This is an optimization exercise on Yosys and OpenROAD, whose aim is small area and a short achievable clock period, not a production implementation.
Where RTL was checked, it was by simulation tests only, not by an equivalence proof against the original.
Not every run is shown, and edits may drop behaviour that the tests do not exercise.
Only the layout flow was run in runs 5 and 6; the RTL was not checked for function there.

Run 1, clock distribution:
Drawn at 3 px/µm.
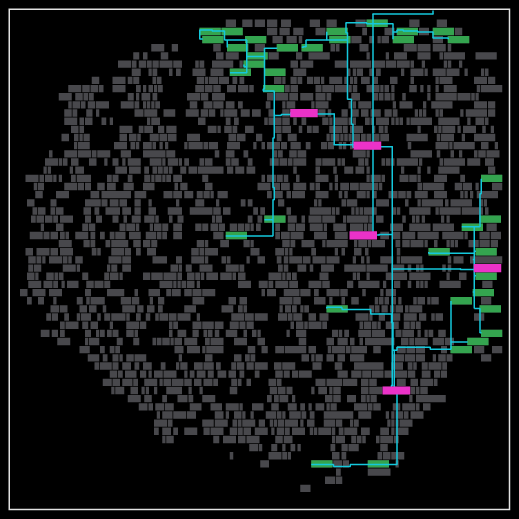
Run 1, congestion heat map:
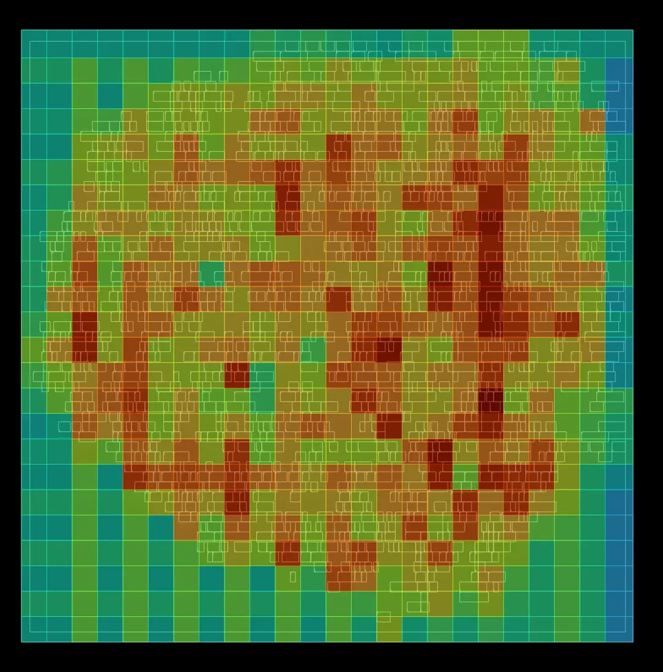
Run 1, met2 routing:
Drawn at 3 px/µm. Cells faint in the background.
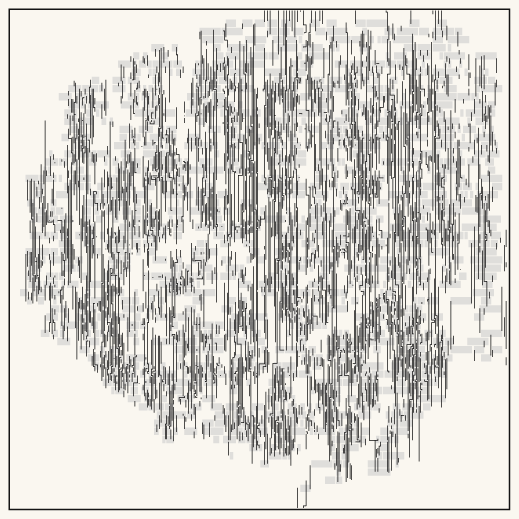
--- flow/config.mk ---
export PLATFORM = sky130hd
export DESIGN_NAME = alu_top
export DESIGN_NICKNAME = alu_top
export VERILOG_FILES = /design/flow/design.v
export SDC_FILE = /design/flow/constraint.sdc
export NUM_CORES = 4
export LEC_CHECK = 0
export CAP_MARGIN = 20
export CORE_MARGIN = 2
export CORE_UTILIZATION = 40
export SLEW_MARGIN = 20
--- flow/constraint.sdc ---
create_clock -name core_clock -period 32.0 [get_ports {clk}]
set_input_delay 6.4000 -clock core_clock [delete_from_list [all_inputs] [get_ports {clk}]]
set_output_delay 6.4000 -clock core_clock [all_outputs]
set_load 0.01 [all_outputs]
--- flow/design.v ---
module alu_top (
    input             clk,
    input      [7:0]  a,
    input      [7:0]  b,
    input      [3:0]  sel,
    output reg [15:0] out
);
    reg  [7:0]  a_q, b_q;
    reg  [3:0]  sel_q;
    wire [15:0] alu_out;
    always @(posedge clk) begin
        a_q   <= a;
        b_q   <= b;
        sel_q <= sel;
        out   <= alu_out;
    end
    alu u_alu (.a(a_q), .b(b_q), .sel(sel_q), .out(alu_out));
endmodule

`timescale 1ns / 1ps
module alu(
    input [7:0] a,b,
    input [3:0] sel,
    output reg [15:0] out
    );
    always@(*)
        begin
            case(sel)
                4'b0000 : out=a+b;
                4'b0001 : out=a+1;
                4'b0010 : out=a-b;
                4'b0011 : out=a*b;
                4'b0100 : out=(b==0) ? 16'd0 : a/b;
                4'b0101 : out=(b==0) ? 16'd0 : a%b;
                4'b0110 : out=a&b;
                4'b0111 : out=a|b;
                4'b1000 : out=~(a&b);
                4'b1001 : out=~(a|b);
                4'b1010 : out=a^b;
                default: out=0;
            endcase        
        end    
endmodule
--- flow/run.sh ---
#!/bin/bash
# synth_recipe.tcl (not shown) runs the flow's synth.tcl, then flattens the netlist and writes it again
# the make line also repeats each setting of config.mk as NAME=value (left out here)
make -C /OpenROAD-flow-scripts/flow DESIGN_CONFIG=/design/flow/config.mk WORK_HOME=/design/flow/orfs CLKGATE_MAP_FILE= SYNTH_SCRIPT=/design/flow/synth_recipe.tcl finish
==> flow_metrics.env, run 1 <==
export IMPL_outcome="finished clean"
export IMPL_die_area_mm2=0.0276
export IMPL_vias=10600
export IMPL_max_freq_mhz=33.4
export IMPL_yosysWarnings=2
export IMPL_globalplace_congestion=0.935
export IMPL_cp_slowest_cell="or4_4"
export IMPL_finalSetupViolCount=0
export IMPL_seqCellArea_um2=721
export IMPL_die_w_um=166
export IMPL_pin_count=37
export IMPL_min_from="sel_q[0]$_DFF_P_"
export IMPL_final_area_mm2=0.0118
export IMPL_fillers=2651
export IMPL_fin_cells=1766
export IMPL_fin_skew_ns=0.0118
export IMPL_antenna_found_initial=0
export IMPL_relSlewSlack=0.294
export IMPL_synthTopCellsByArea="ha_1 (20%), fa_1 (7.4%), dfxtp_1 (6.8%)"
export IMPL_htreeDepth=2
export IMPL_placed_area_mm2=0.0114
export IMPL_fp_coreArea_mm2=0.0260
export IMPL_syn_area_mm2=0.0105
export IMPL_start_kind="flip-flop"
export IMPL_cts_root_buf="clkbuf_16"
export IMPL_crit_fanout=20
export IMPL_clock_latency_ns=0.31
export IMPL_drv_slew=0
export IMPL_ctsHoldBuffers=0
export IMPL_chipHeight_um=166
export IMPL_whs_ns=0.762
export IMPL_synth_edf_count=0
export IMPL_yosysMostFrequentCell="ha_1"
export IMPL_fin_crit_ns=29.98
export IMPL_drive_gt1_frac=0.106
export IMPL_setup_worst_path_start="b_q[4]$_DFF_P_"
export IMPL_setup_ws_ns=2.02
export IMPL_seq_area_frac_synth=0.0684
export IMPL_worstPathArrival_ns=30.11
export IMPL_diodes=0
export IMPL_vias_per_cell=5.99
export IMPL_period_share=0.937
export IMPL_hold_path_class="reg -> reg"
export IMPL_postSynthAreaPerCell_um2=7.61
export IMPL_hold_viol_final=0
export IMPL_wire_per_inst_um=19.4
export IMPL_final_core_util=0.454
export IMPL_cp_required_ns=32.12
export IMPL_grt_remaining_overflow=0
export IMPL_rr_startpoint="b_q[4]$_DFF_P_"
export IMPL_clock_sinks=36
export IMPL_async_reset_ff_frac=0
export IMPL_syn_inst=1384
export IMPL_grt_max_degree=29
About 'clock distribution':
Key: magenta = clock drivers [count 5]; cyan = clock wires [length 767 µm]; green = flip-flops [count 36]
There are 6 routed clock nets.

About 'congestion heat map':
M2 GR Usage: 0.385
GRT busiest layer: met2

About 'met2 routing':
The layer holds 44% of the routed length. The longest straight run is 59.2 µm. The layer carries 15100 µm of wire. The wires run mostly vertical.

-- run 1: cell families after synthesis --
family	share of synthesized area
fa+ha+maj	0.276
mux	0.0453
flops	0.0684
buf+inv	0.0530
other cells	0.000356
compound gates	0.269
simple gates	0.232
xor+xnor	0.0557
-- run 1: per-layer routing --
layer | vias up | part of all wire | GRT usage
met4 | 0 | 0.020 | 0.0570
met1 | 4982 | 0.47 | 0.357
met3 | 36 | 0.069 | 0.0231
met2 | 374 | 0.44 | 0.385
li1 | 5180 | - | -
met5 | - | 0 | 0
-- run 1: worst paths after layout --
check | cells past startpoint | slack [ns] | to
worst max-delay path | 136 | 2.02 | out[10]$_DFF_P_
worst min-delay path | 3 | 0.76 | out[0]$_DFF_P_
worst max register to register | 136 | 2.02 | out[10]$_DFF_P_
worst min register to register | 3 | 0.76 | out[0]$_DFF_P_
-- run 1: cells in the final DEF, fill, tap and decap left out, types with 35 or more instances in the layout --
cell type	netlist	final
ha_1	170	169
nor2_1	156	152
nand2_1	108	106
inv_1	97	96
a21oi_1	74	70
nor3_1	64	62
o21ai_0	61	56
xnor2_1	51	51
o21a_1	50	50
fa_1	39	39
dfxtp_1	36	36
clkdlybuf4s50_1	0	36
buf_4	1	36
a21o_1	35	35
-- run 1: timing repair --
action                                  CTS  global route
gates resized for setup                   7            47
pin swaps                                 0             7
buffers inserted                          0             5
endpoints found under the setup margin   16            16
-- run 1: sequential cells by signal (all words and copies together) (netlist names) --
register and flops:
out 16, a_q 8, b_q 8, sel_q 4
-- run 1: area by class of cell --
cell class,instances,area share
timing repair buffer,72,0.0534
multi-input combinational,1217,0.804
clock buffer,5,0.0106
clock inverter,3,0.00392
inverter,98,0.0312
tap,335,0.0355
sequential,36,0.0610
-- run 1: worst max-delay path, delay by kind of cell, from the launching register on --
family | cells | cell delay, ns
mux | 5 | 1.56
flops | 1 | 0.40
simple gates | 39 | 8.29
buf+inv | 4 | 0.59
fa+ha+maj | 14 | 4.31
compound gates | 74 | 14.62
Run 1, cells coloured by class:
Drawn at 4 px/µm.
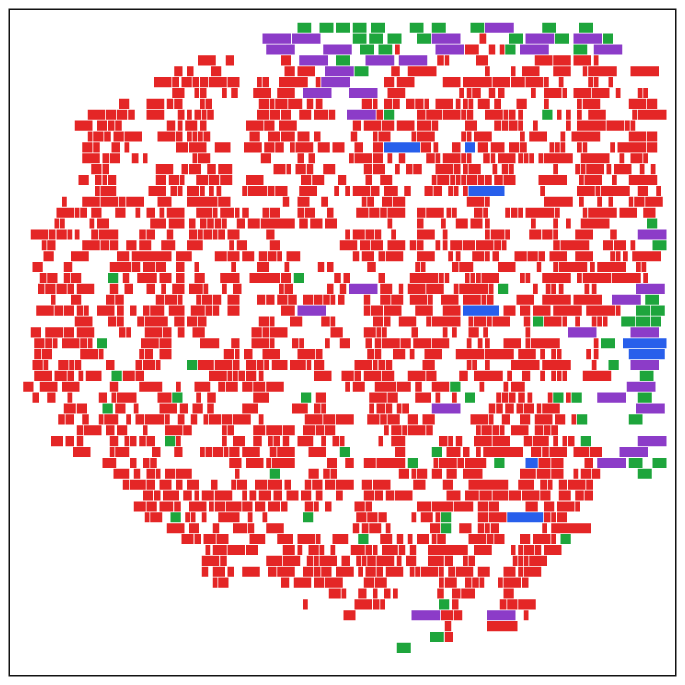

==> inputs of run 2 (changes only) <==
==> flow/design.v (replaced) <==
module alu_top (
    input             clk,
    input      [7:0]  a,
    input      [7:0]  b,
    input      [3:0]  sel,
    output reg [15:0] out
);
    reg  [7:0]  a_q, b_q;
    reg  [3:0]  sel_q;
    wire [15:0] alu_out;
    always @(posedge clk) begin
        a_q   <= a;
        b_q   <= b;
        sel_q <= sel;
        out   <= alu_out;
    end
    alu u_alu (.a(a_q), .b(b_q), .sel(sel_q), .out(alu_out));
endmodule

`timescale 1ns / 1ps
module alu(
    input  [7:0]  a, b,
    input  [3:0]  sel,
    output reg [15:0] out
    );
    wire        is_inc = (sel == 4'd1);
    wire        is_sub = (sel == 4'd2);
    wire [7:0]  bop    = is_inc ? 8'd0 : (is_sub ? ~b : b);
    wire [8:0]  sum    = {1'b0, a} + {1'b0, bop} + {8'd0, (is_inc | is_sub)};
    wire [15:0] prod = a * b;
    wire [7:0] q;
    wire [7:0] r7, r6, r5, r4, r3, r2, r1, r0;
    wire [0:0] t7 = a[7];
    assign q[7] = (b[7:1] == 0) && (t7 >= b[0:0]);
    assign r7   = q[7] ? {7'd0, t7 - b[0:0]} : {7'd0, t7};
    wire [1:0] t6 = {r7[0], a[6]};
    assign q[6] = (b[7:2] == 0) && (t6 >= b[1:0]);
    assign r6   = q[6] ? {6'd0, t6 - b[1:0]} : {6'd0, t6};
    wire [2:0] t5 = {r6[1:0], a[5]};
    assign q[5] = (b[7:3] == 0) && (t5 >= b[2:0]);
    assign r5   = q[5] ? {5'd0, t5 - b[2:0]} : {5'd0, t5};
    wire [3:0] t4 = {r5[2:0], a[4]};
    assign q[4] = (b[7:4] == 0) && (t4 >= b[3:0]);
    assign r4   = q[4] ? {4'd0, t4 - b[3:0]} : {4'd0, t4};
    wire [4:0] t3 = {r4[3:0], a[3]};
    assign q[3] = (b[7:5] == 0) && (t3 >= b[4:0]);
    assign r3   = q[3] ? {3'd0, t3 - b[4:0]} : {3'd0, t3};
    wire [5:0] t2 = {r3[4:0], a[2]};
    assign q[2] = (b[7:6] == 0) && (t2 >= b[5:0]);
    assign r2   = q[2] ? {2'd0, t2 - b[5:0]} : {2'd0, t2};
    wire [6:0] t1 = {r2[5:0], a[1]};
    assign q[1] = (b[7] == 1'b0) && (t1 >= b[6:0]);
    assign r1   = q[1] ? {1'd0, t1 - b[6:0]} : {1'd0, t1};
    wire [7:0] t0 = {r1[6:0], a[0]};
    assign q[0] = (t0 >= b);
    assign r0   = q[0] ? (t0 - b) : t0;
    wire bz = (b == 8'd0);
    always @(*) begin
        case (sel)
            4'd0:  out = {7'd0, sum};
            4'd1:  out = {7'd0, sum};
            4'd2:  out = {{8{~sum[8]}}, sum[7:0]};
            4'd3:  out = prod;
            4'd4:  out = bz ? 16'd0 : {8'd0, q};
            4'd5:  out = bz ? 16'd0 : {8'd0, r0};
            4'd6:  out = {8'd0, a & b};
            4'd7:  out = {8'd0, a | b};
            4'd8:  out = {8'hff, ~(a & b)};
            4'd9:  out = {8'hff, ~(a | b)};
            4'd10: out = {8'd0, a ^ b};
            default: out = 16'd0;
        endcase
    end
endmodule
--- a/flow/config.mk
+++ b/flow/config.mk
@@ -5,7 +5,8 @@
 export SDC_FILE = /design/flow/constraint.sdc
 export NUM_CORES = 4
 export LEC_CHECK = 0
+export ABC_AREA = 1
 export CAP_MARGIN = 20
 export CORE_MARGIN = 2
-export CORE_UTILIZATION = 40
+export CORE_UTILIZATION = 70
 export SLEW_MARGIN = 20
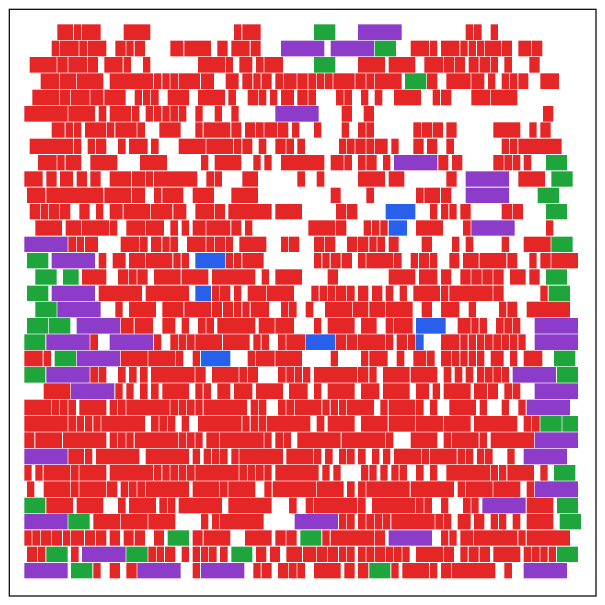
Run 2: cells coloured by class
Drawn at 6 px/µm.
Key: green = remaining buffers and delay cells [cells 38, share of their area 5.8%]; red = combinational and other logic [cells 783, share of their area 82%]; purple = sequential cells [cells 36, share of their area 11%]; blue = clock drivers and dummy loads [cells 8, share of their area 1.4%]

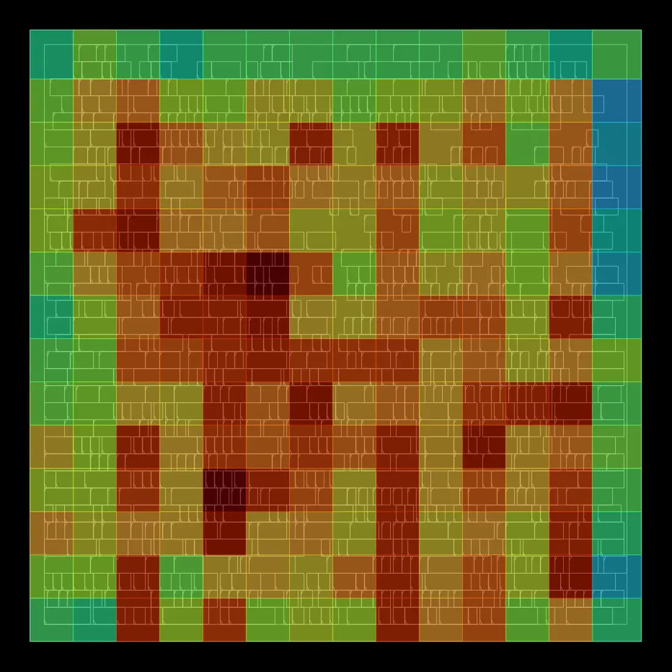
Run 2: congestion heat map
gr usage total: 0.360
drt wl/cell: 16.8 µm
met3 global-route usage: 0.0683
M2 GR Usage: 0.579

==> run 2 against run 1 <==
  * Register-to-register slack better by 19 ns
  * Non-clock buffer count decreased by 34
  * Critical endpoint is now out[1]$_DFF_P_
  * Setup slack better by 19 ns
  * Maximum frequency grew to 2.8 times the previous value
  * Die area down 66%
==> flow_metrics.env, run 2 <==
export IMPL_drive_gt1_frac=0.0671
export IMPL_chipHeight_um=97.5
export IMPL_synth_top_cell_area_share=0.208
export IMPL_seq_area_frac_synth=0.118
export IMPL_fillers=650
export IMPL_clockBufferDepth=2
export IMPL_post_cts_buffers=0
export IMPL_pin_count=37
export IMPL_post_dp_hpwl_um=13100
export IMPL_yosysWarnings=2
export IMPL_yosysMostFrequentCell="nand2_1"
export IMPL_clkTransAtPathRegs_ns=0.08
export IMPL_fin_cells=973
export IMPL_synth_common_cells="nand2_1 (177), inv_1 (158), ha_1 (102)"
export IMPL_dr_pass1_iters=8
export IMPL_ys_ff_latch=36
export IMPL_worstPathArrival_ns=10.96
export IMPL_start_kind="flip-flop"
export IMPL_grt_pass1_vias=5917
export IMPL_syn_area_mm2=0.00612
export IMPL_place_ws_ns=21.53
export IMPL_outcome="finished clean"
export IMPL_cts_root_buf="clkbuf_8"
export IMPL_max_freq_mhz=92.6
export IMPL_synthTopCellsByArea="ha_1 (21%), fa_1 (15%), dfxtp_1 (12%)"
export IMPL_vias_per_cell=5.87
export IMPL_hold_viol_final=0
export IMPL_antenna_found_initial=0
export IMPL_largestRegisters="out (16), a_q (8), b_q (8)"
export IMPL_min_path_cells=3
export IMPL_cts_resized=0
export IMPL_postSynthAreaPerCell_um2=7.32
export IMPL_postRouteAntennaNets=0
export IMPL_worst_slew_pin_slew_ns=0.776
export IMPL_grt_pass1_wl_um=27900
export IMPL_synth_top_flop_cell="dfxtp_1"
export IMPL_rsz0062_at_grt="false"
export IMPL_globalplace_congestion=0.959
export IMPL_final_common_cell="nand2_1"
export IMPL_clock_sinks=36
export IMPL_period_share=0.338
export IMPL_place_inst=965
export IMPL_ff2ff_setup_slack_ns=21.20
export IMPL_async_reset_ff_frac=0
export IMPL_cp_slowest_stage_delay_ns=0.62
export IMPL_die_area_mm2=0.00951
export IMPL_relSlewSlack=0.482
export IMPL_final_cell_mix="nand2_1 (177), inv_1 (158), ha_1 (102)"
export IMPL_fin_skew_ns=0.0186
export IMPL_crit_fanout=11
export IMPL_finalSetupViolCount=0
export IMPL_synth_distinct_cells=48
export IMPL_largest_register="out"
export IMPL_final_area_mm2=0.00661
export IMPL_drt_iter0_markers=389
export IMPL_rows=34
export IMPL_cts_tree="built"
export IMPL_numPortBuffers=36
export IMPL_rr_worst_depth=58
export IMPL_clock_latency_ns=0.31
export IMPL_nets=1032
export IMPL_grt_remaining_overflow=0
export IMPL_largest_reg_flops=16
export IMPL_syn_to_final_growth_pct=7.87
export IMPL_diodes=0
export IMPL_start_util=0.713
export IMPL_syn_inst=836
export IMPL_fp_coreArea_mm2=0.00859
export IMPL_ctsHoldBuffers=0
export IMPL_tns_ns=0
export IMPL_htreeDepth=2
export IMPL_path_class="reg -> reg"
export IMPL_wl_um=16300
export IMPL_drv_slew=0
export IMPL_setup_ws_ns=21.20
export IMPL_cp_required_ns=32.15
export IMPL_vias=5714
export IMPL_worstSetupEndpointType="flip-flop"
export IMPL_drv_cap=0
export IMPL_yosysTopAreaCell="ha_1"
export IMPL_fin_crit_ns=10.80
export IMPL_hold_path_class="reg -> reg"
export IMPL_synth_edf_count=0
export IMPL_cp_slowest_cell="dfxtp_1"
export IMPL_grt_max_degree=18
export IMPL_crit_path_frequent_cell="nand2_1"
export IMPL_drc=0
export IMPL_die_w_um=97.5
export IMPL_placed_area_mm2=0.00652
export IMPL_cts_buffers=5
## run 2: worst paths after layout
kind                    start             end
min reg2reg  sel_q[3]$_DFF_P_  out[8]$_DFF_P_
min          sel_q[3]$_DFF_P_  out[8]$_DFF_P_
max            a_q[7]$_DFF_P_  out[1]$_DFF_P_
max reg2reg    a_q[7]$_DFF_P_  out[1]$_DFF_P_
## run 2: layer usage
layer	routed length, µm	GRT usage
met4	682	0.167
met3	1220	0.0683
met5	0	0
met1	7060	0.468
met2	7360	0.579
## run 2: worst max-delay path, delay by kind of cell (launching register included)
family,cells,cell delay [ns]
AOI/OAI and AO/OA,15,2.91
and+or+nand+nor,26,3.07
buffers and inverters,9,1.18
adders and majority gates,8,2.84
DFF,1,0.62
## run 2: final cells by class
class / instances / area (µm²) / area share
clock inverter: 2 / 16.3 / 0.00246
clock buffer: 6 / 72.6 / 0.0110
multi-input combinational: 617 / 4660 / 0.706
sequential: 36 / 721 / 0.109
timing repair buffer: 38 / 375 / 0.0568
inverter: 166 / 623 / 0.0943
tap: 108 / 135 / 0.0205
## run 2: kinds of logic after synthesis
kind of cell	Yosys count	share of synthesized area
xor+xnor	19	0.0272
buf+inv	183	0.121
compound gates	143	0.143
simple gates	308	0.236
flops	36	0.118
fa+ha+maj	147	0.356
## run 2: metrics by stage
| stage | util | hold slack, ns |
|---|---|---|
| after floorplan | - | 0.552 |
| after global placement | 0.758 | 0.640 |
| after detailed placement | 0.758 | 0.637 |
| after CTS | 0.769 | 0.664 |
| after global routing | 0.769 | 0.684 |
| final | 0.769 | 0.670 |
Run 2, met2 routing:
Drawn at 4 px/µm. Cells faint in the background.
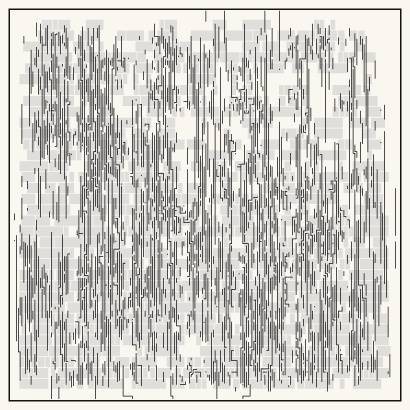

==> inputs of run 3 (changes only) <==
--- a/flow/config.mk
+++ b/flow/config.mk
@@ -5,8 +5,7 @@
 export SDC_FILE = /design/flow/constraint.sdc
 export NUM_CORES = 4
 export LEC_CHECK = 0
-export ABC_AREA = 1
 export CAP_MARGIN = 20
 export CORE_MARGIN = 2
-export CORE_UTILIZATION = 70
+export CORE_UTILIZATION = 40
 export SLEW_MARGIN = 20
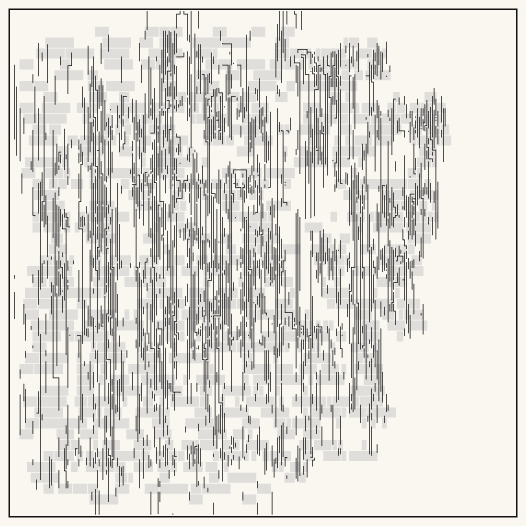
Run 3: met2 routing
Drawn at 4 px/µm. Cells faint in the background.
The layer holds 46% of the routed length. 806 nets have wire on it.

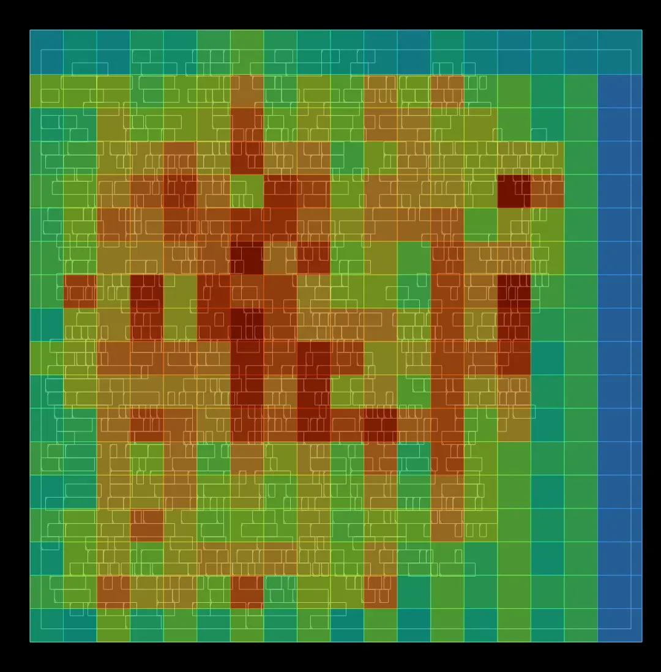
Run 3: congestion heat map
gr usage total: 0.225
grt met1 use: 0.296
drt wl/cell: 18.3 µm

==> run 3 against run 2 <==
  * Critical endpoint is now out[4]$_DFF_P_
  * Largest cell class unchanged
  * Still clean
  * Sequential share of layout area down 0.19 points
  * First-iteration DRC count up 15%
  * Die area up 68%
  * Global-route usage down 13 points
  * Non-clock buffer count up 3
==> flow_metrics.env, run 3 <==
export IMPL_largestClassByArea="multi-input combinational cells"
export IMPL_finalSetupViolCount=0
export IMPL_clock_latency_ns=0.29
export IMPL_synth_top_cell_area_share=0.213
export IMPL_tap_cells=184
export IMPL_chipHeight_um=126
export IMPL_crit_path_frequent_cell="ha_1"
export IMPL_fp_coreArea_mm2=0.0146
export IMPL_rows=44
export IMPL_multi_input_area_share=0.728
export IMPL_fin_skew_ns=0.0105
export IMPL_fillers=1456
export IMPL_globalplace_congestion=0.963
export IMPL_numPortBuffers=36
export IMPL_multi_input_area_mm2=0.00489
export IMPL_cp_top_family="compound AO/OA/AOI/OAI gates"
export IMPL_die_area_mm2=0.0160
export IMPL_n_all_inverters=88
export IMPL_drive_gt1_frac=0.0361
export IMPL_wl_um=17600
export IMPL_drv_slew=0
export IMPL_cp_slowest_cell="dfxtp_1"
export IMPL_yosysWarnings=2
export IMPL_max_freq_mhz=76.6
export IMPL_yosysTopAreaCell="ha_1"
export IMPL_cp_required_ns=32.18
export IMPL_cts_resized=0
export IMPL_worstSetupEndpointType="flip-flop"
export IMPL_drv_cap=0
export IMPL_grt_pass1_vias=5661
export IMPL_largest_register="out"
export IMPL_synth_edf_count=0
export IMPL_design_seq_count=36
export IMPL_post_dp_hpwl_um=13900
export IMPL_dr_pass1_iters=5
export IMPL_post_cts_buffers=0
export IMPL_outcome="finished clean"
export IMPL_period_share=0.408
export IMPL_yosysMostFrequentCell="ha_1"
export IMPL_worst_slew_pin_slew_ns=1.07
export IMPL_pin_count=37
export IMPL_hold_viol_final=0
export IMPL_grt_remaining_overflow=0
export IMPL_path_class="reg -> reg"
export IMPL_seq_share=0.107
export IMPL_final_common_cell="ha_1"
export IMPL_antenna_found_initial=0
export IMPL_rsz0062_at_grt="false"
export IMPL_postRouteAntennaNets=0
export IMPL_drt_iter0_markers=447
export IMPL_cts_buffers=5
export IMPL_crit_buf_inv=3
export IMPL_seq_area_frac_synth=0.120
export IMPL_synth_common_cells="ha_1 (102), nor2_1 (89), inv_1 (86)"
export IMPL_whs_ns=0.819
export IMPL_syn_inst=741
export IMPL_synth_distinct_cells=62
export IMPL_fin_crit_ns=13.06
export IMPL_largest_reg_flops=16
export IMPL_seqCellArea_um2=721
export IMPL_syn_to_final_growth_pct=12.1
export IMPL_crit_fanout=15
export IMPL_syn_area_mm2=0.00600
export IMPL_n_clock_buffer=7
export IMPL_grt_pass1_wl_um=29000
export IMPL_drc=0
export IMPL_relSlewSlack=0.283
export IMPL_synthTopCellsByArea="ha_1 (21%), fa_1 (15%), dfxtp_1 (12%)"
export IMPL_cp_slowest_stage_delay_ns=0.85
export IMPL_clock_sinks=36
==> run 3: cell count changes in the layout (fill, tap and decap cells not counted), sizes merged, moves of 8 or more <==
| cell | delta |
|---|---|
| nand2 | -124 |
| a22oi | +9 |
| nor2 | +40 |
| xnor2 | +10 |
| nand3 | -38 |
| a21o | +15 |
| a31oi | +8 |
| nor3 | +10 |
| a21oi | -24 |
| nor2b | +13 |
| or3 | +9 |
| o21a | +14 |
| inv | -79 |
==> run 3: tightest hold or removal path, stage by stage, from the launching register on <==
cell and delay, ns:
dfxtp_1 0.29, buf_4 0.23, nand2_1 0.14, o31ai_1 0.10
==> run 3: per-layer routing <==
metal	routed length [µm]	global-route usage	up-vias
met5	0	0	-
met4	621	0.0873	0
met3	1180	0.0405	41
li1	-	-	2666
met1	7730	0.296	2655
met2	8040	0.369	229
==> run 3: final timing paths <==
check,startpoint,end,cells past startpoint
min,sel_q[0]$_DFF_P_,out[7]$_DFF_P_,3
max reg2reg,b_q[1]$_DFF_P_,out[4]$_DFF_P_,42
max,b_q[1]$_DFF_P_,out[4]$_DFF_P_,42
min reg2reg,sel_q[0]$_DFF_P_,out[7]$_DFF_P_,3
==> run 3: per-stage QoR <==
stage          utilization  instance area [µm²]  setup WS [ns]  cells
2_1_floorplan            -                 6000          20.97    741
3_3_place_gp         0.450                 6570          19.60    952
3_5_place_dp         0.450                 6570          19.15    952
4_1_cts              0.461                 6720          19.11    959
5_1_grt              0.461                 6720          17.88    959
6_report             0.461                 6720          18.94    959
==> run 3: cell families (layout without fill, tap and decap cells) <==
logic type,after synthesis,count (layout),synth area share
AO/OA/AOI/OAI,198,198,0.231
buffers and inverters,102,136,0.0644
flip-flops,36,36,0.120
multiplexers,9,9,0.0158
AND/OR/NAND/NOR,222,222,0.166
adder cells (fa/ha/maj),147,147,0.363
XOR/XNOR,27,27,0.0394
Run 3, clock distribution:
Drawn at 4 px/µm.
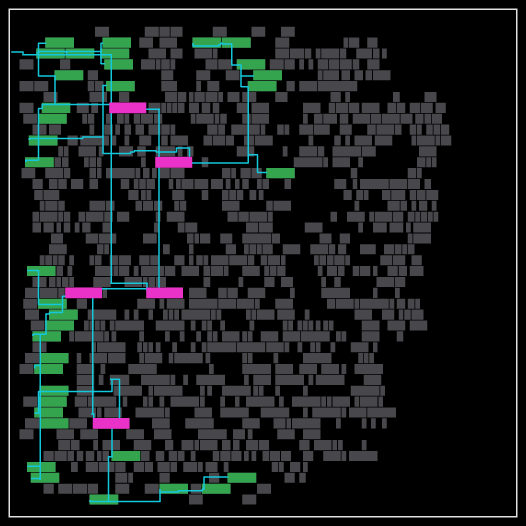

==> inputs of run 4 (changes only) <==
==> flow/flow/run.sh (new file) <==
#!/bin/bash
# Standard ORFS layout, with the resizer asked to keep a larger setup slack
# margin (so it sizes the critical paths instead of stopping at the 32 ns
# constraint) and with the smallest buffer on the ports.
set -euo pipefail
MARGIN=${MARGIN:-24}
bash standard.sh SETUP_SLACK_MARGIN=$MARGIN \
  "BUFFER_PORTS_ARGS=-buffer_cell sky130_fd_sc_hd__buf_1" finish > orfs_make.log 2>&1
==> flow/standard.sh (new file) <==
#!/bin/bash
# synth_recipe.tcl (not shown) runs the flow's synth.tcl, then flattens the netlist and writes it again
# the make line also repeats each setting of config.mk as NAME=value (left out here)
make -C /OpenROAD-flow-scripts/flow DESIGN_CONFIG=/design/flow/config.mk WORK_HOME=/design/flow/orfs CLKGATE_MAP_FILE= SYNTH_SCRIPT=/design/flow/synth_recipe.tcl "${@:-finish}"
--- a/flow/config.mk
+++ b/flow/config.mk
@@ -5,7 +5,8 @@
 export SDC_FILE = /design/flow/constraint.sdc
 export NUM_CORES = 4
 export LEC_CHECK = 0
+export ABC_AREA = 1
 export CAP_MARGIN = 20
 export CORE_MARGIN = 2
-export CORE_UTILIZATION = 40
+export CORE_UTILIZATION = 70
 export SLEW_MARGIN = 20
removed: flow/run.sh
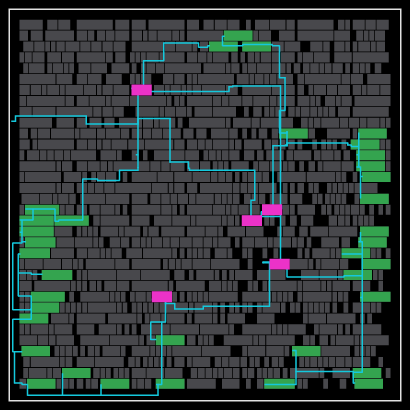
Run 4: clock distribution
Drawn at 4 px/µm.
Key: cyan = clock wires [length 713 µm]; magenta = clock drivers [count 5]; green = flip-flops [count 36]
Position of the flops: spread over the die.

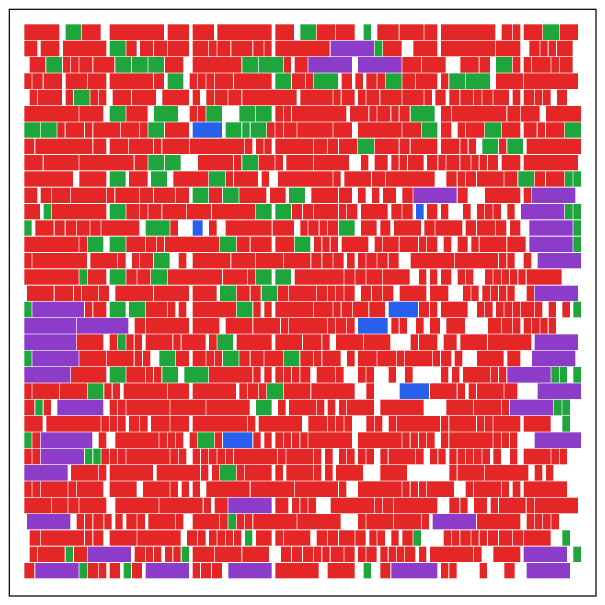
Run 4: cells coloured by class
Drawn at 6 px/µm.
Key: red = combinational and other logic [cells 784, share of their area 80%]; purple = sequential cells [cells 36, share of their area 9.7%]; blue = clock drivers and dummy loads [cells 7, share of their area 1.0%]; green = remaining buffers and delay cells [cells 112, share of their area 9.5%]

==> run 4 against run 3 <==
  * Die area fell by 41%
  * Highest routed layer unchanged
  * Still clean on timing, DRC and antenna
  * Maximum frequency up 32%
  * Hold slack worse by 0.15 ns
  * Clock skew is 0.00089 ns higher
  * Via count grew 26%
  * Cell count up 9.2%
  * Utilization grew 45 points
==> flow_metrics.env, run 4 <==
export IMPL_nets=1107
export IMPL_wl_um=24400
export IMPL_final_cell_mix="inv_1 (147), nand2_1 (134), ha_1 (79)"
export IMPL_finalSetupViolCount=0
export IMPL_fillers=352
export IMPL_seq_area_frac_synth=0.118
export IMPL_wire_per_inst_um=23.4
export IMPL_synth_edf_count=0
export IMPL_drv_cap=0
export IMPL_route_met2_wl_um=10400
export IMPL_drc=0
export IMPL_chipHeight_um=97.5
export IMPL_post_dp_hpwl_um=13000
export IMPL_multi_input_area_mm2=0.00546
export IMPL_top_layer_used="met4"
export IMPL_synthTopCellsByArea="ha_1 (21%), fa_1 (15%), dfxtp_1 (12%)"
export IMPL_drive_gt1_frac=0.277
export IMPL_largest_register="out"
export IMPL_cp_slowest_cell="fa_2"
export IMPL_synth_top_cell_area_share=0.208
export IMPL_clock_latency_ns=0.32
export IMPL_gr_max_usage_layer="met2"
export IMPL_track_usage=0.403
export IMPL_grtUsageMet1=0.516
export IMPL_worstPathArrival_ns=10.11
export IMPL_cp_required_ns=32.20
export IMPL_final_common_cell="inv_1"
export IMPL_dr_pass1_iters=10
export IMPL_drv_slew=0
export IMPL_grt_remaining_overflow=0
export IMPL_syn_area_mm2=0.00612
export IMPL_numPortBuffers=36
export IMPL_cp_slowest_stage_delay_ns=0.44
export IMPL_met3_length_um=3320
export IMPL_start_kind="flip-flop"
export IMPL_path_class="reg -> reg"
export IMPL_globalplace_congestion=0.980
export IMPL_rows=34
export IMPL_fin_crit_ns=9.91
export IMPL_yosysTopAreaCell="ha_1"
export IMPL_worst_slew_pin_slew_ns=0.962
export IMPL_relSlewSlack=0.358
export IMPL_outcome="finished clean"
export IMPL_start_util=0.713
export IMPL_fin_cells=1047
export IMPL_place_inst=963
export IMPL_rsz0062_at_grt="true"
export IMPL_postSynthAreaPerCell_um2=7.32
export IMPL_async_reset_ff_frac=0
export IMPL_synth_distinct_cells=48
export IMPL_clock_sinks=36
export IMPL_largest_reg_flops=16
export IMPL_worstSetupEndpointType="flip-flop"
export IMPL_largestRegisters="out (16), a_q (8), b_q (8)"
export IMPL_vias_per_cell=6.74
export IMPL_clockBufferDepth=2
export IMPL_grt_pass1_vias=6374
export IMPL_synth_common_cells="nand2_1 (177), inv_1 (158), ha_1 (102)"
export IMPL_grt_max_degree=18
export IMPL_cts_buffers=5
export IMPL_die_area_mm2=0.00951
export IMPL_cts_tree="built"
export IMPL_period_share=0.310
export IMPL_diodes=0
export IMPL_syn_to_final_growth_pct=27.4
export IMPL_cp_top_family="simple AND/OR/NAND/NOR gates"
export IMPL_hold_path_class="reg -> reg"
export IMPL_met1_length_um=8370
export IMPL_max_freq_mhz=101
export IMPL_postRouteAntennaNets=0
export IMPL_cts_root_buf="clkbuf_8"
export IMPL_yosysWarnings=2
export IMPL_drt_iter0_markers=1004
export IMPL_hold_viol_final=0
export IMPL_clkTransAtPathRegs_ns=0.09
export IMPL_seqCellArea_um2=746
export IMPL_grt_pass1_wl_um=30800
export IMPL_fp_coreArea_mm2=0.00859
export IMPL_die_w_um=97.5
export IMPL_tns_ns=0
export IMPL_antenna_found_initial=0
export IMPL_synth_top_flop_cell="dfxtp_1"
export IMPL_pin_count=37
export IMPL_fin_skew_ns=0.0114
export IMPL_ys_ff_latch=36
export IMPL_crit_buf_inv=9
export IMPL_yosysMostFrequentCell="nand2_1"
export IMPL_htreeDepth=2
export IMPL_crit_fanout=8
export IMPL_grtUsageMet2=0.664
export IMPL_syn_inst=836
export IMPL_grt_use_met3=0.0813
-- run 4: cell count changes in the layout (fill, tap and decap cells not counted), sizes merged, moves of 13 or more --
| cell | before | now |
|---|---|---|
| buf | 5 | 112 |
| nand2 | 60 | 185 |
| a21oi | 33 | 57 |
| o21a | 15 | 1 |
| a21o | 18 | 3 |
| nor2b | 13 | 0 |
| nor2 | 89 | 49 |
| clkdlybuf4s50 | 36 | 0 |
| inv | 86 | 164 |
| nand3 | 6 | 44 |
-- run 4: logic make-up (layout without fill, tap and decap cells) --
group / Yosys count / after routing / synth area share
compound gates: 143 / 143 / 0.143
xor+xnor: 19 / 19 / 0.0272
fa+ha+maj: 147 / 147 / 0.356
buf+inv: 183 / 285 / 0.121
flops: 36 / 36 / 0.118
simple gates: 308 / 309 / 0.236
-- run 4: per-stage QoR --
stage	setup slack [ns]	hold WS [ns]	util	area (µm²)
CTS	23.58	0.670	0.858	7370
detailed placement	22.48	0.656	0.771	6630
finish	22.09	0.666	0.908	7800
global placement	22.82	0.649	0.771	6630
global route	22.00	0.695	0.908	7800
floorplan	23.88	0.552	-	6490
-- run 4: what timing repair did --
action,in CTS,in global routing
gates cloned,1,0
resized for setup,68,58
pin swaps,54,25
setup buffers,57,19
setup endpoints to repair,8,8
hold buffers,0,0
-- run 4: tightest hold or removal path: stages, from the launching register on --
cell	delay [ns]
dfxtp_1	0.33
nor2_1	0.08
nand3_1	0.13
nand3_1	0.08
-- run 4: final timing paths --
path                         start        endpoint  slack [ns]  cells after the start
setup / recovery    a_q[7]$_DFF_P_  out[7]$_DFF_P_       22.09                     58
hold / removal    sel_q[3]$_DFF_P_  out[8]$_DFF_P_        0.67                      3
setup reg to reg    a_q[7]$_DFF_P_  out[7]$_DFF_P_       22.09                     58
hold reg to reg   sel_q[3]$_DFF_P_  out[8]$_DFF_P_        0.67                      3
-- run 4: layout make-up --
| class | instances | area share |
|---|---|---|
| Timing Repair Buffer | 112 | 0.0938 |
| Clock buffer | 6 | 0.00930 |
| Sequential cell | 36 | 0.0956 |
| Inverter | 166 | 0.0842 |
| Tap cell | 108 | 0.0173 |
| Multi-Input combinational cell | 618 | 0.699 |
| Clock inverter | 1 | 0.000641 |
Run 4, met2 routing:
Drawn at 4 px/µm. Cells faint in the background.
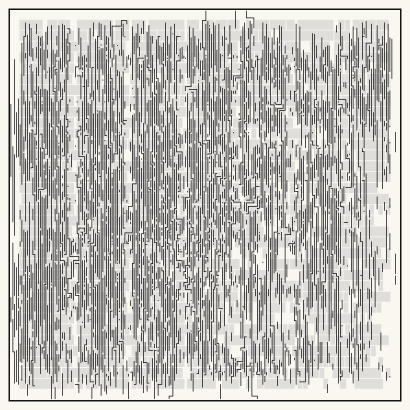

## Run 5: files that changed since run 4, shown whole
==> flow/design.v <==
module alu_top (
    input             clk,
    input      [7:0]  a,
    input      [7:0]  b,
    input      [3:0]  sel,
    output reg [15:0] out
);
    reg  [7:0]  a_q, b_q;
    reg  [3:0]  sel_q;
    wire [15:0] alu_out;
    always @(posedge clk) begin
        a_q   <= a;
        b_q   <= b;
        sel_q <= sel;
        out   <= alu_out;
    end
    alu u_alu (.a(a_q), .b(b_q), .sel(sel_q), .out(alu_out));
endmodule

`timescale 1ns / 1ps
module alu(
    input  [7:0]  a, b,
    input  [3:0]  sel,
    output reg [15:0] out
    );
    wire        is_inc = (sel == 4'd1);
    wire        is_sub = (sel == 4'd2);
    wire [7:0]  bop    = is_inc ? 8'd0 : (is_sub ? ~b : b);
    wire [8:0]  sum    = {1'b0, a} + {1'b0, bop} + {8'd0, (is_inc | is_sub)};
    wire pp0_0 = a[0] & b[0];
    wire pp0_1 = a[1] & b[0];
    wire pp0_2 = a[2] & b[0];
    wire pp0_3 = a[3] & b[0];
    wire pp0_4 = a[4] & b[0];
    wire pp0_5 = a[5] & b[0];
    wire pp0_6 = a[6] & b[0];
    wire pp0_7 = a[7] & b[0];
    wire pp1_0 = a[0] & b[1];
    wire pp1_1 = a[1] & b[1];
    wire pp1_2 = a[2] & b[1];
    wire pp1_3 = a[3] & b[1];
    wire pp1_4 = a[4] & b[1];
    wire pp1_5 = a[5] & b[1];
    wire pp1_6 = a[6] & b[1];
    wire pp1_7 = a[7] & b[1];
    wire pp2_0 = a[0] & b[2];
    wire pp2_1 = a[1] & b[2];
    wire pp2_2 = a[2] & b[2];
    wire pp2_3 = a[3] & b[2];
    wire pp2_4 = a[4] & b[2];
    wire pp2_5 = a[5] & b[2];
    wire pp2_6 = a[6] & b[2];
    wire pp2_7 = a[7] & b[2];
    wire pp3_0 = a[0] & b[3];
    wire pp3_1 = a[1] & b[3];
    wire pp3_2 = a[2] & b[3];
    wire pp3_3 = a[3] & b[3];
    wire pp3_4 = a[4] & b[3];
    wire pp3_5 = a[5] & b[3];
    wire pp3_6 = a[6] & b[3];
    wire pp3_7 = a[7] & b[3];
    wire pp4_0 = a[0] & b[4];
    wire pp4_1 = a[1] & b[4];
    wire pp4_2 = a[2] & b[4];
    wire pp4_3 = a[3] & b[4];
    wire pp4_4 = a[4] & b[4];
    wire pp4_5 = a[5] & b[4];
    wire pp4_6 = a[6] & b[4];
    wire pp4_7 = a[7] & b[4];
    wire pp5_0 = a[0] & b[5];
    wire pp5_1 = a[1] & b[5];
    wire pp5_2 = a[2] & b[5];
    wire pp5_3 = a[3] & b[5];
    wire pp5_4 = a[4] & b[5];
    wire pp5_5 = a[5] & b[5];
    wire pp5_6 = a[6] & b[5];
    wire pp5_7 = a[7] & b[5];
    wire pp6_0 = a[0] & b[6];
    wire pp6_1 = a[1] & b[6];
    wire pp6_2 = a[2] & b[6];
    wire pp6_3 = a[3] & b[6];
    wire pp6_4 = a[4] & b[6];
    wire pp6_5 = a[5] & b[6];
    wire pp6_6 = a[6] & b[6];
    wire pp6_7 = a[7] & b[6];
    wire pp7_0 = a[0] & b[7];
    wire pp7_1 = a[1] & b[7];
    wire pp7_2 = a[2] & b[7];
    wire pp7_3 = a[3] & b[7];
    wire pp7_4 = a[4] & b[7];
    wire pp7_5 = a[5] & b[7];
    wire pp7_6 = a[6] & b[7];
    wire pp7_7 = a[7] & b[7];
    wire ms1 = pp0_1 ^ pp1_0;
    wire mc2 = pp0_1 & pp1_0;
    wire ms3 = pp0_2 ^ pp1_1 ^ pp2_0;
    wire mc4 = (pp0_2 & pp1_1) | (pp0_2 & pp2_0) | (pp1_1 & pp2_0);
    wire ms5 = mc2 ^ ms3;
    wire mc6 = mc2 & ms3;
    wire ms7 = pp0_3 ^ pp1_2 ^ pp2_1;
    wire mc8 = (pp0_3 & pp1_2) | (pp0_3 & pp2_1) | (pp1_2 & pp2_1);
    wire ms9 = pp3_0 ^ mc4 ^ mc6;
    wire mc10 = (pp3_0 & mc4) | (pp3_0 & mc6) | (mc4 & mc6);
    wire ms11 = ms7 ^ ms9;
    wire mc12 = ms7 & ms9;
    wire ms13 = pp0_4 ^ pp1_3 ^ pp2_2;
    wire mc14 = (pp0_4 & pp1_3) | (pp0_4 & pp2_2) | (pp1_3 & pp2_2);
    wire ms15 = pp3_1 ^ pp4_0 ^ mc8;
    wire mc16 = (pp3_1 & pp4_0) | (pp3_1 & mc8) | (pp4_0 & mc8);
    wire ms17 = mc10 ^ mc12 ^ ms13;
    wire mc18 = (mc10 & mc12) | (mc10 & ms13) | (mc12 & ms13);
    wire ms19 = ms15 ^ ms17;
    wire mc20 = ms15 & ms17;
    wire ms21 = pp0_5 ^ pp1_4 ^ pp2_3;
    wire mc22 = (pp0_5 & pp1_4) | (pp0_5 & pp2_3) | (pp1_4 & pp2_3);
    wire ms23 = pp3_2 ^ pp4_1 ^ pp5_0;
    wire mc24 = (pp3_2 & pp4_1) | (pp3_2 & pp5_0) | (pp4_1 & pp5_0);
    wire ms25 = mc14 ^ mc16 ^ mc18;
    wire mc26 = (mc14 & mc16) | (mc14 & mc18) | (mc16 & mc18);
    wire ms27 = mc20 ^ ms21 ^ ms23;
    wire mc28 = (mc20 & ms21) | (mc20 & ms23) | (ms21 & ms23);
    wire ms29 = ms25 ^ ms27;
    wire mc30 = ms25 & ms27;
    wire ms31 = pp0_6 ^ pp1_5 ^ pp2_4;
    wire mc32 = (pp0_6 & pp1_5) | (pp0_6 & pp2_4) | (pp1_5 & pp2_4);
    wire ms33 = pp3_3 ^ pp4_2 ^ pp5_1;
    wire mc34 = (pp3_3 & pp4_2) | (pp3_3 & pp5_1) | (pp4_2 & pp5_1);
    wire ms35 = pp6_0 ^ mc22 ^ mc24;
    wire mc36 = (pp6_0 & mc22) | (pp6_0 & mc24) | (mc22 & mc24);
    wire ms37 = mc26 ^ mc28 ^ mc30;
    wire mc38 = (mc26 & mc28) | (mc26 & mc30) | (mc28 & mc30);
    wire ms39 = ms31 ^ ms33 ^ ms35;
    wire mc40 = (ms31 & ms33) | (ms31 & ms35) | (ms33 & ms35);
    wire ms41 = ms37 ^ ms39;
    wire mc42 = ms37 & ms39;
    wire ms43 = pp0_7 ^ pp1_6 ^ pp2_5;
    wire mc44 = (pp0_7 & pp1_6) | (pp0_7 & pp2_5) | (pp1_6 & pp2_5);
    wire ms45 = pp3_4 ^ pp4_3 ^ pp5_2;
    wire mc46 = (pp3_4 & pp4_3) | (pp3_4 & pp5_2) | (pp4_3 & pp5_2);
    wire ms47 = pp6_1 ^ pp7_0 ^ mc32;
    wire mc48 = (pp6_1 & pp7_0) | (pp6_1 & mc32) | (pp7_0 & mc32);
    wire ms49 = mc34 ^ mc36 ^ mc38;
    wire mc50 = (mc34 & mc36) | (mc34 & mc38) | (mc36 & mc38);
    wire ms51 = mc40 ^ mc42 ^ ms43;
    wire mc52 = (mc40 & mc42) | (mc40 & ms43) | (mc42 & ms43);
    wire ms53 = ms45 ^ ms47 ^ ms49;
    wire mc54 = (ms45 & ms47) | (ms45 & ms49) | (ms47 & ms49);
    wire ms55 = ms51 ^ ms53;
    wire mc56 = ms51 & ms53;
    wire ms57 = pp1_7 ^ pp2_6 ^ pp3_5;
    wire mc58 = (pp1_7 & pp2_6) | (pp1_7 & pp3_5) | (pp2_6 & pp3_5);
    wire ms59 = pp4_4 ^ pp5_3 ^ pp6_2;
    wire mc60 = (pp4_4 & pp5_3) | (pp4_4 & pp6_2) | (pp5_3 & pp6_2);
    wire ms61 = pp7_1 ^ mc44 ^ mc46;
    wire mc62 = (pp7_1 & mc44) | (pp7_1 & mc46) | (mc44 & mc46);
    wire ms63 = mc48 ^ mc50 ^ mc52;
    wire mc64 = (mc48 & mc50) | (mc48 & mc52) | (mc50 & mc52);
    wire ms65 = mc54 ^ mc56 ^ ms57;
    wire mc66 = (mc54 & mc56) | (mc54 & ms57) | (mc56 & ms57);
    wire ms67 = ms59 ^ ms61 ^ ms63;
    wire mc68 = (ms59 & ms61) | (ms59 & ms63) | (ms61 & ms63);
    wire ms69 = ms65 ^ ms67;
    wire mc70 = ms65 & ms67;
    wire ms71 = pp2_7 ^ pp3_6 ^ pp4_5;
    wire mc72 = (pp2_7 & pp3_6) | (pp2_7 & pp4_5) | (pp3_6 & pp4_5);
    wire ms73 = pp5_4 ^ pp6_3 ^ pp7_2;
    wire mc74 = (pp5_4 & pp6_3) | (pp5_4 & pp7_2) | (pp6_3 & pp7_2);
    wire ms75 = mc58 ^ mc60 ^ mc62;
    wire mc76 = (mc58 & mc60) | (mc58 & mc62) | (mc60 & mc62);
    wire ms77 = mc64 ^ mc66 ^ mc68;
    wire mc78 = (mc64 & mc66) | (mc64 & mc68) | (mc66 & mc68);
    wire ms79 = mc70 ^ ms71 ^ ms73;
    wire mc80 = (mc70 & ms71) | (mc70 & ms73) | (ms71 & ms73);
    wire ms81 = ms75 ^ ms77 ^ ms79;
    wire mc82 = (ms75 & ms77) | (ms75 & ms79) | (ms77 & ms79);
    wire ms83 = pp3_7 ^ pp4_6 ^ pp5_5;
    wire mc84 = (pp3_7 & pp4_6) | (pp3_7 & pp5_5) | (pp4_6 & pp5_5);
    wire ms85 = pp6_4 ^ pp7_3 ^ mc72;
    wire mc86 = (pp6_4 & pp7_3) | (pp6_4 & mc72) | (pp7_3 & mc72);
    wire ms87 = mc74 ^ mc76 ^ mc78;
    wire mc88 = (mc74 & mc76) | (mc74 & mc78) | (mc76 & mc78);
    wire ms89 = mc80 ^ mc82 ^ ms83;
    wire mc90 = (mc80 & mc82) | (mc80 & ms83) | (mc82 & ms83);
    wire ms91 = ms85 ^ ms87 ^ ms89;
    wire mc92 = (ms85 & ms87) | (ms85 & ms89) | (ms87 & ms89);
    wire ms93 = pp4_7 ^ pp5_6 ^ pp6_5;
    wire mc94 = (pp4_7 & pp5_6) | (pp4_7 & pp6_5) | (pp5_6 & pp6_5);
    wire ms95 = pp7_4 ^ mc84 ^ mc86;
    wire mc96 = (pp7_4 & mc84) | (pp7_4 & mc86) | (mc84 & mc86);
    wire ms97 = mc88 ^ mc90 ^ mc92;
    wire mc98 = (mc88 & mc90) | (mc88 & mc92) | (mc90 & mc92);
    wire ms99 = ms93 ^ ms95 ^ ms97;
    wire mc100 = (ms93 & ms95) | (ms93 & ms97) | (ms95 & ms97);
    wire ms101 = pp5_7 ^ pp6_6 ^ pp7_5;
    wire mc102 = (pp5_7 & pp6_6) | (pp5_7 & pp7_5) | (pp6_6 & pp7_5);
    wire ms103 = mc94 ^ mc96 ^ mc98;
    wire mc104 = (mc94 & mc96) | (mc94 & mc98) | (mc96 & mc98);
    wire ms105 = mc100 ^ ms101 ^ ms103;
    wire mc106 = (mc100 & ms101) | (mc100 & ms103) | (ms101 & ms103);
    wire ms107 = pp6_7 ^ pp7_6 ^ mc102;
    wire mc108 = (pp6_7 & pp7_6) | (pp6_7 & mc102) | (pp7_6 & mc102);
    wire ms109 = mc104 ^ mc106 ^ ms107;
    wire mc110 = (mc104 & mc106) | (mc104 & ms107) | (mc106 & ms107);
    wire ms111 = pp7_7 ^ mc108 ^ mc110;
    wire mc112 = (pp7_7 & mc108) | (pp7_7 & mc110) | (mc108 & mc110);
    wire [15:0] prod = {mc112, ms111, ms109, ms105, ms99, ms91, ms81, ms69, ms55, ms41, ms29, ms19, ms11, ms5, ms1, pp0_0};
    wire [7:0] q;
    wire gs7_113 = (a[7] | ~b[0]);
    assign q[7] = (b[7:1] == 0) & gs7_113;
    wire [0:0] r7 = q[7] ? {(a[7] ^ b[0])} : {a[7]};
    wire gs6_114 = (a[6] | ~b[0]);
    wire gs6_115 = (r7[0] & ~b[1]);
    wire es6_116 = ~(r7[0] ^ b[1]);
    wire cs6_117 = gs6_115 | (es6_116 & gs6_114);
    assign q[6] = (b[7:2] == 0) & cs6_117;
    wire [1:0] r6 = q[6] ? {(r7[0] ^ b[1] ^ ~gs6_114), (a[6] ^ b[0])} : {r7[0], a[6]};
    wire gs5_118 = (a[5] | ~b[0]);
    wire gs5_119 = (r6[0] & ~b[1]);
    wire es5_120 = ~(r6[0] ^ b[1]);
    wire gs5_121 = (r6[1] & ~b[2]);
    wire es5_122 = ~(r6[1] ^ b[2]);
    wire cs5_123 = gs5_119 | (es5_120 & gs5_118);
    wire cs5_124 = gs5_121 | (es5_122 & cs5_123);
    assign q[5] = (b[7:3] == 0) & cs5_124;
    wire [2:0] r5 = q[5] ? {(r6[1] ^ b[2] ^ ~cs5_123), (r6[0] ^ b[1] ^ ~gs5_118), (a[5] ^ b[0])} : {r6[1], r6[0], a[5]};
    wire gs4_125 = (a[4] | ~b[0]);
    wire gs4_126 = (r5[0] & ~b[1]);
    wire es4_127 = ~(r5[0] ^ b[1]);
    wire gs4_128 = (r5[1] & ~b[2]);
    wire es4_129 = ~(r5[1] ^ b[2]);
    wire gs4_130 = (r5[2] & ~b[3]);
    wire es4_131 = ~(r5[2] ^ b[3]);
    wire cs4_132 = gs4_126 | (es4_127 & gs4_125);
    wire cs4_133 = gs4_128 | (es4_129 & cs4_132);
    wire cs4_134 = gs4_130 | (es4_131 & cs4_133);
    assign q[4] = (b[7:4] == 0) & cs4_134;
    wire [3:0] r4 = q[4] ? {(r5[2] ^ b[3] ^ ~cs4_133), (r5[1] ^ b[2] ^ ~cs4_132), (r5[0] ^ b[1] ^ ~gs4_125), (a[4] ^ b[0])} : {r5[2], r5[1], r5[0], a[4]};
    wire gs3_135 = (a[3] | ~b[0]);
    wire gs3_136 = (r4[0] & ~b[1]);
    wire es3_137 = ~(r4[0] ^ b[1]);
    wire gs3_138 = (r4[1] & ~b[2]);
    wire es3_139 = ~(r4[1] ^ b[2]);
    wire gs3_140 = (r4[2] & ~b[3]);
    wire es3_141 = ~(r4[2] ^ b[3]);
    wire gs3_142 = (r4[3] & ~b[4]);
    wire es3_143 = ~(r4[3] ^ b[4]);
    wire cs3_144 = gs3_136 | (es3_137 & gs3_135);
    wire cs3_145 = gs3_138 | (es3_139 & cs3_144);
    wire cs3_146 = gs3_140 | (es3_141 & cs3_145);
    wire cs3_147 = gs3_142 | (es3_143 & cs3_146);
    assign q[3] = (b[7:5] == 0) & cs3_147;
    wire [4:0] r3 = q[3] ? {(r4[3] ^ b[4] ^ ~cs3_146), (r4[2] ^ b[3] ^ ~cs3_145), (r4[1] ^ b[2] ^ ~cs3_144), (r4[0] ^ b[1] ^ ~gs3_135), (a[3] ^ b[0])} : {r4[3], r4[2], r4[1], r4[0], a[3]};
    wire gs2_148 = (a[2] | ~b[0]);
    wire gs2_149 = (r3[0] & ~b[1]);
    wire es2_150 = ~(r3[0] ^ b[1]);
    wire gs2_151 = (r3[1] & ~b[2]);
    wire es2_152 = ~(r3[1] ^ b[2]);
    wire gs2_153 = (r3[2] & ~b[3]);
    wire es2_154 = ~(r3[2] ^ b[3]);
    wire gs2_155 = (r3[3] & ~b[4]);
    wire es2_156 = ~(r3[3] ^ b[4]);
    wire gs2_157 = (r3[4] & ~b[5]);
    wire es2_158 = ~(r3[4] ^ b[5]);
    wire cs2_159 = gs2_149 | (es2_150 & gs2_148);
    wire cs2_160 = gs2_151 | (es2_152 & cs2_159);
    wire cs2_161 = gs2_153 | (es2_154 & cs2_160);
    wire cs2_162 = gs2_155 | (es2_156 & cs2_161);
    wire cs2_163 = gs2_157 | (es2_158 & cs2_162);
    assign q[2] = (b[7:6] == 0) & cs2_163;
    wire [5:0] r2 = q[2] ? {(r3[4] ^ b[5] ^ ~cs2_162), (r3[3] ^ b[4] ^ ~cs2_161), (r3[2] ^ b[3] ^ ~cs2_160), (r3[1] ^ b[2] ^ ~cs2_159), (r3[0] ^ b[1] ^ ~gs2_148), (a[2] ^ b[0])} : {r3[4], r3[3], r3[2], r3[1], r3[0], a[2]};
    wire gs1_164 = (a[1] | ~b[0]);
    wire gs1_165 = (r2[0] & ~b[1]);
    wire es1_166 = ~(r2[0] ^ b[1]);
    wire gs1_167 = (r2[1] & ~b[2]);
    wire es1_168 = ~(r2[1] ^ b[2]);
    wire gs1_169 = (r2[2] & ~b[3]);
    wire es1_170 = ~(r2[2] ^ b[3]);
    wire gs1_171 = (r2[3] & ~b[4]);
    wire es1_172 = ~(r2[3] ^ b[4]);
    wire gs1_173 = (r2[4] & ~b[5]);
    wire es1_174 = ~(r2[4] ^ b[5]);
    wire gs1_175 = (r2[5] & ~b[6]);
    wire es1_176 = ~(r2[5] ^ b[6]);
    wire cs1_177 = gs1_165 | (es1_166 & gs1_164);
    wire cs1_178 = gs1_167 | (es1_168 & cs1_177);
    wire cs1_179 = gs1_169 | (es1_170 & cs1_178);
    wire cs1_180 = gs1_171 | (es1_172 & cs1_179);
    wire cs1_181 = gs1_173 | (es1_174 & cs1_180);
    wire cs1_182 = gs1_175 | (es1_176 & cs1_181);
    assign q[1] = (b[7:7] == 0) & cs1_182;
    wire [6:0] r1 = q[1] ? {(r2[5] ^ b[6] ^ ~cs1_181), (r2[4] ^ b[5] ^ ~cs1_180), (r2[3] ^ b[4] ^ ~cs1_179), (r2[2] ^ b[3] ^ ~cs1_178), (r2[1] ^ b[2] ^ ~cs1_177), (r2[0] ^ b[1] ^ ~gs1_164), (a[1] ^ b[0])} : {r2[5], r2[4], r2[3], r2[2], r2[1], r2[0], a[1]};
    wire gs0_183 = (a[0] | ~b[0]);
    wire gs0_184 = (r1[0] & ~b[1]);
    wire es0_185 = ~(r1[0] ^ b[1]);
    wire gs0_186 = (r1[1] & ~b[2]);
    wire es0_187 = ~(r1[1] ^ b[2]);
    wire gs0_188 = (r1[2] & ~b[3]);
    wire es0_189 = ~(r1[2] ^ b[3]);
    wire gs0_190 = (r1[3] & ~b[4]);
    wire es0_191 = ~(r1[3] ^ b[4]);
    wire gs0_192 = (r1[4] & ~b[5]);
    wire es0_193 = ~(r1[4] ^ b[5]);
    wire gs0_194 = (r1[5] & ~b[6]);
    wire es0_195 = ~(r1[5] ^ b[6]);
    wire gs0_196 = (r1[6] & ~b[7]);
    wire es0_197 = ~(r1[6] ^ b[7]);
    wire cs0_198 = gs0_184 | (es0_185 & gs0_183);
    wire cs0_199 = gs0_186 | (es0_187 & cs0_198);
    wire cs0_200 = gs0_188 | (es0_189 & cs0_199);
    wire cs0_201 = gs0_190 | (es0_191 & cs0_200);
    wire cs0_202 = gs0_192 | (es0_193 & cs0_201);
    wire cs0_203 = gs0_194 | (es0_195 & cs0_202);
    wire cs0_204 = gs0_196 | (es0_197 & cs0_203);
    assign q[0] = 1'b1 & cs0_204;
    wire [7:0] r0 = q[0] ? {(r1[6] ^ b[7] ^ ~cs0_203), (r1[5] ^ b[6] ^ ~cs0_202), (r1[4] ^ b[5] ^ ~cs0_201), (r1[3] ^ b[4] ^ ~cs0_200), (r1[2] ^ b[3] ^ ~cs0_199), (r1[1] ^ b[2] ^ ~cs0_198), (r1[0] ^ b[1] ^ ~gs0_183), (a[0] ^ b[0])} : {r1[6], r1[5], r1[4], r1[3], r1[2], r1[1], r1[0], a[0]};
    wire bz = (b == 8'd0);
    wire s_as  = (sel == 4'd0) | (sel == 4'd1) | (sel == 4'd2);
    wire s_sub = (sel == 4'd2);
    wire s_addc= (sel == 4'd0) | (sel == 4'd1);
    wire s_mul = (sel == 4'd3);
    wire s_div = (sel == 4'd4) & ~bz;
    wire s_rem = (sel == 4'd5) & ~bz;
    wire s_and = (sel == 4'd6);
    wire s_or  = (sel == 4'd7);
    wire s_nand= (sel == 4'd8);
    wire s_nor = (sel == 4'd9);
    wire s_xor = (sel == 4'd10);
    wire s_ones = s_nand | s_nor | (s_sub & ~sum[8]);
    wire [7:0] lg = ({8{s_and}} & (a & b)) | ({8{s_or}} & (a | b)) | ({8{s_nand}} & ~(a & b))
                  | ({8{s_nor}} & ~(a | b)) | ({8{s_xor}} & (a ^ b));
    always @(*) begin
        out[7:0]  = ({8{s_as}} & sum[7:0]) | ({8{s_mul}} & prod[7:0]) | ({8{s_div}} & q) | ({8{s_rem}} & r0) | lg;
        out[8]    = (s_addc & sum[8]) | (s_mul & prod[8]) | s_ones;
        out[15:9] = ({7{s_mul}} & prod[15:9]) | {7{s_ones}};
    end
endmodule
==> flow/flow/run.sh <==
#!/bin/bash
# Layout flow: the standard ORFS layout (standard.sh) with these changes:
#  - synthesis is synth_recipe.tcl unchanged except that ABC runs flow/synth.abc;
#  - no Yosys full/half-adder cell mapping (ADDER_MAP_FILE empty), so ABC maps
#    all of the logic;
#  - the resizer keeps a larger setup slack margin, so it sizes the critical
#    paths instead of stopping at the 32 ns constraint;
#  - the smallest buffer (buf_1) on each port.
# Each tool's output goes to a log file in this folder.
set -euo pipefail
W=$(pwd)
MARGIN=$(cat flow/margin.txt 2>/dev/null || echo 24)
{
  echo "proc abc {args} {"
  echo "  set i [lsearch \$args -script]"
  echo "  if {\$i >= 0} { lset args [expr {\$i + 1}] $W/flow/synth.abc }"
  echo "  yosys abc {*}\$args"
  echo "}"
  cat synth_recipe.tcl
} > my_synth.tcl
bash standard.sh SYNTH_SCRIPT=$W/my_synth.tcl ADDER_MAP_FILE= SETUP_SLACK_MARGIN=$MARGIN \
  "BUFFER_PORTS_ARGS=-buffer_cell sky130_fd_sc_hd__buf_1" finish > orfs_make.log 2>&1
cp orfs/logs/*/alu_top/base/*.log . 2>/dev/null || true
==> flow/flow/margin.txt <==
24
==> flow/flow/synth.abc <==
strash
 dch
 map -B 0.9
 topo
 stime -c
==> flow/config.mk <==
export PLATFORM = sky130hd
export DESIGN_NAME = alu_top
export DESIGN_NICKNAME = alu_top
export VERILOG_FILES = /design/flow/design.v
export SDC_FILE = /design/flow/constraint.sdc
export NUM_CORES = 4
export LEC_CHECK = 0
export ABC_AREA = 1
export CAP_MARGIN = 20
export CORE_MARGIN = 2
export CORE_UTILIZATION = 60
export SLEW_MARGIN = 20
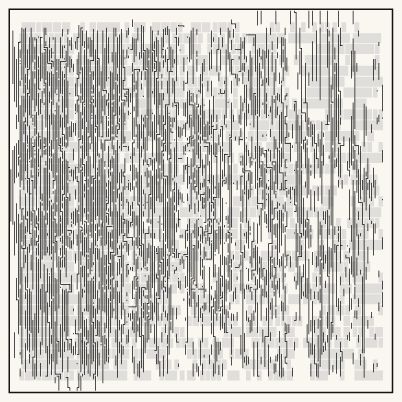
Run 5: met2 routing
Drawn at 4 px/µm. Cells faint in the background.
905 nets have wire on it. The layer carries 8530 µm of wire. The longest straight run is 43.7 µm. The wires run mostly vertical.

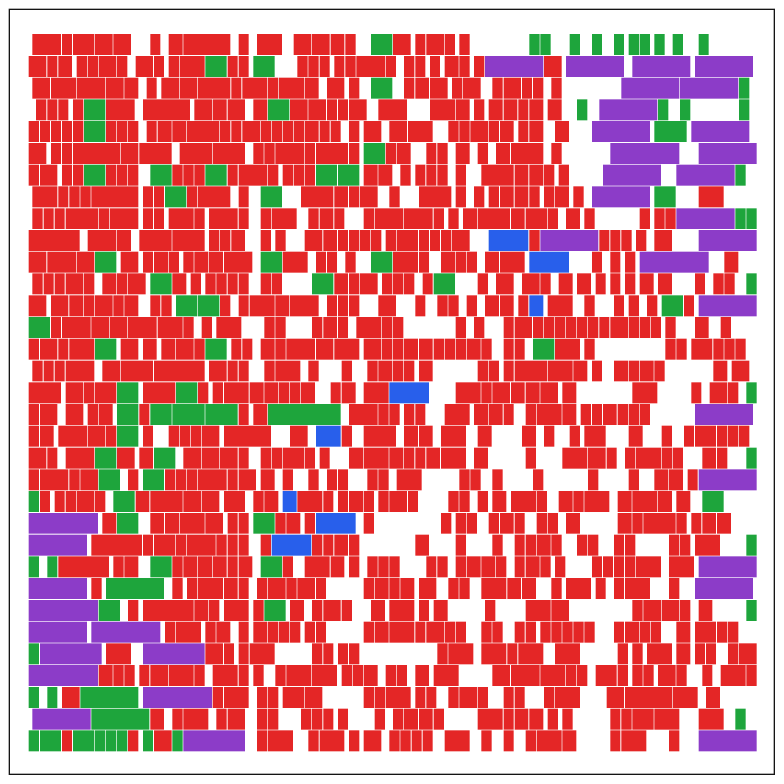
Run 5: cells coloured by class
Drawn at 8 px/µm.
Key: blue = clock drivers and dummy loads [cells 8, share of their area 1.4%]; purple = sequential cells [cells 36, share of their area 12%]; green = remaining buffers and delay cells [cells 91, share of their area 9.7%]; red = combinational and other logic [cells 938, share of their area 77%]

==> run 5 against run 4 <==
  * Critical path depth grew 24
  * Via count up 2.1%
  * Die area fell by 4.2%
  * Sequential share of layout area increased by 2.0 points
  * Global-route usage fell by 4.1 points
  * Area after synthesis down 18%
  * Utilization shrank 12 points
  * Largest cell class unchanged
==> flow_metrics.env, run 5 <==
export IMPL_outcome="finished clean"
export IMPL_grt_remaining_overflow=0
export IMPL_cts_buffers=5
export IMPL_setup_ws_ns=23.94
export IMPL_rsz0062_at_grt="true"
export IMPL_ys_ff_latch=36
export IMPL_clockBufferDepth=2
export IMPL_yosysMostFrequentCell="nand2_1"
export IMPL_diodes=0
export IMPL_hold_path_class="reg -> reg"
export IMPL_numPortBuffers=36
export IMPL_seq_area_frac_synth=0.144
export IMPL_syn_area_mm2=0.00502
export IMPL_setup_worst_path_start="b_q[3]$_DFF_P_"
export IMPL_final_cell_mix="nand2_1 (344), clkinv_1 (102), nor2_1 (81)"
export IMPL_clkTransAtPathRegs_ns=0.10
export IMPL_worstPathArrival_ns=8.29
export IMPL_synth_edf_count=0
export IMPL_largest_register="out"
export IMPL_worstSetupEndpointType="flip-flop"
export IMPL_finalSetupViolCount=0
export IMPL_postRouteAntennaNets=0
export IMPL_drive_gt1_frac=0.213
export IMPL_fin_crit_ns=8.06
export IMPL_antenna_found_initial=0
export IMPL_ctsHoldBuffers=0
export IMPL_fin_skew_ns=0.0213
export IMPL_fp_coreArea_mm2=0.00818
export IMPL_cp_slowest_stage_delay_ns=0.35
export IMPL_vias_per_cell=6.11
export IMPL_dr_pass1_iters=10
export IMPL_die_w_um=95.4
export IMPL_synth_common_cells="nand2_1 (415), clkinv_1 (115), nand3_1 (100)"
export IMPL_whs_ns=0.683
export IMPL_rr_startpoint="b_q[3]$_DFF_P_"
export IMPL_worst_slew_pin_slew_ns=0.929
export IMPL_wire_per_inst_um=16.9
export IMPL_final_common_cell="nand2_1"
export IMPL_wl_um=19900
run 5: cell types whose count changed in the layout (fill, tap and decap cells not counted), sizes merged, moves of 29 or more:
cell / delta
nand2: +231
inv: -156
clkinv: +108
ha: -102
nand3: +56
fa: -45
nor2: +44
xor2: +29
run 5: stage by stage:
stage | cell area (µm²) | std cells | utilization
2_1_floorplan | 5020 | 973 | -
3_5_place_dp | 5320 | 1119 | 0.651
4_1_cts | 5590 | 1135 | 0.684
5_1_grt | 6480 | 1178 | 0.792
6_report | 6480 | 1178 | 0.792
3_3_place_gp | 5320 | 1119 | 0.651
run 5: cells by family after synthesis:
group,after synthesis,share of synthesized area
simple gates,649,0.531
buf+inv,115,0.0860
compound gates,109,0.127
xor+xnor,60,0.105
flops,36,0.144
fa+ha+maj,4,0.00798
run 5: path summary, 6_finish.rpt:
kind / endpoint / slack, ns / depth (start not counted)
max reg2reg: out[5]$_DFF_P_ / 23.94 / 82
min: out[8]$_DFF_P_ / 0.68 / 3
max: out[5]$_DFF_P_ / 23.94 / 82
min reg2reg: out[8]$_DFF_P_ / 0.68 / 3
run 5: repair_timing:
item / CTS / global route
pin swaps: 5 / 59
setup buffers: 8 / 41
gates cloned: 0 / 2
setup endpoints to repair: 8 / 12
resized for setup: 43 / 163
run 5: layout make-up:
| cell class | instances | area (µm²) |
|---|---|---|
| tap | 105 | 131 |
| fill | 624 | 1700 |
| multi-input combinational | 823 | 4390 |
| clock inverter | 3 | 18.8 |
| clock buffer | 5 | 68.8 |
| inverter | 115 | 498 |
| timing repair buffer | 91 | 614 |
| sequential | 36 | 751 |
run 5: routing by layer:
metal	track usage	vias to the layer above	wire, µm
li1	-	3322	-
met1	0.483	3086	7390
met5	0	-	0
met3	0.0664	188	2490
met4	0.140	0	1450
met2	0.579	607	8530
run 5: worst max-delay path, delay by kind of cell (launching register included):
family | cells | cell delay, ns
AOI/OAI and AO/OA | 2 | 0.28
xor gates and xnor gates | 2 | 0.50
buffers and inverters | 5 | 0.43
DFF | 1 | 0.35
and+or+nand+nor | 73 | 6.37
Run 5, congestion heat map:
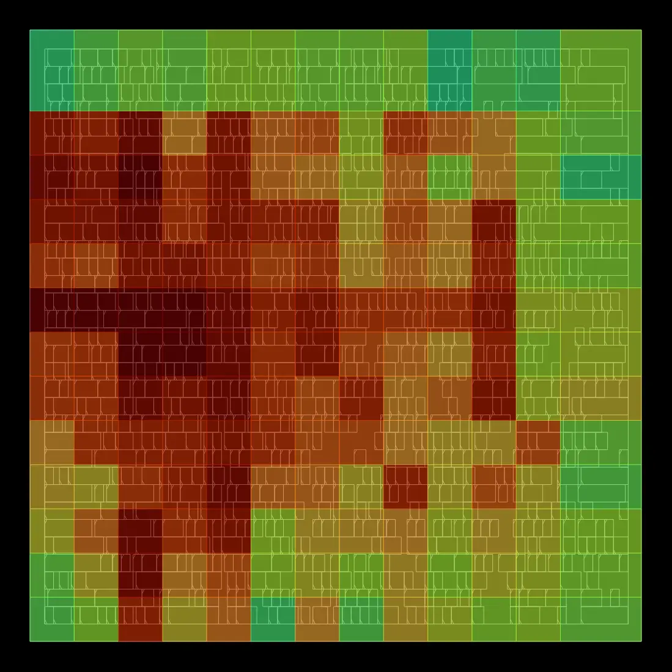

==> inputs of run 6 (changes only) <==
==> flow/flow/synth.abc (replaced) <==
strash
dch
map -B 0.9
topo
stime -c
buffer -c
upsize -c
dnsize -c
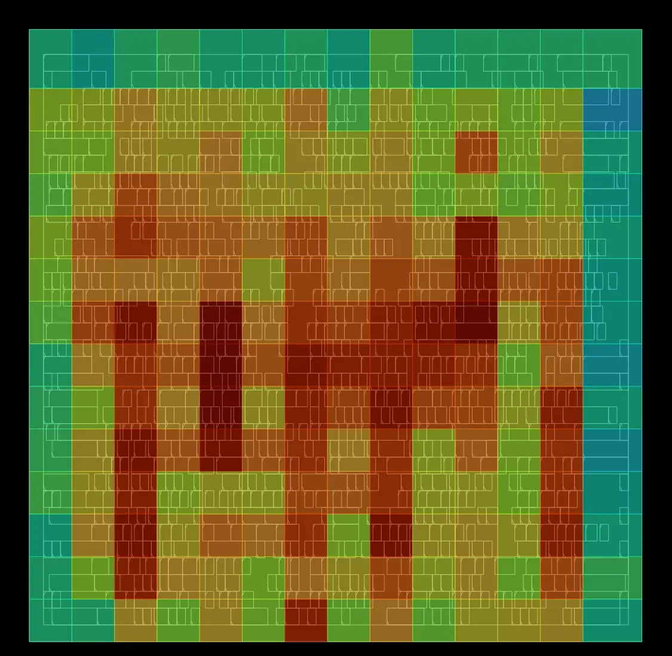
Run 6: congestion heat map
drt wl/cell: 14.3 µm
M2 GR Usage: 0.541
gr usage total: 0.331
grt met1 use: 0.435
final core occ: 0.679

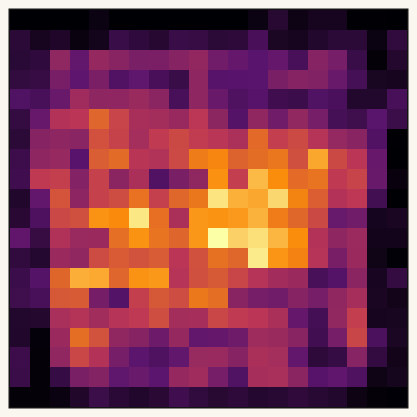
Run 6: wire density map
Drawn at 4 px/µm. The die is cut into 20 by 20 equal tiles; black is low, pale yellow is high, scaled to the fullest tile. Values are wire area over tile area, all layers added.
The emptiest ninth of the die: upper right. The fullest tile reaches 0.81. 26% of the tiles are over half the peak. The mean over all tiles is 0.28. The densest ninth of the die: centre.

==> run 6 against run 5 <==
  * Setup slack better by 0.62 ns
  * Die area up 8.1%
  * First-iteration DRC count shrank 35%
  * Register-to-register slack better by 0.62 ns
  * Final area down 8.2%
  * Synthesized cell count is 2.5% higher
  * Critical path depth fell by 4
  * Critical path type unchanged
  * Largest cell class unchanged
==> flow_metrics.env, run 6 <==
export IMPL_cp_slowest_stage_delay_ns=0.31
export IMPL_cp_num_cells=78
export IMPL_vias_per_cell=5.56
export IMPL_multi_input_area_mm2=0.00424
export IMPL_crit_fanout=12
export IMPL_clockBufferDepth=2
export IMPL_placed_area_mm2=0.00564
export IMPL_antenna_found_initial=0
export IMPL_rr_endpoint="out[4]$_DFF_P_"
export IMPL_dr_pass1_iters=6
export IMPL_worstPathArrival_ns=7.68
export IMPL_min_path_cells=3
export IMPL_die_w_um=99.3
export IMPL_synth_edf_count=0
export IMPL_setup_worst_path_start="b_q[7]$_DFF_P_"
export IMPL_fp_coreArea_mm2=0.00876
export IMPL_synth_xor_area_frac=0.0993
export IMPL_fillers=875
export IMPL_grt_max_degree=21
export IMPL_largest_register="out"
export IMPL_hold_path_class="reg -> reg"
export IMPL_cp_top_family="simple AND/OR/NAND/NOR gates"
export IMPL_numPortBuffers=36
export IMPL_fin_crit_ns=7.44
export IMPL_finalSetupViolCount=0
export IMPL_final_area_mm2=0.00595
export IMPL_diodes=0
export IMPL_synth_simple_gate_area_frac=0.538
export IMPL_syn_area_mm2=0.00544
export IMPL_worstSetupEndpointType="flip-flop"
export IMPL_wl_um=16300
export IMPL_outcome="finished clean"
export IMPL_ys_ff_latch=36
export IMPL_synthTopCellsByArea="nand2_1 (25%), dfxtp_1 (13%), nand3_1 (8.6%)"
export IMPL_rr_startpoint="b_q[7]$_DFF_P_"
export IMPL_crit_buf_inv=3
export IMPL_drive_gt1_frac=0.130
export IMPL_seqCellArea_um2=728
export IMPL_crit_path_end="out[4]$_DFF_P_"
export IMPL_synth_mux_area_frac=0
export IMPL_rsz0062_at_grt="true"
export IMPL_synth_fa_ha_area_frac=0.00735
export IMPL_worst_slew_pin_slew_ns=0.847
export IMPL_synth_common_cells="nand2_1 (364), inv_1 (99), nand3_1 (94)"
export IMPL_place_ws_ns=24.40
export IMPL_vias=6346
export IMPL_final_cell_mix="nand2_1 (357), inv_1 (98), nor2_1 (88), nand3_1 (88)"
export IMPL_ff2ff_setup_slack_ns=24.56
export IMPL_cts_buffers=5
export IMPL_seq_area_frac_synth=0.132
export IMPL_synth_top_family_by_area="simple AND/OR/NAND/NOR gates"
export IMPL_yosysMostFrequentCell="nand2_1"
-- run 6: cell types whose count changed after synthesis, sizes merged --
cell	previous run	this run
clkinv	115	5
inv	0	110
buf	0	13
clkbuf	0	11
-- run 6: stage by stage --
step | cells
4_1_cts | 1132
5_1_grt | 1142
3_3_place_gp | 1124
2_1_floorplan | 997
3_5_place_dp | 1124
6_report | 1142
-- run 6: timing repair --
action,CTS,global route
resized for setup,0,34
endpoints found under the setup margin,0,11
endpoints found under the hold margin,0,0
setup buffers,0,10
-- run 6: routing by layer --
| metal | global-route usage | share of wire | vias up |
|---|---|---|---|
| li1 | - | - | 3248 |
| met1 | 0.435 | 0.43 | 2730 |
| met2 | 0.541 | 0.44 | 316 |
| met3 | 0.0548 | 0.10 | 52 |
| met4 | 0.133 | 0.034 | 0 |
| met5 | 0 | 0 | - |
-- run 6: cell type report --
| type | instances | share of cell area |
|---|---|---|
| Multi-Input combinational cell | 822 | 0.712 |
| Sequential cell | 36 | 0.122 |
| Inverter | 115 | 0.0789 |
| Timing Repair Buffer | 53 | 0.0448 |
| Tap cell | 108 | 0.0227 |
| Clock buffer | 5 | 0.0116 |
| Clock inverter | 3 | 0.00715 |
-- run 6: cell families after synthesis --
family / after synthesis
AO/OA/AOI/OAI: 109
XOR/XNOR: 60
adder cells (fa/ha/maj): 4
buffers and inverters: 139
flip-flops: 36
AND/OR/NAND/NOR: 649
-- run 6: worst min path at each step --
stage / from / endpoint / slack, ns
after detailed placement: sel_q[3]$_DFF_P_ / out[8]$_DFF_P_ / 0.63
after global routing: sel_q[3]$_DFF_P_ / out[8]$_DFF_P_ / 0.71
after CTS: sel_q[3]$_DFF_P_ / out[8]$_DFF_P_ / 0.65
after floorplan: sel_q[3]$_DFF_P_ / out[8]$_DFF_P_ / 0.55
after global placement: sel_q[3]$_DFF_P_ / out[8]$_DFF_P_ / 0.63
final: sel_q[3]$_DFF_P_ / out[8]$_DFF_P_ / 0.63
Run 6, met2 routing:
Drawn at 4 px/µm. Cells faint in the background.
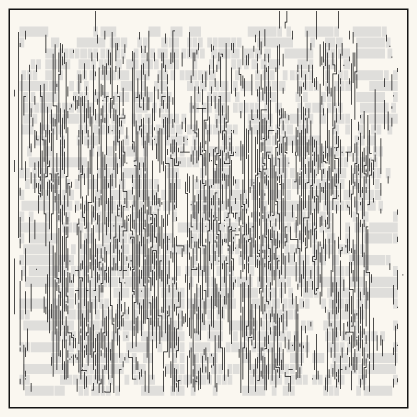

--- run 7: outline of the changes from run 6 ---
flow/design.v: 336 -> 357 lines; modules unchanged: 1
  alu: edited, 316 -> 337 lines
==> flow/flow/synth.abc (replaced) <==
strash
 dch
 map -B 0.9
 topo
 stime -c
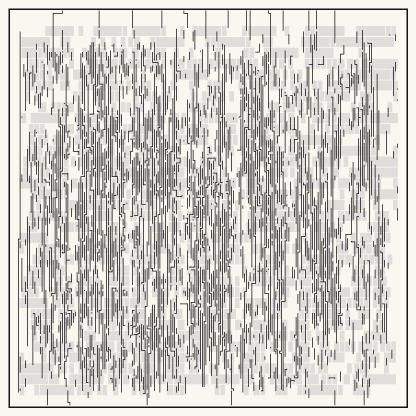
Run 7: met2 routing
Drawn at 4 px/µm. Cells faint in the background.
The wires run mostly vertical. 908 nets have wire on it. The longest straight run is 55.0 µm.

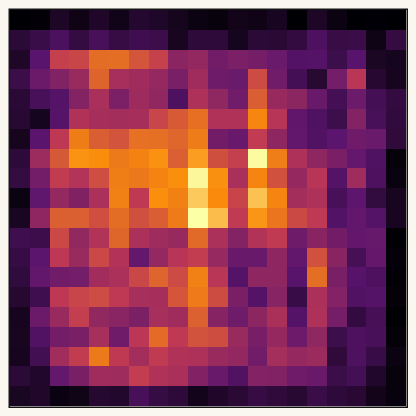
Run 7: wire density map
Drawn at 4 px/µm. The die is cut into 20 by 20 equal tiles; black is low, pale yellow is high, scaled to the fullest tile. Values are wire area over tile area, all layers added.
The mean over all tiles is 0.31. 3.5% of the tiles are nearly empty. The emptiest ninth of the die: upper right. 24% of the tiles are over half the peak.

==> run 7 against run 6 <==
  * Die area shrank 0.29%
  * Still clean on timing, DRC and antenna
  * Clock skew increased by 0.0093 ns
  * Synthesized cell count up 11%
  * First-iteration DRC count fell by 7.8%
  * Utilization up 1.5 points
==> flow_metrics.env, run 7 <==
export IMPL_synth_edf_count=0
export IMPL_largest_reg_flops=16
export IMPL_die_w_um=99.1
export IMPL_wl_um=17400
export IMPL_die_area_mm2=0.00982
export IMPL_numPortBuffers=36
export IMPL_vias_per_cell=5.59
export IMPL_syn_area_mm2=0.00543
export IMPL_cp_top_family="flip-flops"
export IMPL_synthTopCellsByArea="nand2_1 (31%), dfxtp_1 (13%), nand3_1 (12%)"
export IMPL_crit_buf_inv=1
export IMPL_fp_coreArea_mm2=0.00876
export IMPL_track_usage=0.359
export IMPL_fin_crit_ns=7.17
export IMPL_grt_max_degree=25
export IMPL_final_cell_mix="nand2_1 (441), clkinv_1 (152), nand3_1 (129)"
export IMPL_worstSetupEndpointType="output pin"
export IMPL_place_ws_ns=22.73
export IMPL_drive_gt1_frac=0.0612
export IMPL_hold_path_class="reg -> reg"
export IMPL_rsz0062_at_grt="false"
export IMPL_rr_worst_depth=57
export IMPL_synth_common_cells="nand2_1 (455), clkinv_1 (159), nand3_1 (132)"
export IMPL_placed_area_mm2=0.00573
export IMPL_postSynthAreaPerCell_um2=4.93
export IMPL_vias=7099
export IMPL_path_class="reg -> out"
export IMPL_drt_iter0_markers=570
export IMPL_syn_to_final_growth_pct=11.9
export IMPL_final_area_mm2=0.00608
export IMPL_crit_fanout=1
export IMPL_grt_pass1_wl_um=28900
export IMPL_yosysMostFrequentCell="nand2_1"
export IMPL_outcome="finished clean"
export IMPL_chipHeight_um=99.1
export IMPL_ff2ff_setup_slack_ns=24.86
export IMPL_cp_slowest_cell="dfxtp_1"
export IMPL_pin_count=37
export IMPL_worst_slew_pin_slew_ns=0.818
export IMPL_cp_num_cells=1
export IMPL_min_from="sel_q[1]$_DFF_P_"
export IMPL_antenna_found_initial=0
export IMPL_yosysWarnings=2
export IMPL_diodes=0
export IMPL_finalSetupViolCount=0
export IMPL_worst_hold_path_endpoint="out[8]$_DFF_P_"
export IMPL_dr_pass1_iters=9
export IMPL_cts_buffers=5
export IMPL_crit_path_cell_trace="buf_1"
export IMPL_drv_cap=0
export IMPL_seq_area_frac_synth=0.133
export IMPL_largest_register="out"
export IMPL_drv_slew=0
export IMPL_rr_startpoint="b_q[6]$_DFF_P_"
export IMPL_min_path_cells=3
export IMPL_final_common_cell="nand2_1"
export IMPL_cp_slowest_stage_delay_ns=0.32
export IMPL_clockBufferDepth=2
export IMPL_ctsHoldBuffers=0
export IMPL_rr_endpoint="out[5]$_DFF_P_"
export IMPL_worstPathArrival_ns=0.77
export IMPL_wire_per_inst_um=13.7
export IMPL_ys_ff_latch=36
export IMPL_rows=34
==> run 7: area by class of cell <==
cell class / instances / area, µm²
Multi-Input combinational cell: 907 / 4240
Fill cell: 916 / 2690
Sequential cell: 36 / 739
Inverter: 159 / 619
Timing Repair Buffer: 51 / 248
Tap cell: 108 / 135
Clock buffer: 6 / 82.6
Clock inverter: 2 / 13.8
==> run 7: worst max path at each step <==
stage | from | to | slack, ns
floorplan | b_q[7]$_DFF_P_ | out[3]$_DFF_P_ | 24.47
CTS | b_q[7]$_DFF_P_ | out[5]$_DFF_P_ | 24.02
detailed placement | b_q[7]$_DFF_P_ | out[3]$_DFF_P_ | 22.73
finish | out[12]$_DFF_P_ | out[12] | 24.83
global placement | b_q[7]$_DFF_P_ | out[3]$_DFF_P_ | 22.98
global route | b_q[6]$_DFF_P_ | out[4]$_DFF_P_ | 24.01
==> run 7: layer usage <==
layer | track usage | share of wire | vias to the layer above
met3 | 0.0597 | 0.097 | 75
met5 | 0 | 0 | -
met1 | 0.461 | 0.42 | 3045
met2 | 0.595 | 0.44 | 341
met4 | 0.153 | 0.046 | 0
li1 | - | - | 3638
==> run 7: kinds of logic (layout without fill, tap and decap cells) <==
kind of cell / Yosys count / in the layout / synth area share
and+or+nand+nor: 731 / 731 / 0.548
buffers and inverters: 159 / 218 / 0.110
AOI/OAI and AO/OA: 128 / 128 / 0.132
xor gates and xnor gates: 46 / 46 / 0.0742
DFF: 36 / 36 / 0.133
adders and majority gates: 2 / 2 / 0.00369
==> run 7: repair_timing <==
item / in CTS / in global routing
resized for setup: 17 / 39
setup endpoints to repair: 8 / 8
pin swaps: 1 / 2
buffers inserted: 1 / 10
==> run 7: stage by stage <==
step | instances | utilization
after global placement | 1250 | 0.654
after detailed placement | 1250 | 0.654
after global routing | 1269 | 0.693
after floorplan | 1102 | -
after CTS | 1259 | 0.669
final | 1269 | 0.693
Run 7, cells coloured by class:
Drawn at 6 px/µm.
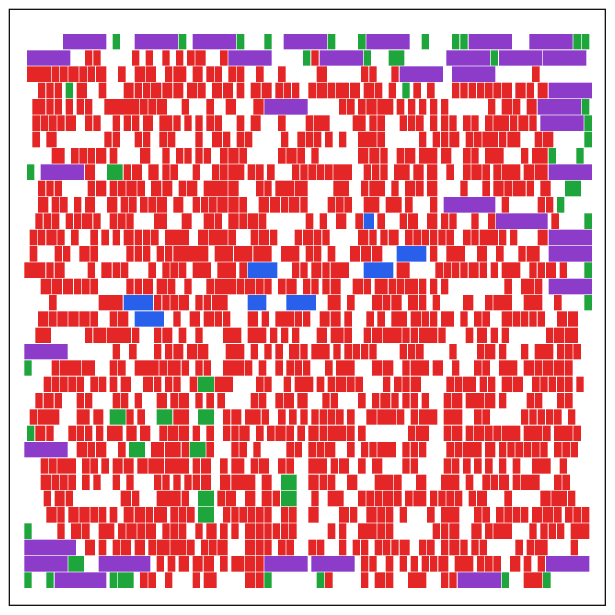

==> inputs of run 8 (changes only) <==
==> flow/flow/synth.abc (replaced) <==
&get -n
 &st
 &dch
 &nf
 &put
 topo
 stime -c
 buffer -c
 upsize -c
 dnsize -c
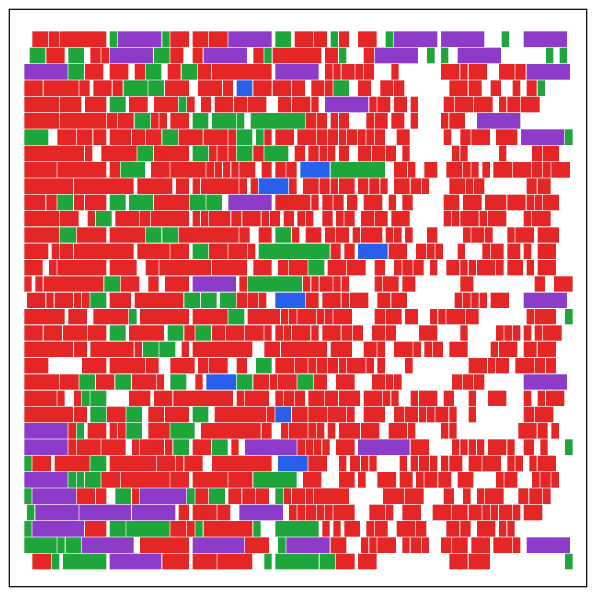
Run 8: cells coloured by class
Drawn at 6 px/µm.
Key: red = combinational and other logic [cells 667, share of their area 74%]; purple = sequential cells [cells 36, share of their area 11%]; blue = clock drivers and dummy loads [cells 8, share of their area 1.5%]; green = remaining buffers and delay cells [cells 112, share of their area 13%]

==> run 8 against run 7 <==
  * Still clean
  * First-iteration DRC count increased by 79%
  * Sequential share of layout area down 1.0 points
  * Hold slack got worse by 0.065 ns
  * Via count down 12%
  * Maximum frequency is 22% lower
  * Critical path type is now reg -> reg
  * Critical endpoint is now out[6]$_DFF_P_
  * Largest cell class unchanged
  * Highest routed layer unchanged
==> flow_metrics.env, run 8 <==
export IMPL_outcome="finished clean"
export IMPL_path_class="reg -> reg"
export IMPL_max_freq_mhz=109
export IMPL_grt_pass1_wl_um=27200
export IMPL_whs_ns=0.650
export IMPL_grt_remaining_overflow=0
export IMPL_cp_required_ns=32.21
export IMPL_fp_coreArea_mm2=0.00822
export IMPL_die_area_mm2=0.00921
export IMPL_yosysTopAreaCell="xnor2_1"
export IMPL_multi_input_area_mm2=0.00478
export IMPL_cts_tree="built"
export IMPL_crit_path_frequent_cell="maj3_2"
export IMPL_start_util=0.618
export IMPL_drc=0
export IMPL_clock_latency_ns=0.32
export IMPL_final_cell_mix="nand2_1 (105), nor2_1 (98), xnor2_1 (79)"
export IMPL_async_reset_ff_frac=0
export IMPL_vias_per_cell=6.75
export IMPL_post_dp_hpwl_um=10400
export IMPL_place_ws_ns=22.01
export IMPL_hold_path_class="reg -> reg"
export IMPL_worstPathArrival_ns=9.42
export IMPL_fin_skew_ns=0.0226
export IMPL_drt_iter0_markers=1020
export IMPL_wire_per_inst_um=22.4
export IMPL_crit_buf_inv=4
export IMPL_rr_endpoint="out[6]$_DFF_P_"
export IMPL_worstSetupEndpointType="flip-flop"
export IMPL_ctsHoldBuffers=0
export IMPL_clkTransAtPathRegs_ns=0.11
export IMPL_synthTopCellsByArea="xnor2_1 (16%), dfxtp_1 (14%), nand2_1 (7.9%)"
export IMPL_synth_edf_count=0
export IMPL_setup_ws_ns=22.79
export IMPL_rr_worst_depth=36
export IMPL_chipHeight_um=96.0
export IMPL_vias=6260
export IMPL_crit_fanout=7
export IMPL_drive_gt1_frac=0.237
export IMPL_drv_slew=0
export IMPL_final_common_cell="nand2_1"
export IMPL_fillers=484
export IMPL_period_share=0.288
export IMPL_largestRegisters="out (16), a_q (8), b_q (8)"
export IMPL_clock_sinks=36
export IMPL_pin_count=37
export IMPL_final_area_mm2=0.00671
export IMPL_worst_slew_pin_slew_ns=0.920
export IMPL_antenna_found_initial=0
export IMPL_track_usage=0.380
export IMPL_synth_top_flop_cell="dfxtp_1"
export IMPL_largest_reg_flops=16
export IMPL_cp_slowest_cell="o31ai_1"
export IMPL_crit_path_end="out[6]$_DFF_P_"
export IMPL_clockBufferDepth=2
export IMPL_cts_root_buf="clkbuf_8"
export IMPL_die_w_um=96.0
export IMPL_seq_area_frac_synth=0.142
export IMPL_rr_startpoint="b_q[1]$_DFF_P_"
export IMPL_ys_ff_latch=36
export IMPL_synth_distinct_cells=72
export IMPL_setup_worst_path_start="b_q[1]$_DFF_P_"
export IMPL_largest_register="out"
export IMPL_wl_um=20800
export IMPL_relSlewSlack=0.386
export IMPL_numPortBuffers=36
export IMPL_tns_ns=0
export IMPL_cp_num_cells=36
export IMPL_drv_cap=0
export IMPL_cts_buffers=5
export IMPL_fin_crit_ns=9.21
export IMPL_rsz0062_at_grt="true"
export IMPL_syn_inst=744
export IMPL_seqCellArea_um2=748
export IMPL_syn_area_mm2=0.00508
export IMPL_finalSetupViolCount=0
export IMPL_syn_to_final_growth_pct=32.2
export IMPL_cp_top_family="compound AO/OA/AOI/OAI gates"
export IMPL_dr_pass1_iters=6
export IMPL_cp_slowest_stage_delay_ns=0.46
export IMPL_yosysWarnings=2
export IMPL_postRouteAntennaNets=0
export IMPL_yosysMostFrequentCell="nand2_1"
export IMPL_ff2ff_setup_slack_ns=22.79
export IMPL_grt_max_degree=31
export IMPL_nets=843
export IMPL_diodes=0
export IMPL_synth_top_cell_area_share=0.162
export IMPL_postSynthAreaPerCell_um2=6.82
export IMPL_htreeDepth=2
export IMPL_synth_common_cells="nand2_1 (107), nor2_1 (103), xnor2_1 (94)"
export IMPL_rows=33
export IMPL_placed_area_mm2=0.00529
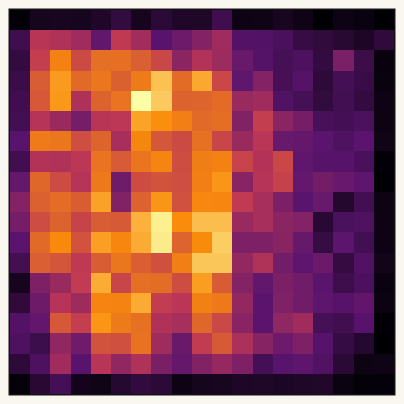
Run 8: wire density map
Drawn at 4 px/µm. The die is cut into 19 by 19 equal tiles; black is low, pale yellow is high, scaled to the fullest tile. Values are wire area over tile area, all layers added.
35% of the tiles are over half the peak. The densest ninth of the die: centre. The mean over all tiles is 0.41. The fullest tile reaches 1.1. 2.8% of the tiles are nearly empty. The emptiest ninth of the die: upper right.

==> run 8: worst reg2reg max path, delay by kind of cell (launching register included) <==
family,cells,cell delay (ns)
AO/OA/AOI/OAI,12,3.18
AND/OR/NAND/NOR,10,2.16
adder cells (fa/ha/maj),4,1.39
XOR/XNOR,5,1.05
buffers and inverters,4,0.62
flip-flops,1,0.36
multiplexers,1,0.36
==> run 8: cell families after synthesis <==
family | after synthesis | share of synthesized area
fa+ha+maj | 23 | 0.0468
flops | 36 | 0.142
buf+inv | 60 | 0.0461
mux | 15 | 0.0310
simple gates | 315 | 0.284
xor+xnor | 132 | 0.232
compound gates | 163 | 0.218
==> run 8: metrics by stage <==
stage	instances	utilization
floorplan	744	-
global placement	852	0.644
detailed placement	852	0.644
CTS	906	0.761
global route	928	0.817
finish	928	0.817
==> run 8: repair_timing <==
action                     CTS  global route
resized for setup           96            46
gates cloned                 1             3
pin swaps                   31            26
setup buffers               45            19
setup endpoints to repair    8             8
==> run 8: cell type report <==
type,count,area share
clock buffer,6,0.0123
clock inverter,2,0.00224
inverter,19,0.0112
multi-input combinational,648,0.712
sequential,36,0.111
tap,105,0.0196
timing repair buffer,112,0.131
==> run 8: worst min-delay path by stage <==
stage	startpoint	endpoint	depth (start not counted)
finish	a_q[7]$_DFF_P_	out[15]$_DFF_P_	2
global route	a_q[7]$_DFF_P_	out[15]$_DFF_P_	2
CTS	a_q[7]$_DFF_P_	out[15]$_DFF_P_	2
detailed placement	sel_q[3]$_DFF_P_	out[8]$_DFF_P_	3
global placement	sel_q[2]$_DFF_P_	out[8]$_DFF_P_	3
floorplan	sel_q[1]$_DFF_P_	out[8]$_DFF_P_	3
==> run 8: routing by layer <==
| layer | wire length [µm] | track usage |
|---|---|---|
| met4 | 1840 | 0.220 |
| met5 | 0 | 0 |
| met3 | 2470 | 0.0783 |
| met1 | 7210 | 0.433 |
| met2 | 9270 | 0.653 |
Run 8, clock distribution:
Drawn at 4 px/µm.
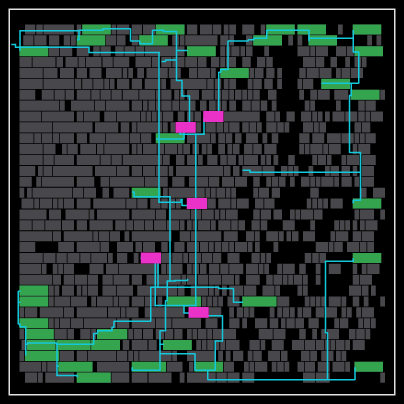

==> inputs of run 9 (changes only) <==
==> flow/flow/run.sh (replaced) <==
#!/bin/bash
# Layout flow: the standard ORFS layout (standard.sh) with these changes:
#  - synthesis is synth_recipe.tcl, except that ABC runs flow/synth.abc and
#    Yosys's full/half-adder extraction (extract_fa) is applied only to the
#    adder and multiplier modules (flow/fa_modules.txt), which are kept as
#    separate modules until the end of synthesis (SYNTH_HIERARCHICAL=1) and
#    then flattened by synth_recipe.tcl as usual;
#  - the resizer keeps a larger setup slack margin (flow/margin.txt), so it
#    sizes the critical paths instead of stopping at the 32 ns constraint;
#  - the smallest buffer (buf_1) on each port.
# Each tool's output goes to a log file in this folder.
set -euo pipefail
W=$(pwd)
MARGIN=$(cat flow/margin.txt)
FAMODS=$(cat flow/fa_modules.txt)
{
  echo "proc abc {args} {"
  echo "  set i [lsearch \$args -script]"
  echo "  if {\$i >= 0} { lset args [expr {\$i + 1}] $W/flow/synth.abc }"
  echo "  yosys abc {*}\$args"
  echo "}"
  echo "proc extract_fa {args} { yosys extract_fa {*}\$args $FAMODS }"
  cat synth_recipe.tcl
} > my_synth.tcl
EXTRA=()
[ -n "$FAMODS" ] && EXTRA+=(SYNTH_HIERARCHICAL=1 SYNTH_INSBUF=0)
[ -z "$FAMODS" ] && EXTRA+=(ADDER_MAP_FILE=)
bash standard.sh SYNTH_SCRIPT=$W/my_synth.tcl SETUP_SLACK_MARGIN=$MARGIN "${EXTRA[@]}" \
  "BUFFER_PORTS_ARGS=-buffer_cell sky130_fd_sc_hd__buf_1" finish > orfs_make.log 2>&1
cp orfs/logs/*/alu_top/base/*.log . 2>/dev/null || true
==> flow/flow/fa_modules.txt (new file) <==

==> flow/flow/margin.txt (replaced) <==
25
==> flow/flow/synth.abc (replaced) <==
strash
dch
map -B 0.9
topo
stime -c
buffer -c
upsize -c
dnsize -c
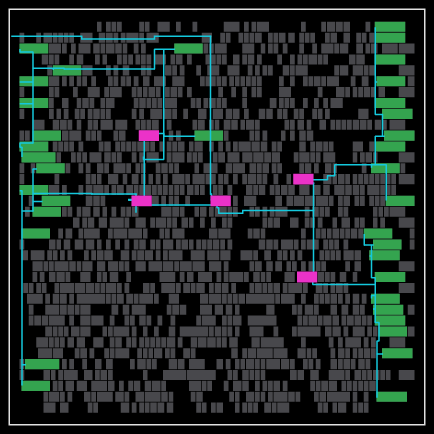
Run 9: clock distribution
Drawn at 4 px/µm.
Key: cyan = clock wires [length 563 µm]; green = flip-flops [count 36]; magenta = clock drivers [count 5]
Position of the flops: spread over the die. There are 6 routed clock nets.

==> run 9 against run 8 <==
  * Non-clock buffer count fell by 55
  * Synthesized cell count is 51% higher
  * Maximum frequency rose by 29%
  * Area after synthesis is 17% higher
  * Sequential share of layout area grew 0.21 points
==> flow_metrics.env, run 9 <==
export IMPL_final_common_cell="nand2_1"
export IMPL_whs_ns=0.711
export IMPL_vias_per_cell=5.31
export IMPL_crit_buf_inv=1
export IMPL_outcome="finished clean"
export IMPL_crit_path_cell_trace="buf_6"
export IMPL_ctsHoldBuffers=0
export IMPL_rows=36
export IMPL_drv_slew=0
export IMPL_numPortBuffers=36
export IMPL_drv_cap=0
export IMPL_final_cell_mix="nand2_1 (409), inv_1 (144), nor2_1 (110)"
export IMPL_synth_distinct_cells=47
export IMPL_synth_top_flop_cell="dfxtp_1"
export IMPL_pin_count=37
export IMPL_fin_skew_ns=0.00952
export IMPL_synth_common_cells="nand2_1 (414), inv_1 (146), nor2_1 (113)"
export IMPL_cts_tree="built"
export IMPL_crit_fanout=1
export IMPL_clockBufferDepth=2
export IMPL_vias=6899
export IMPL_relSlewSlack=0.262
export IMPL_max_freq_mhz=140
export IMPL_cp_slowest_cell="dfxtp_2"
export IMPL_rr_worst_depth=61
export IMPL_postSynthAreaPerCell_um2=5.27
export IMPL_seq_area_frac_synth=0.121
export IMPL_antenna_found_initial=0
export IMPL_yosysWarnings=2
export IMPL_yosysMostFrequentCell="nand2_1"
export IMPL_ys_ff_latch=36
export IMPL_cts_buffers=5
export IMPL_start_util=0.613
export IMPL_drc=0
export IMPL_worst_slew_pin_slew_ns=1.08
export IMPL_fillers=951
export IMPL_grt_pass1_wl_um=27600
export IMPL_nets=1188
export IMPL_postRouteAntennaNets=0
export IMPL_die_w_um=103
export IMPL_cts_root_buf="clkbuf_8"
export IMPL_largest_reg_flops=16
export IMPL_rsz0062_at_grt="true"
export IMPL_clock_latency_ns=0.30
export IMPL_cp_slowest_stage_delay_ns=0.32
export IMPL_post_dp_hpwl_um=13100
export IMPL_die_area_mm2=0.0107
export IMPL_syn_inst=1126
export IMPL_drive_gt1_frac=0.143
export IMPL_min_path_cells=3
export IMPL_yosysTopAreaCell="nand2_1"
export IMPL_syn_to_final_growth_pct=10.4
export IMPL_clock_sinks=36
export IMPL_worstPathArrival_ns=0.72
export IMPL_largest_register="out"
export IMPL_finalSetupViolCount=0
export IMPL_wl_um=17300
export IMPL_worstSetupEndpointType="output pin"
export IMPL_largestRegisters="out (16), a_q (8), b_q (8)"
export IMPL_grt_max_degree=25
export IMPL_syn_area_mm2=0.00594
export IMPL_synthTopCellsByArea="nand2_1 (26%), dfxtp_1 (12%), nand3_1 (9.4%)"
export IMPL_hold_path_class="reg -> reg"
export IMPL_chipHeight_um=103
export IMPL_fin_crit_ns=7.12
export IMPL_setup_ws_ns=24.88
export IMPL_fp_coreArea_mm2=0.00968
export IMPL_period_share=0.223
export IMPL_path_class="reg -> out"
export IMPL_drt_iter0_markers=578
export IMPL_grt_remaining_overflow=0
export IMPL_tns_ns=0
export IMPL_async_reset_ff_frac=0
export IMPL_htreeDepth=2
export IMPL_wire_per_inst_um=13.3
export IMPL_grt_pass1_vias=5721
export IMPL_track_usage=0.325
export IMPL_cp_required_ns=25.60
export IMPL_place_ws_ns=25.16
export IMPL_synth_edf_count=0
export IMPL_cp_num_cells=1
export IMPL_cp_top_family="flip-flops"
export IMPL_synth_top_cell_area_share=0.262
export IMPL_start_kind="flip-flop"
export IMPL_dr_pass1_iters=6
export IMPL_hold_viol_final=0
export IMPL_diodes=0
export IMPL_clkTransAtPathRegs_ns=0.07
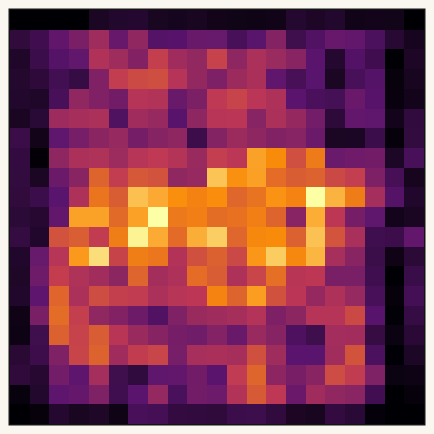
Run 9: wire density map
Drawn at 4 px/µm. The die is cut into 21 by 21 equal tiles; black is low, pale yellow is high, scaled to the fullest tile. Values are wire area over tile area, all layers added.
The mean over all tiles is 0.27. The fullest tile reaches 0.77. The densest ninth of the die: centre. 25% of the tiles are over half the peak.

-- run 9: per-stage QoR --
step                cell area, µm²  cells   util
floorplan                     5940   1126      -
global placement              6140   1277  0.634
detailed placement            6140   1277  0.634
CTS                           6240   1284  0.644
global route                  6560   1300  0.677
finish                        6560   1300  0.677
-- run 9: cell families (layout without fill, tap and decap cells) --
kind of cell	after synthesis	in the layout	share of synthesized area
buffers and inverters	183	223	0.125
and+or+nand+nor	731	731	0.557
DFF	36	36	0.121
adders and majority gates	2	2	0.00337
AOI/OAI and AO/OA	128	129	0.126
xor gates and xnor gates	46	46	0.0678
-- run 9: layer usage --
| metal | track usage | wire length, µm | vias to the layer above |
|---|---|---|---|
| met1 | 0.467 | 7750 | 2903 |
| li1 | - | - | 3640 |
| met2 | 0.494 | 7280 | 314 |
| met5 | 0 | 0 | - |
| met3 | 0.0591 | 1760 | 42 |
| met4 | 0.0911 | 459 | 0 |
-- run 9: final timing paths --
check | startpoint | endpoint | slack, ns
worst max-delay path | out[14]$_DFF_P_ | out[14] | 24.88
worst min-delay path | sel_q[1]$_DFF_P_ | out[8]$_DFF_P_ | 0.71
worst max register to register | b_q[6]$_DFF_P_ | out[5]$_DFF_P_ | 25.62
worst min register to register | sel_q[1]$_DFF_P_ | out[8]$_DFF_P_ | 0.71
-- run 9: area by class of cell --
class | instances | area (µm²) | area share
Sequential cell | 36 | 744 | 0.114
Inverter | 159 | 629 | 0.0960
Clock inverter | 1 | 5.00 | 0.000763
Multi-Input combinational cell | 908 | 4540 | 0.693
Clock buffer | 6 | 72.6 | 0.0111
Timing Repair Buffer | 57 | 398 | 0.0607
Tap cell | 133 | 166 | 0.0254
-- run 9: what timing repair did --
item,4_1_cts,5_1_grt
pin swaps,0,9
setup endpoints to repair,16,24
buffers inserted,0,15
cloned,0,1
gates resized for setup,16,59
Run 9, met2 routing:
Drawn at 4 px/µm. Cells faint in the background.
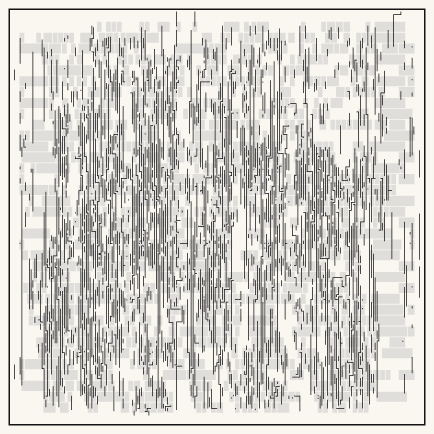

==> inputs of run 10 (changes only) <==
==> flow/flow/run.sh (replaced) <==
#!/bin/bash
# Standard ORFS layout (standard.sh) with these changes:
#  - no Yosys full/half-adder cell mapping, so ABC maps all the logic;
#  - the resizer keeps a larger setup margin, so it sizes the critical
#    paths instead of stopping at the 32 ns constraint;
#  - the smallest buffer on each port.
set -euo pipefail
MARGIN=24
bash standard.sh ADDER_MAP_FILE= SETUP_SLACK_MARGIN=$MARGIN \
  "BUFFER_PORTS_ARGS=-buffer_cell sky130_fd_sc_hd__buf_1" finish > orfs_make.log 2>&1
removed: flow/flow/fa_modules.txt
removed: flow/flow/margin.txt
removed: flow/flow/synth.abc
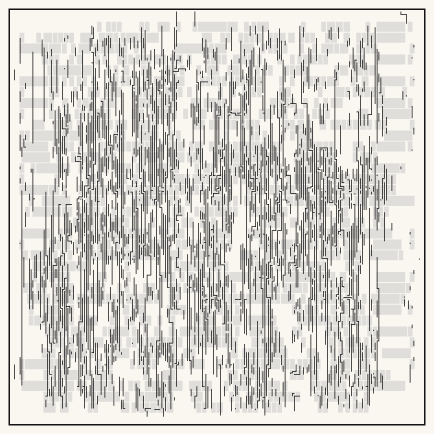
Run 10: met2 routing
Drawn at 4 px/µm. Cells faint in the background.
The wires run mostly vertical. 834 nets have wire on it. The longest straight run is 59.8 µm. The layer carries 6830 µm of wire.

==> run 10 against run 9 <==
  * Sequential share of layout area up 0.24 points
  * Register-to-register slack worse by 0.60 ns
  * Utilization fell by 3.5 points
  * Synthesized cell count did not move
  * Critical endpoint unchanged
  * Setup slack got worse by 0.024 ns
  * Non-clock buffer count fell by 15
  * Still clean on timing, DRC and antenna
  * Highest routed layer unchanged
  * Largest cell class unchanged
  * Sequential cell count unchanged
==> flow_metrics.env, run 10 <==
export IMPL_cp_slowest_stage_delay_ns=0.31
export IMPL_worst_hold_path_endpoint="out[8]$_DFF_P_"
export IMPL_rr_worst_depth=65
export IMPL_synth_edf_count=0
export IMPL_place_inst=1277
export IMPL_numPortBuffers=36
export IMPL_synth_common_cells="nand2_1 (414), inv_1 (146), nor2_1 (113)"
export IMPL_drc=0
export IMPL_ctsHoldBuffers=0
export IMPL_drt_iter0_markers=599
export IMPL_postSynthAreaPerCell_um2=5.27
export IMPL_crit_buf_inv=1
export IMPL_worstPathArrival_ns=0.75
export IMPL_grt_pass1_wl_um=27500
export IMPL_clkTransAtPathRegs_ns=0.07
export IMPL_final_cell_mix="nand2_1 (414), inv_1 (146), nor2_1 (113)"
export IMPL_synth_distinct_cells=47
export IMPL_yosysMostFrequentCell="nand2_1"
export IMPL_crit_fanout=1
export IMPL_post_cts_buffers=0
export IMPL_syn_area_mm2=0.00594
export IMPL_grt_pass1_vias=5712
export IMPL_htreeDepth=2
export IMPL_fin_crit_ns=7.15
export IMPL_path_class="reg -> out"
export IMPL_hold_path_class="reg -> reg"
export IMPL_relSlewSlack=0.392
export IMPL_outcome="finished clean"
export IMPL_yosysWarnings=2
export IMPL_rr_startpoint="b_q[1]$_DFF_P_"
export IMPL_worstSetupEndpointType="output pin"
export IMPL_start_kind="flip-flop"
export IMPL_multi_input_area_mm2=0.00448
export IMPL_ff2ff_setup_slack_ns=25.02
export IMPL_clockBufferDepth=2
export IMPL_grt_max_degree=25
export IMPL_yosysTopAreaCell="nand2_1"
export IMPL_start_util=0.613
export IMPL_fillers=989
export IMPL_antenna_found_initial=0
export IMPL_cp_slowest_cell="dfxtp_1"
export IMPL_fin_skew_ns=0.0118
export IMPL_cts_tree="built"
export IMPL_clock_sinks=36
export IMPL_finalSetupViolCount=0
export IMPL_fp_coreArea_mm2=0.00968
export IMPL_drv_cap=0
export IMPL_synthTopCellsByArea="nand2_1 (26%), dfxtp_1 (12%), nand3_1 (9.4%)"
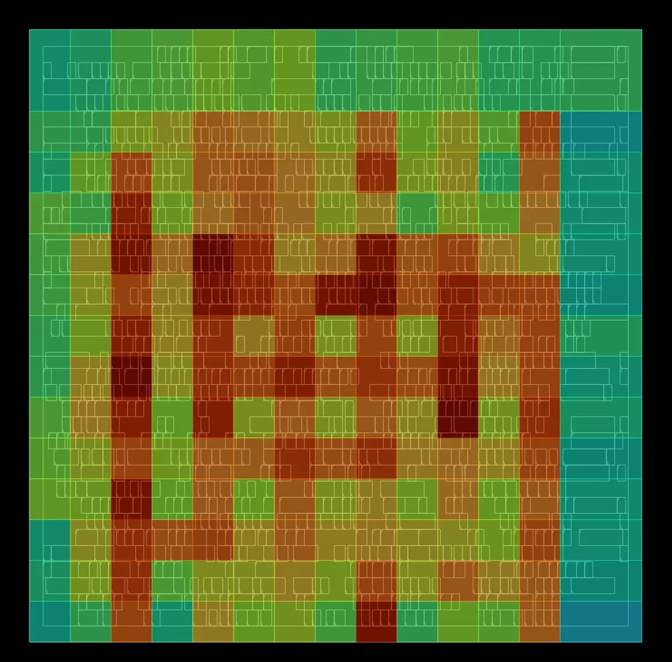
Run 10: congestion heat map
gr usage total: 0.324
met3 global-route usage: 0.0591
final core occ: 0.642
drt wl/cell: 12.9 µm
grt met1 use: 0.467

run 10: cell types whose count changed in the layout (fill, tap and decap cells not counted), moves of 3 or more:
cell,previous run,this run
buf_1,20,36
buf_2,3,0
buf_4,20,6
buf_6,14,0
dfxtp_1,21,36
dfxtp_2,13,0
inv_2,8,12
nand2_1,409,414
nand2_2,32,28
nor2_1,110,113
run 10: worst max-delay path by stage:
stage                               start             end  slack [ns]  depth (start not counted)
after floorplan            out[0]$_DFF_P_          out[0]       25.27                          0
after global placement     out[6]$_DFF_P_          out[6]       25.17                          1
after detailed placement   b_q[1]$_DFF_P_  out[5]$_DFF_P_       25.16                         65
after CTS                  out[6]$_DFF_P_          out[6]       24.86                          1
after global routing       b_q[1]$_DFF_P_  out[5]$_DFF_P_       24.14                         61
final                     out[14]$_DFF_P_         out[14]       24.85                          1
run 10: layout make-up:
class,instances,share of cell area
Multi-Input combinational cell,907,0.720
Sequential cell,36,0.116
Inverter,159,0.0960
Timing Repair Buffer,42,0.0290
Tap cell,133,0.0268
Clock buffer,6,0.0117
Clock inverter,1,0.000805
run 10: cell families (layout without fill, tap and decap cells):
kind of cell,after synthesis,count (layout),share of synthesized area
fa+ha+maj,2,2,0.00337
compound gates,128,128,0.126
flops,36,36,0.121
buf+inv,183,208,0.125
xor+xnor,46,46,0.0678
simple gates,731,731,0.557
run 10: routing by layer:
layer,global-route usage,share of wire
met5,0,0
met4,0.0911,0.028
met3,0.0591,0.10
met2,0.493,0.41
met1,0.467,0.46
run 10: through the flow:
step           instance area, µm²  worst slack, ns  hold slack [ns]
2_1_floorplan                5940            25.27            0.618
3_3_place_gp                 6140            25.17            0.709
3_5_place_dp                 6140            25.16            0.703
4_1_cts                      6220            24.86            0.720
5_1_grt                      6220            24.14            0.772
6_report                     6220            24.85            0.722

## Gallery

Wire density map.
shot_01.png
Drawn at 4 px/µm. The die is cut into 20 by 20 equal tiles; black is low, pale yellow is high, scaled to the fullest tile. Values are wire area over tile area, all layers added.
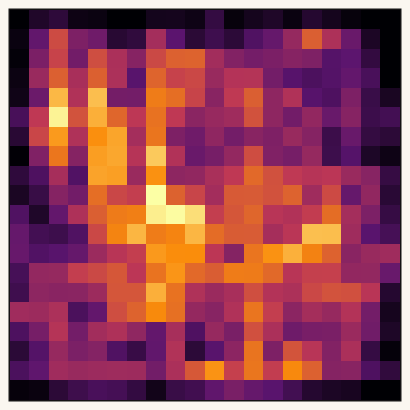
shot_02.png
Drawn at 2 px/µm. The die is cut into 33 by 33 equal tiles; black is low, pale yellow is high, scaled to the fullest tile. Values are wire area over tile area, all layers added.
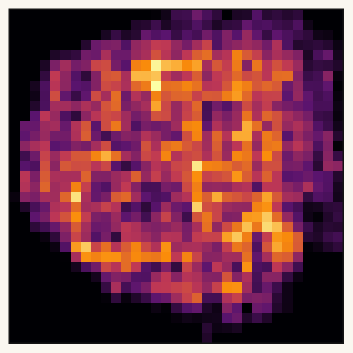
shot_03.png
Drawn at 4 px/µm. The die is cut into 19 by 19 equal tiles; black is low, pale yellow is high, scaled to the fullest tile. Values are wire area over tile area, all layers added.
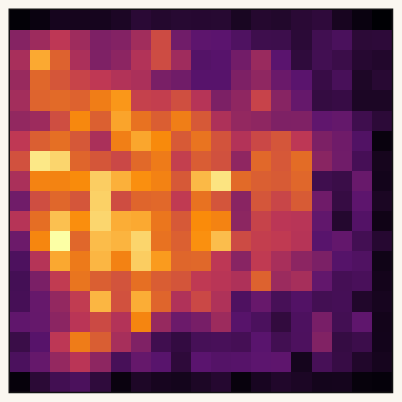
shot_04.png
Drawn at 3 px/µm. The die is cut into 25 by 25 equal tiles; black is low, pale yellow is high, scaled to the fullest tile. Values are wire area over tile area, all layers added.
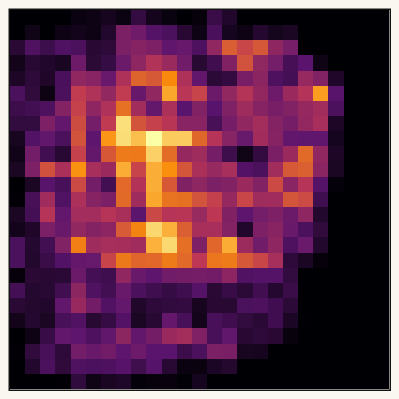
shot_05.png
Drawn at 4 px/µm. The die is cut into 20 by 20 equal tiles; black is low, pale yellow is high, scaled to the fullest tile. Values are wire area over tile area, all layers added.
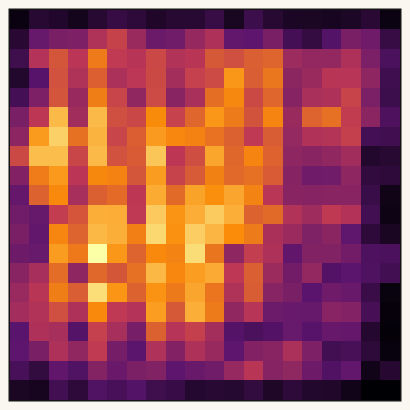
shot_06.png
Drawn at 4 px/µm. The die is cut into 21 by 21 equal tiles; black is low, pale yellow is high, scaled to the fullest tile. Values are wire area over tile area, all layers added.
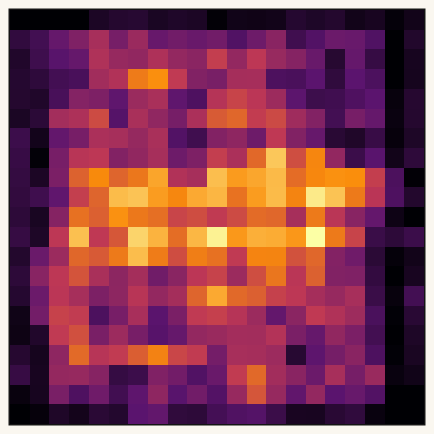
shot_02.png comes from run 1.
shot_06.png comes from run 10.
shot_01.png comes from run 2.
shot_04.png comes from run 3.
shot_05.png comes from run 4.
shot_03.png comes from run 5.
- largest die: shot_02.png


==> notes/layouts.md <==
Pictures saved along the way, in no particular order.

Clock distribution.
Drawn at 4 px/µm.
(a)
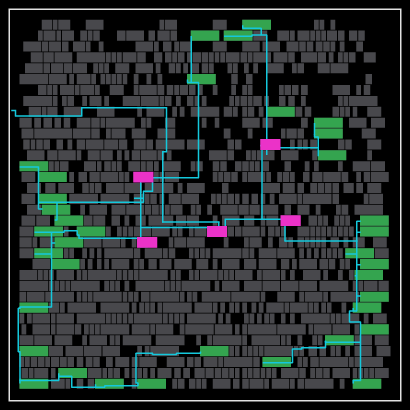
(b)
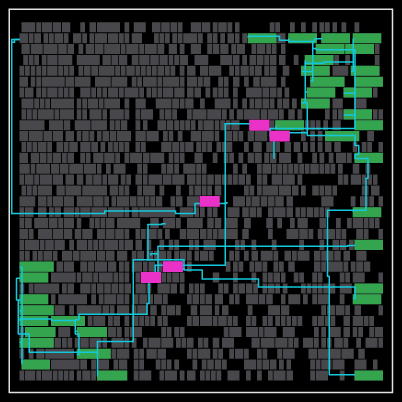
(c)
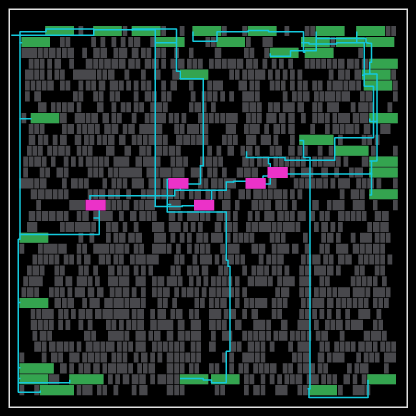
(d)
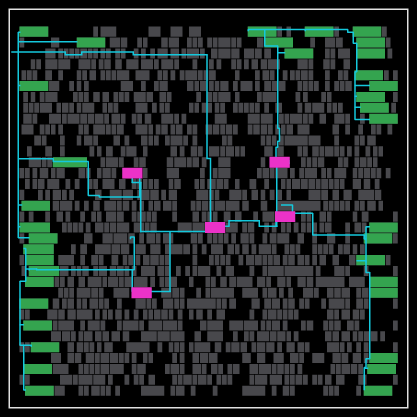
(e)
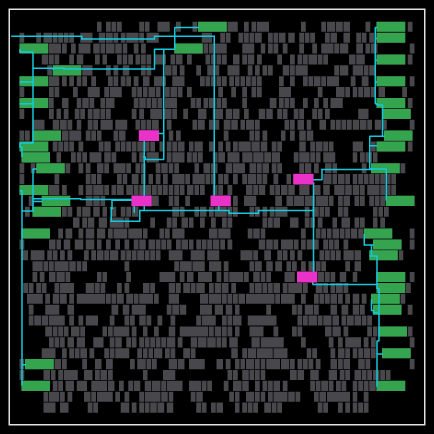
| from | picture |
|---|---|
| run 6 | (d) |
| run 10 | (e) |
| run 7 | (c) |
| run 5 | (b) |
| run 2 | (a) |

Key to (e):
Key: cyan = clock wires [length 589 µm]; magenta = clock drivers [count 5]; green = flip-flops [count 36]
Position of the flops: spread over the die.

re-timing with driven ports:
The flow's constraints put no driver on any port. The routed layouts listed below were extracted and timed again, unchanged, in two steps.
Step 1, drivers: a clkbuf_16 drives clk and a buf_2 each remaining input, both assumed.
Step 2 moves the port delays by t, midway between the first and last clock arrival at a register: inputs arrive t later, outputs are due t later. That takes back most of the time a late clock gives input paths.
a / b / c = no drivers / after step 1 / after step 2; a / b = the first two.
| run | shift t [ns] | setup WS [ns] | latest minus earliest clock arrival (ns) | slew at the worst register clock pin (ns) | worst slew at a driven data input, ns |
|---|---|---|---|---|---|
| run 1 | 0.340 | 2.016 / 2.016 / 2.016 | 0.012 / 0.012 | 0.07 / 0.07 | 0.04 |
| run 2 | 0.334 | 21.196 / 21.196 / 21.196 | 0.018 / 0.019 | 0.09 / 0.09 | 0.04 |
| run 3 | 0.327 | 18.944 / 18.944 / 18.944 | 0.010 / 0.010 | 0.06 / 0.06 | 0.05 |
| run 4 | 0.355 | 22.085 / 22.085 / 22.085 | 0.012 / 0.012 | 0.09 / 0.09 | 0.05 |
| run 5 | 0.338 | 23.944 / 23.944 / 23.944 | 0.021 / 0.021 | 0.10 / 0.10 | 0.03 |
| run 6 | 0.338 | 24.562 / 24.562 / 24.562 | 0.005 / 0.006 | 0.08 / 0.08 | 0.03 |
| run 7 | 0.336 | 24.827 / 24.793 / 24.859 | 0.015 / 0.015 | 0.10 / 0.10 | 0.03 |
| run 8 | 0.345 | 22.787 / 22.787 / 22.787 | 0.022 / 0.023 | 0.11 / 0.11 | 0.05 |
| run 9 | 0.333 | 24.875 / 24.841 / 25.174 | 0.010 / 0.010 | 0.08 / 0.08 | 0.03 |
| run 10 | 0.340 | 24.851 / 24.816 / 25.021 | 0.012 / 0.012 | 0.08 / 0.08 | 0.03 |
After both steps setup and hold are still met in every run listed.
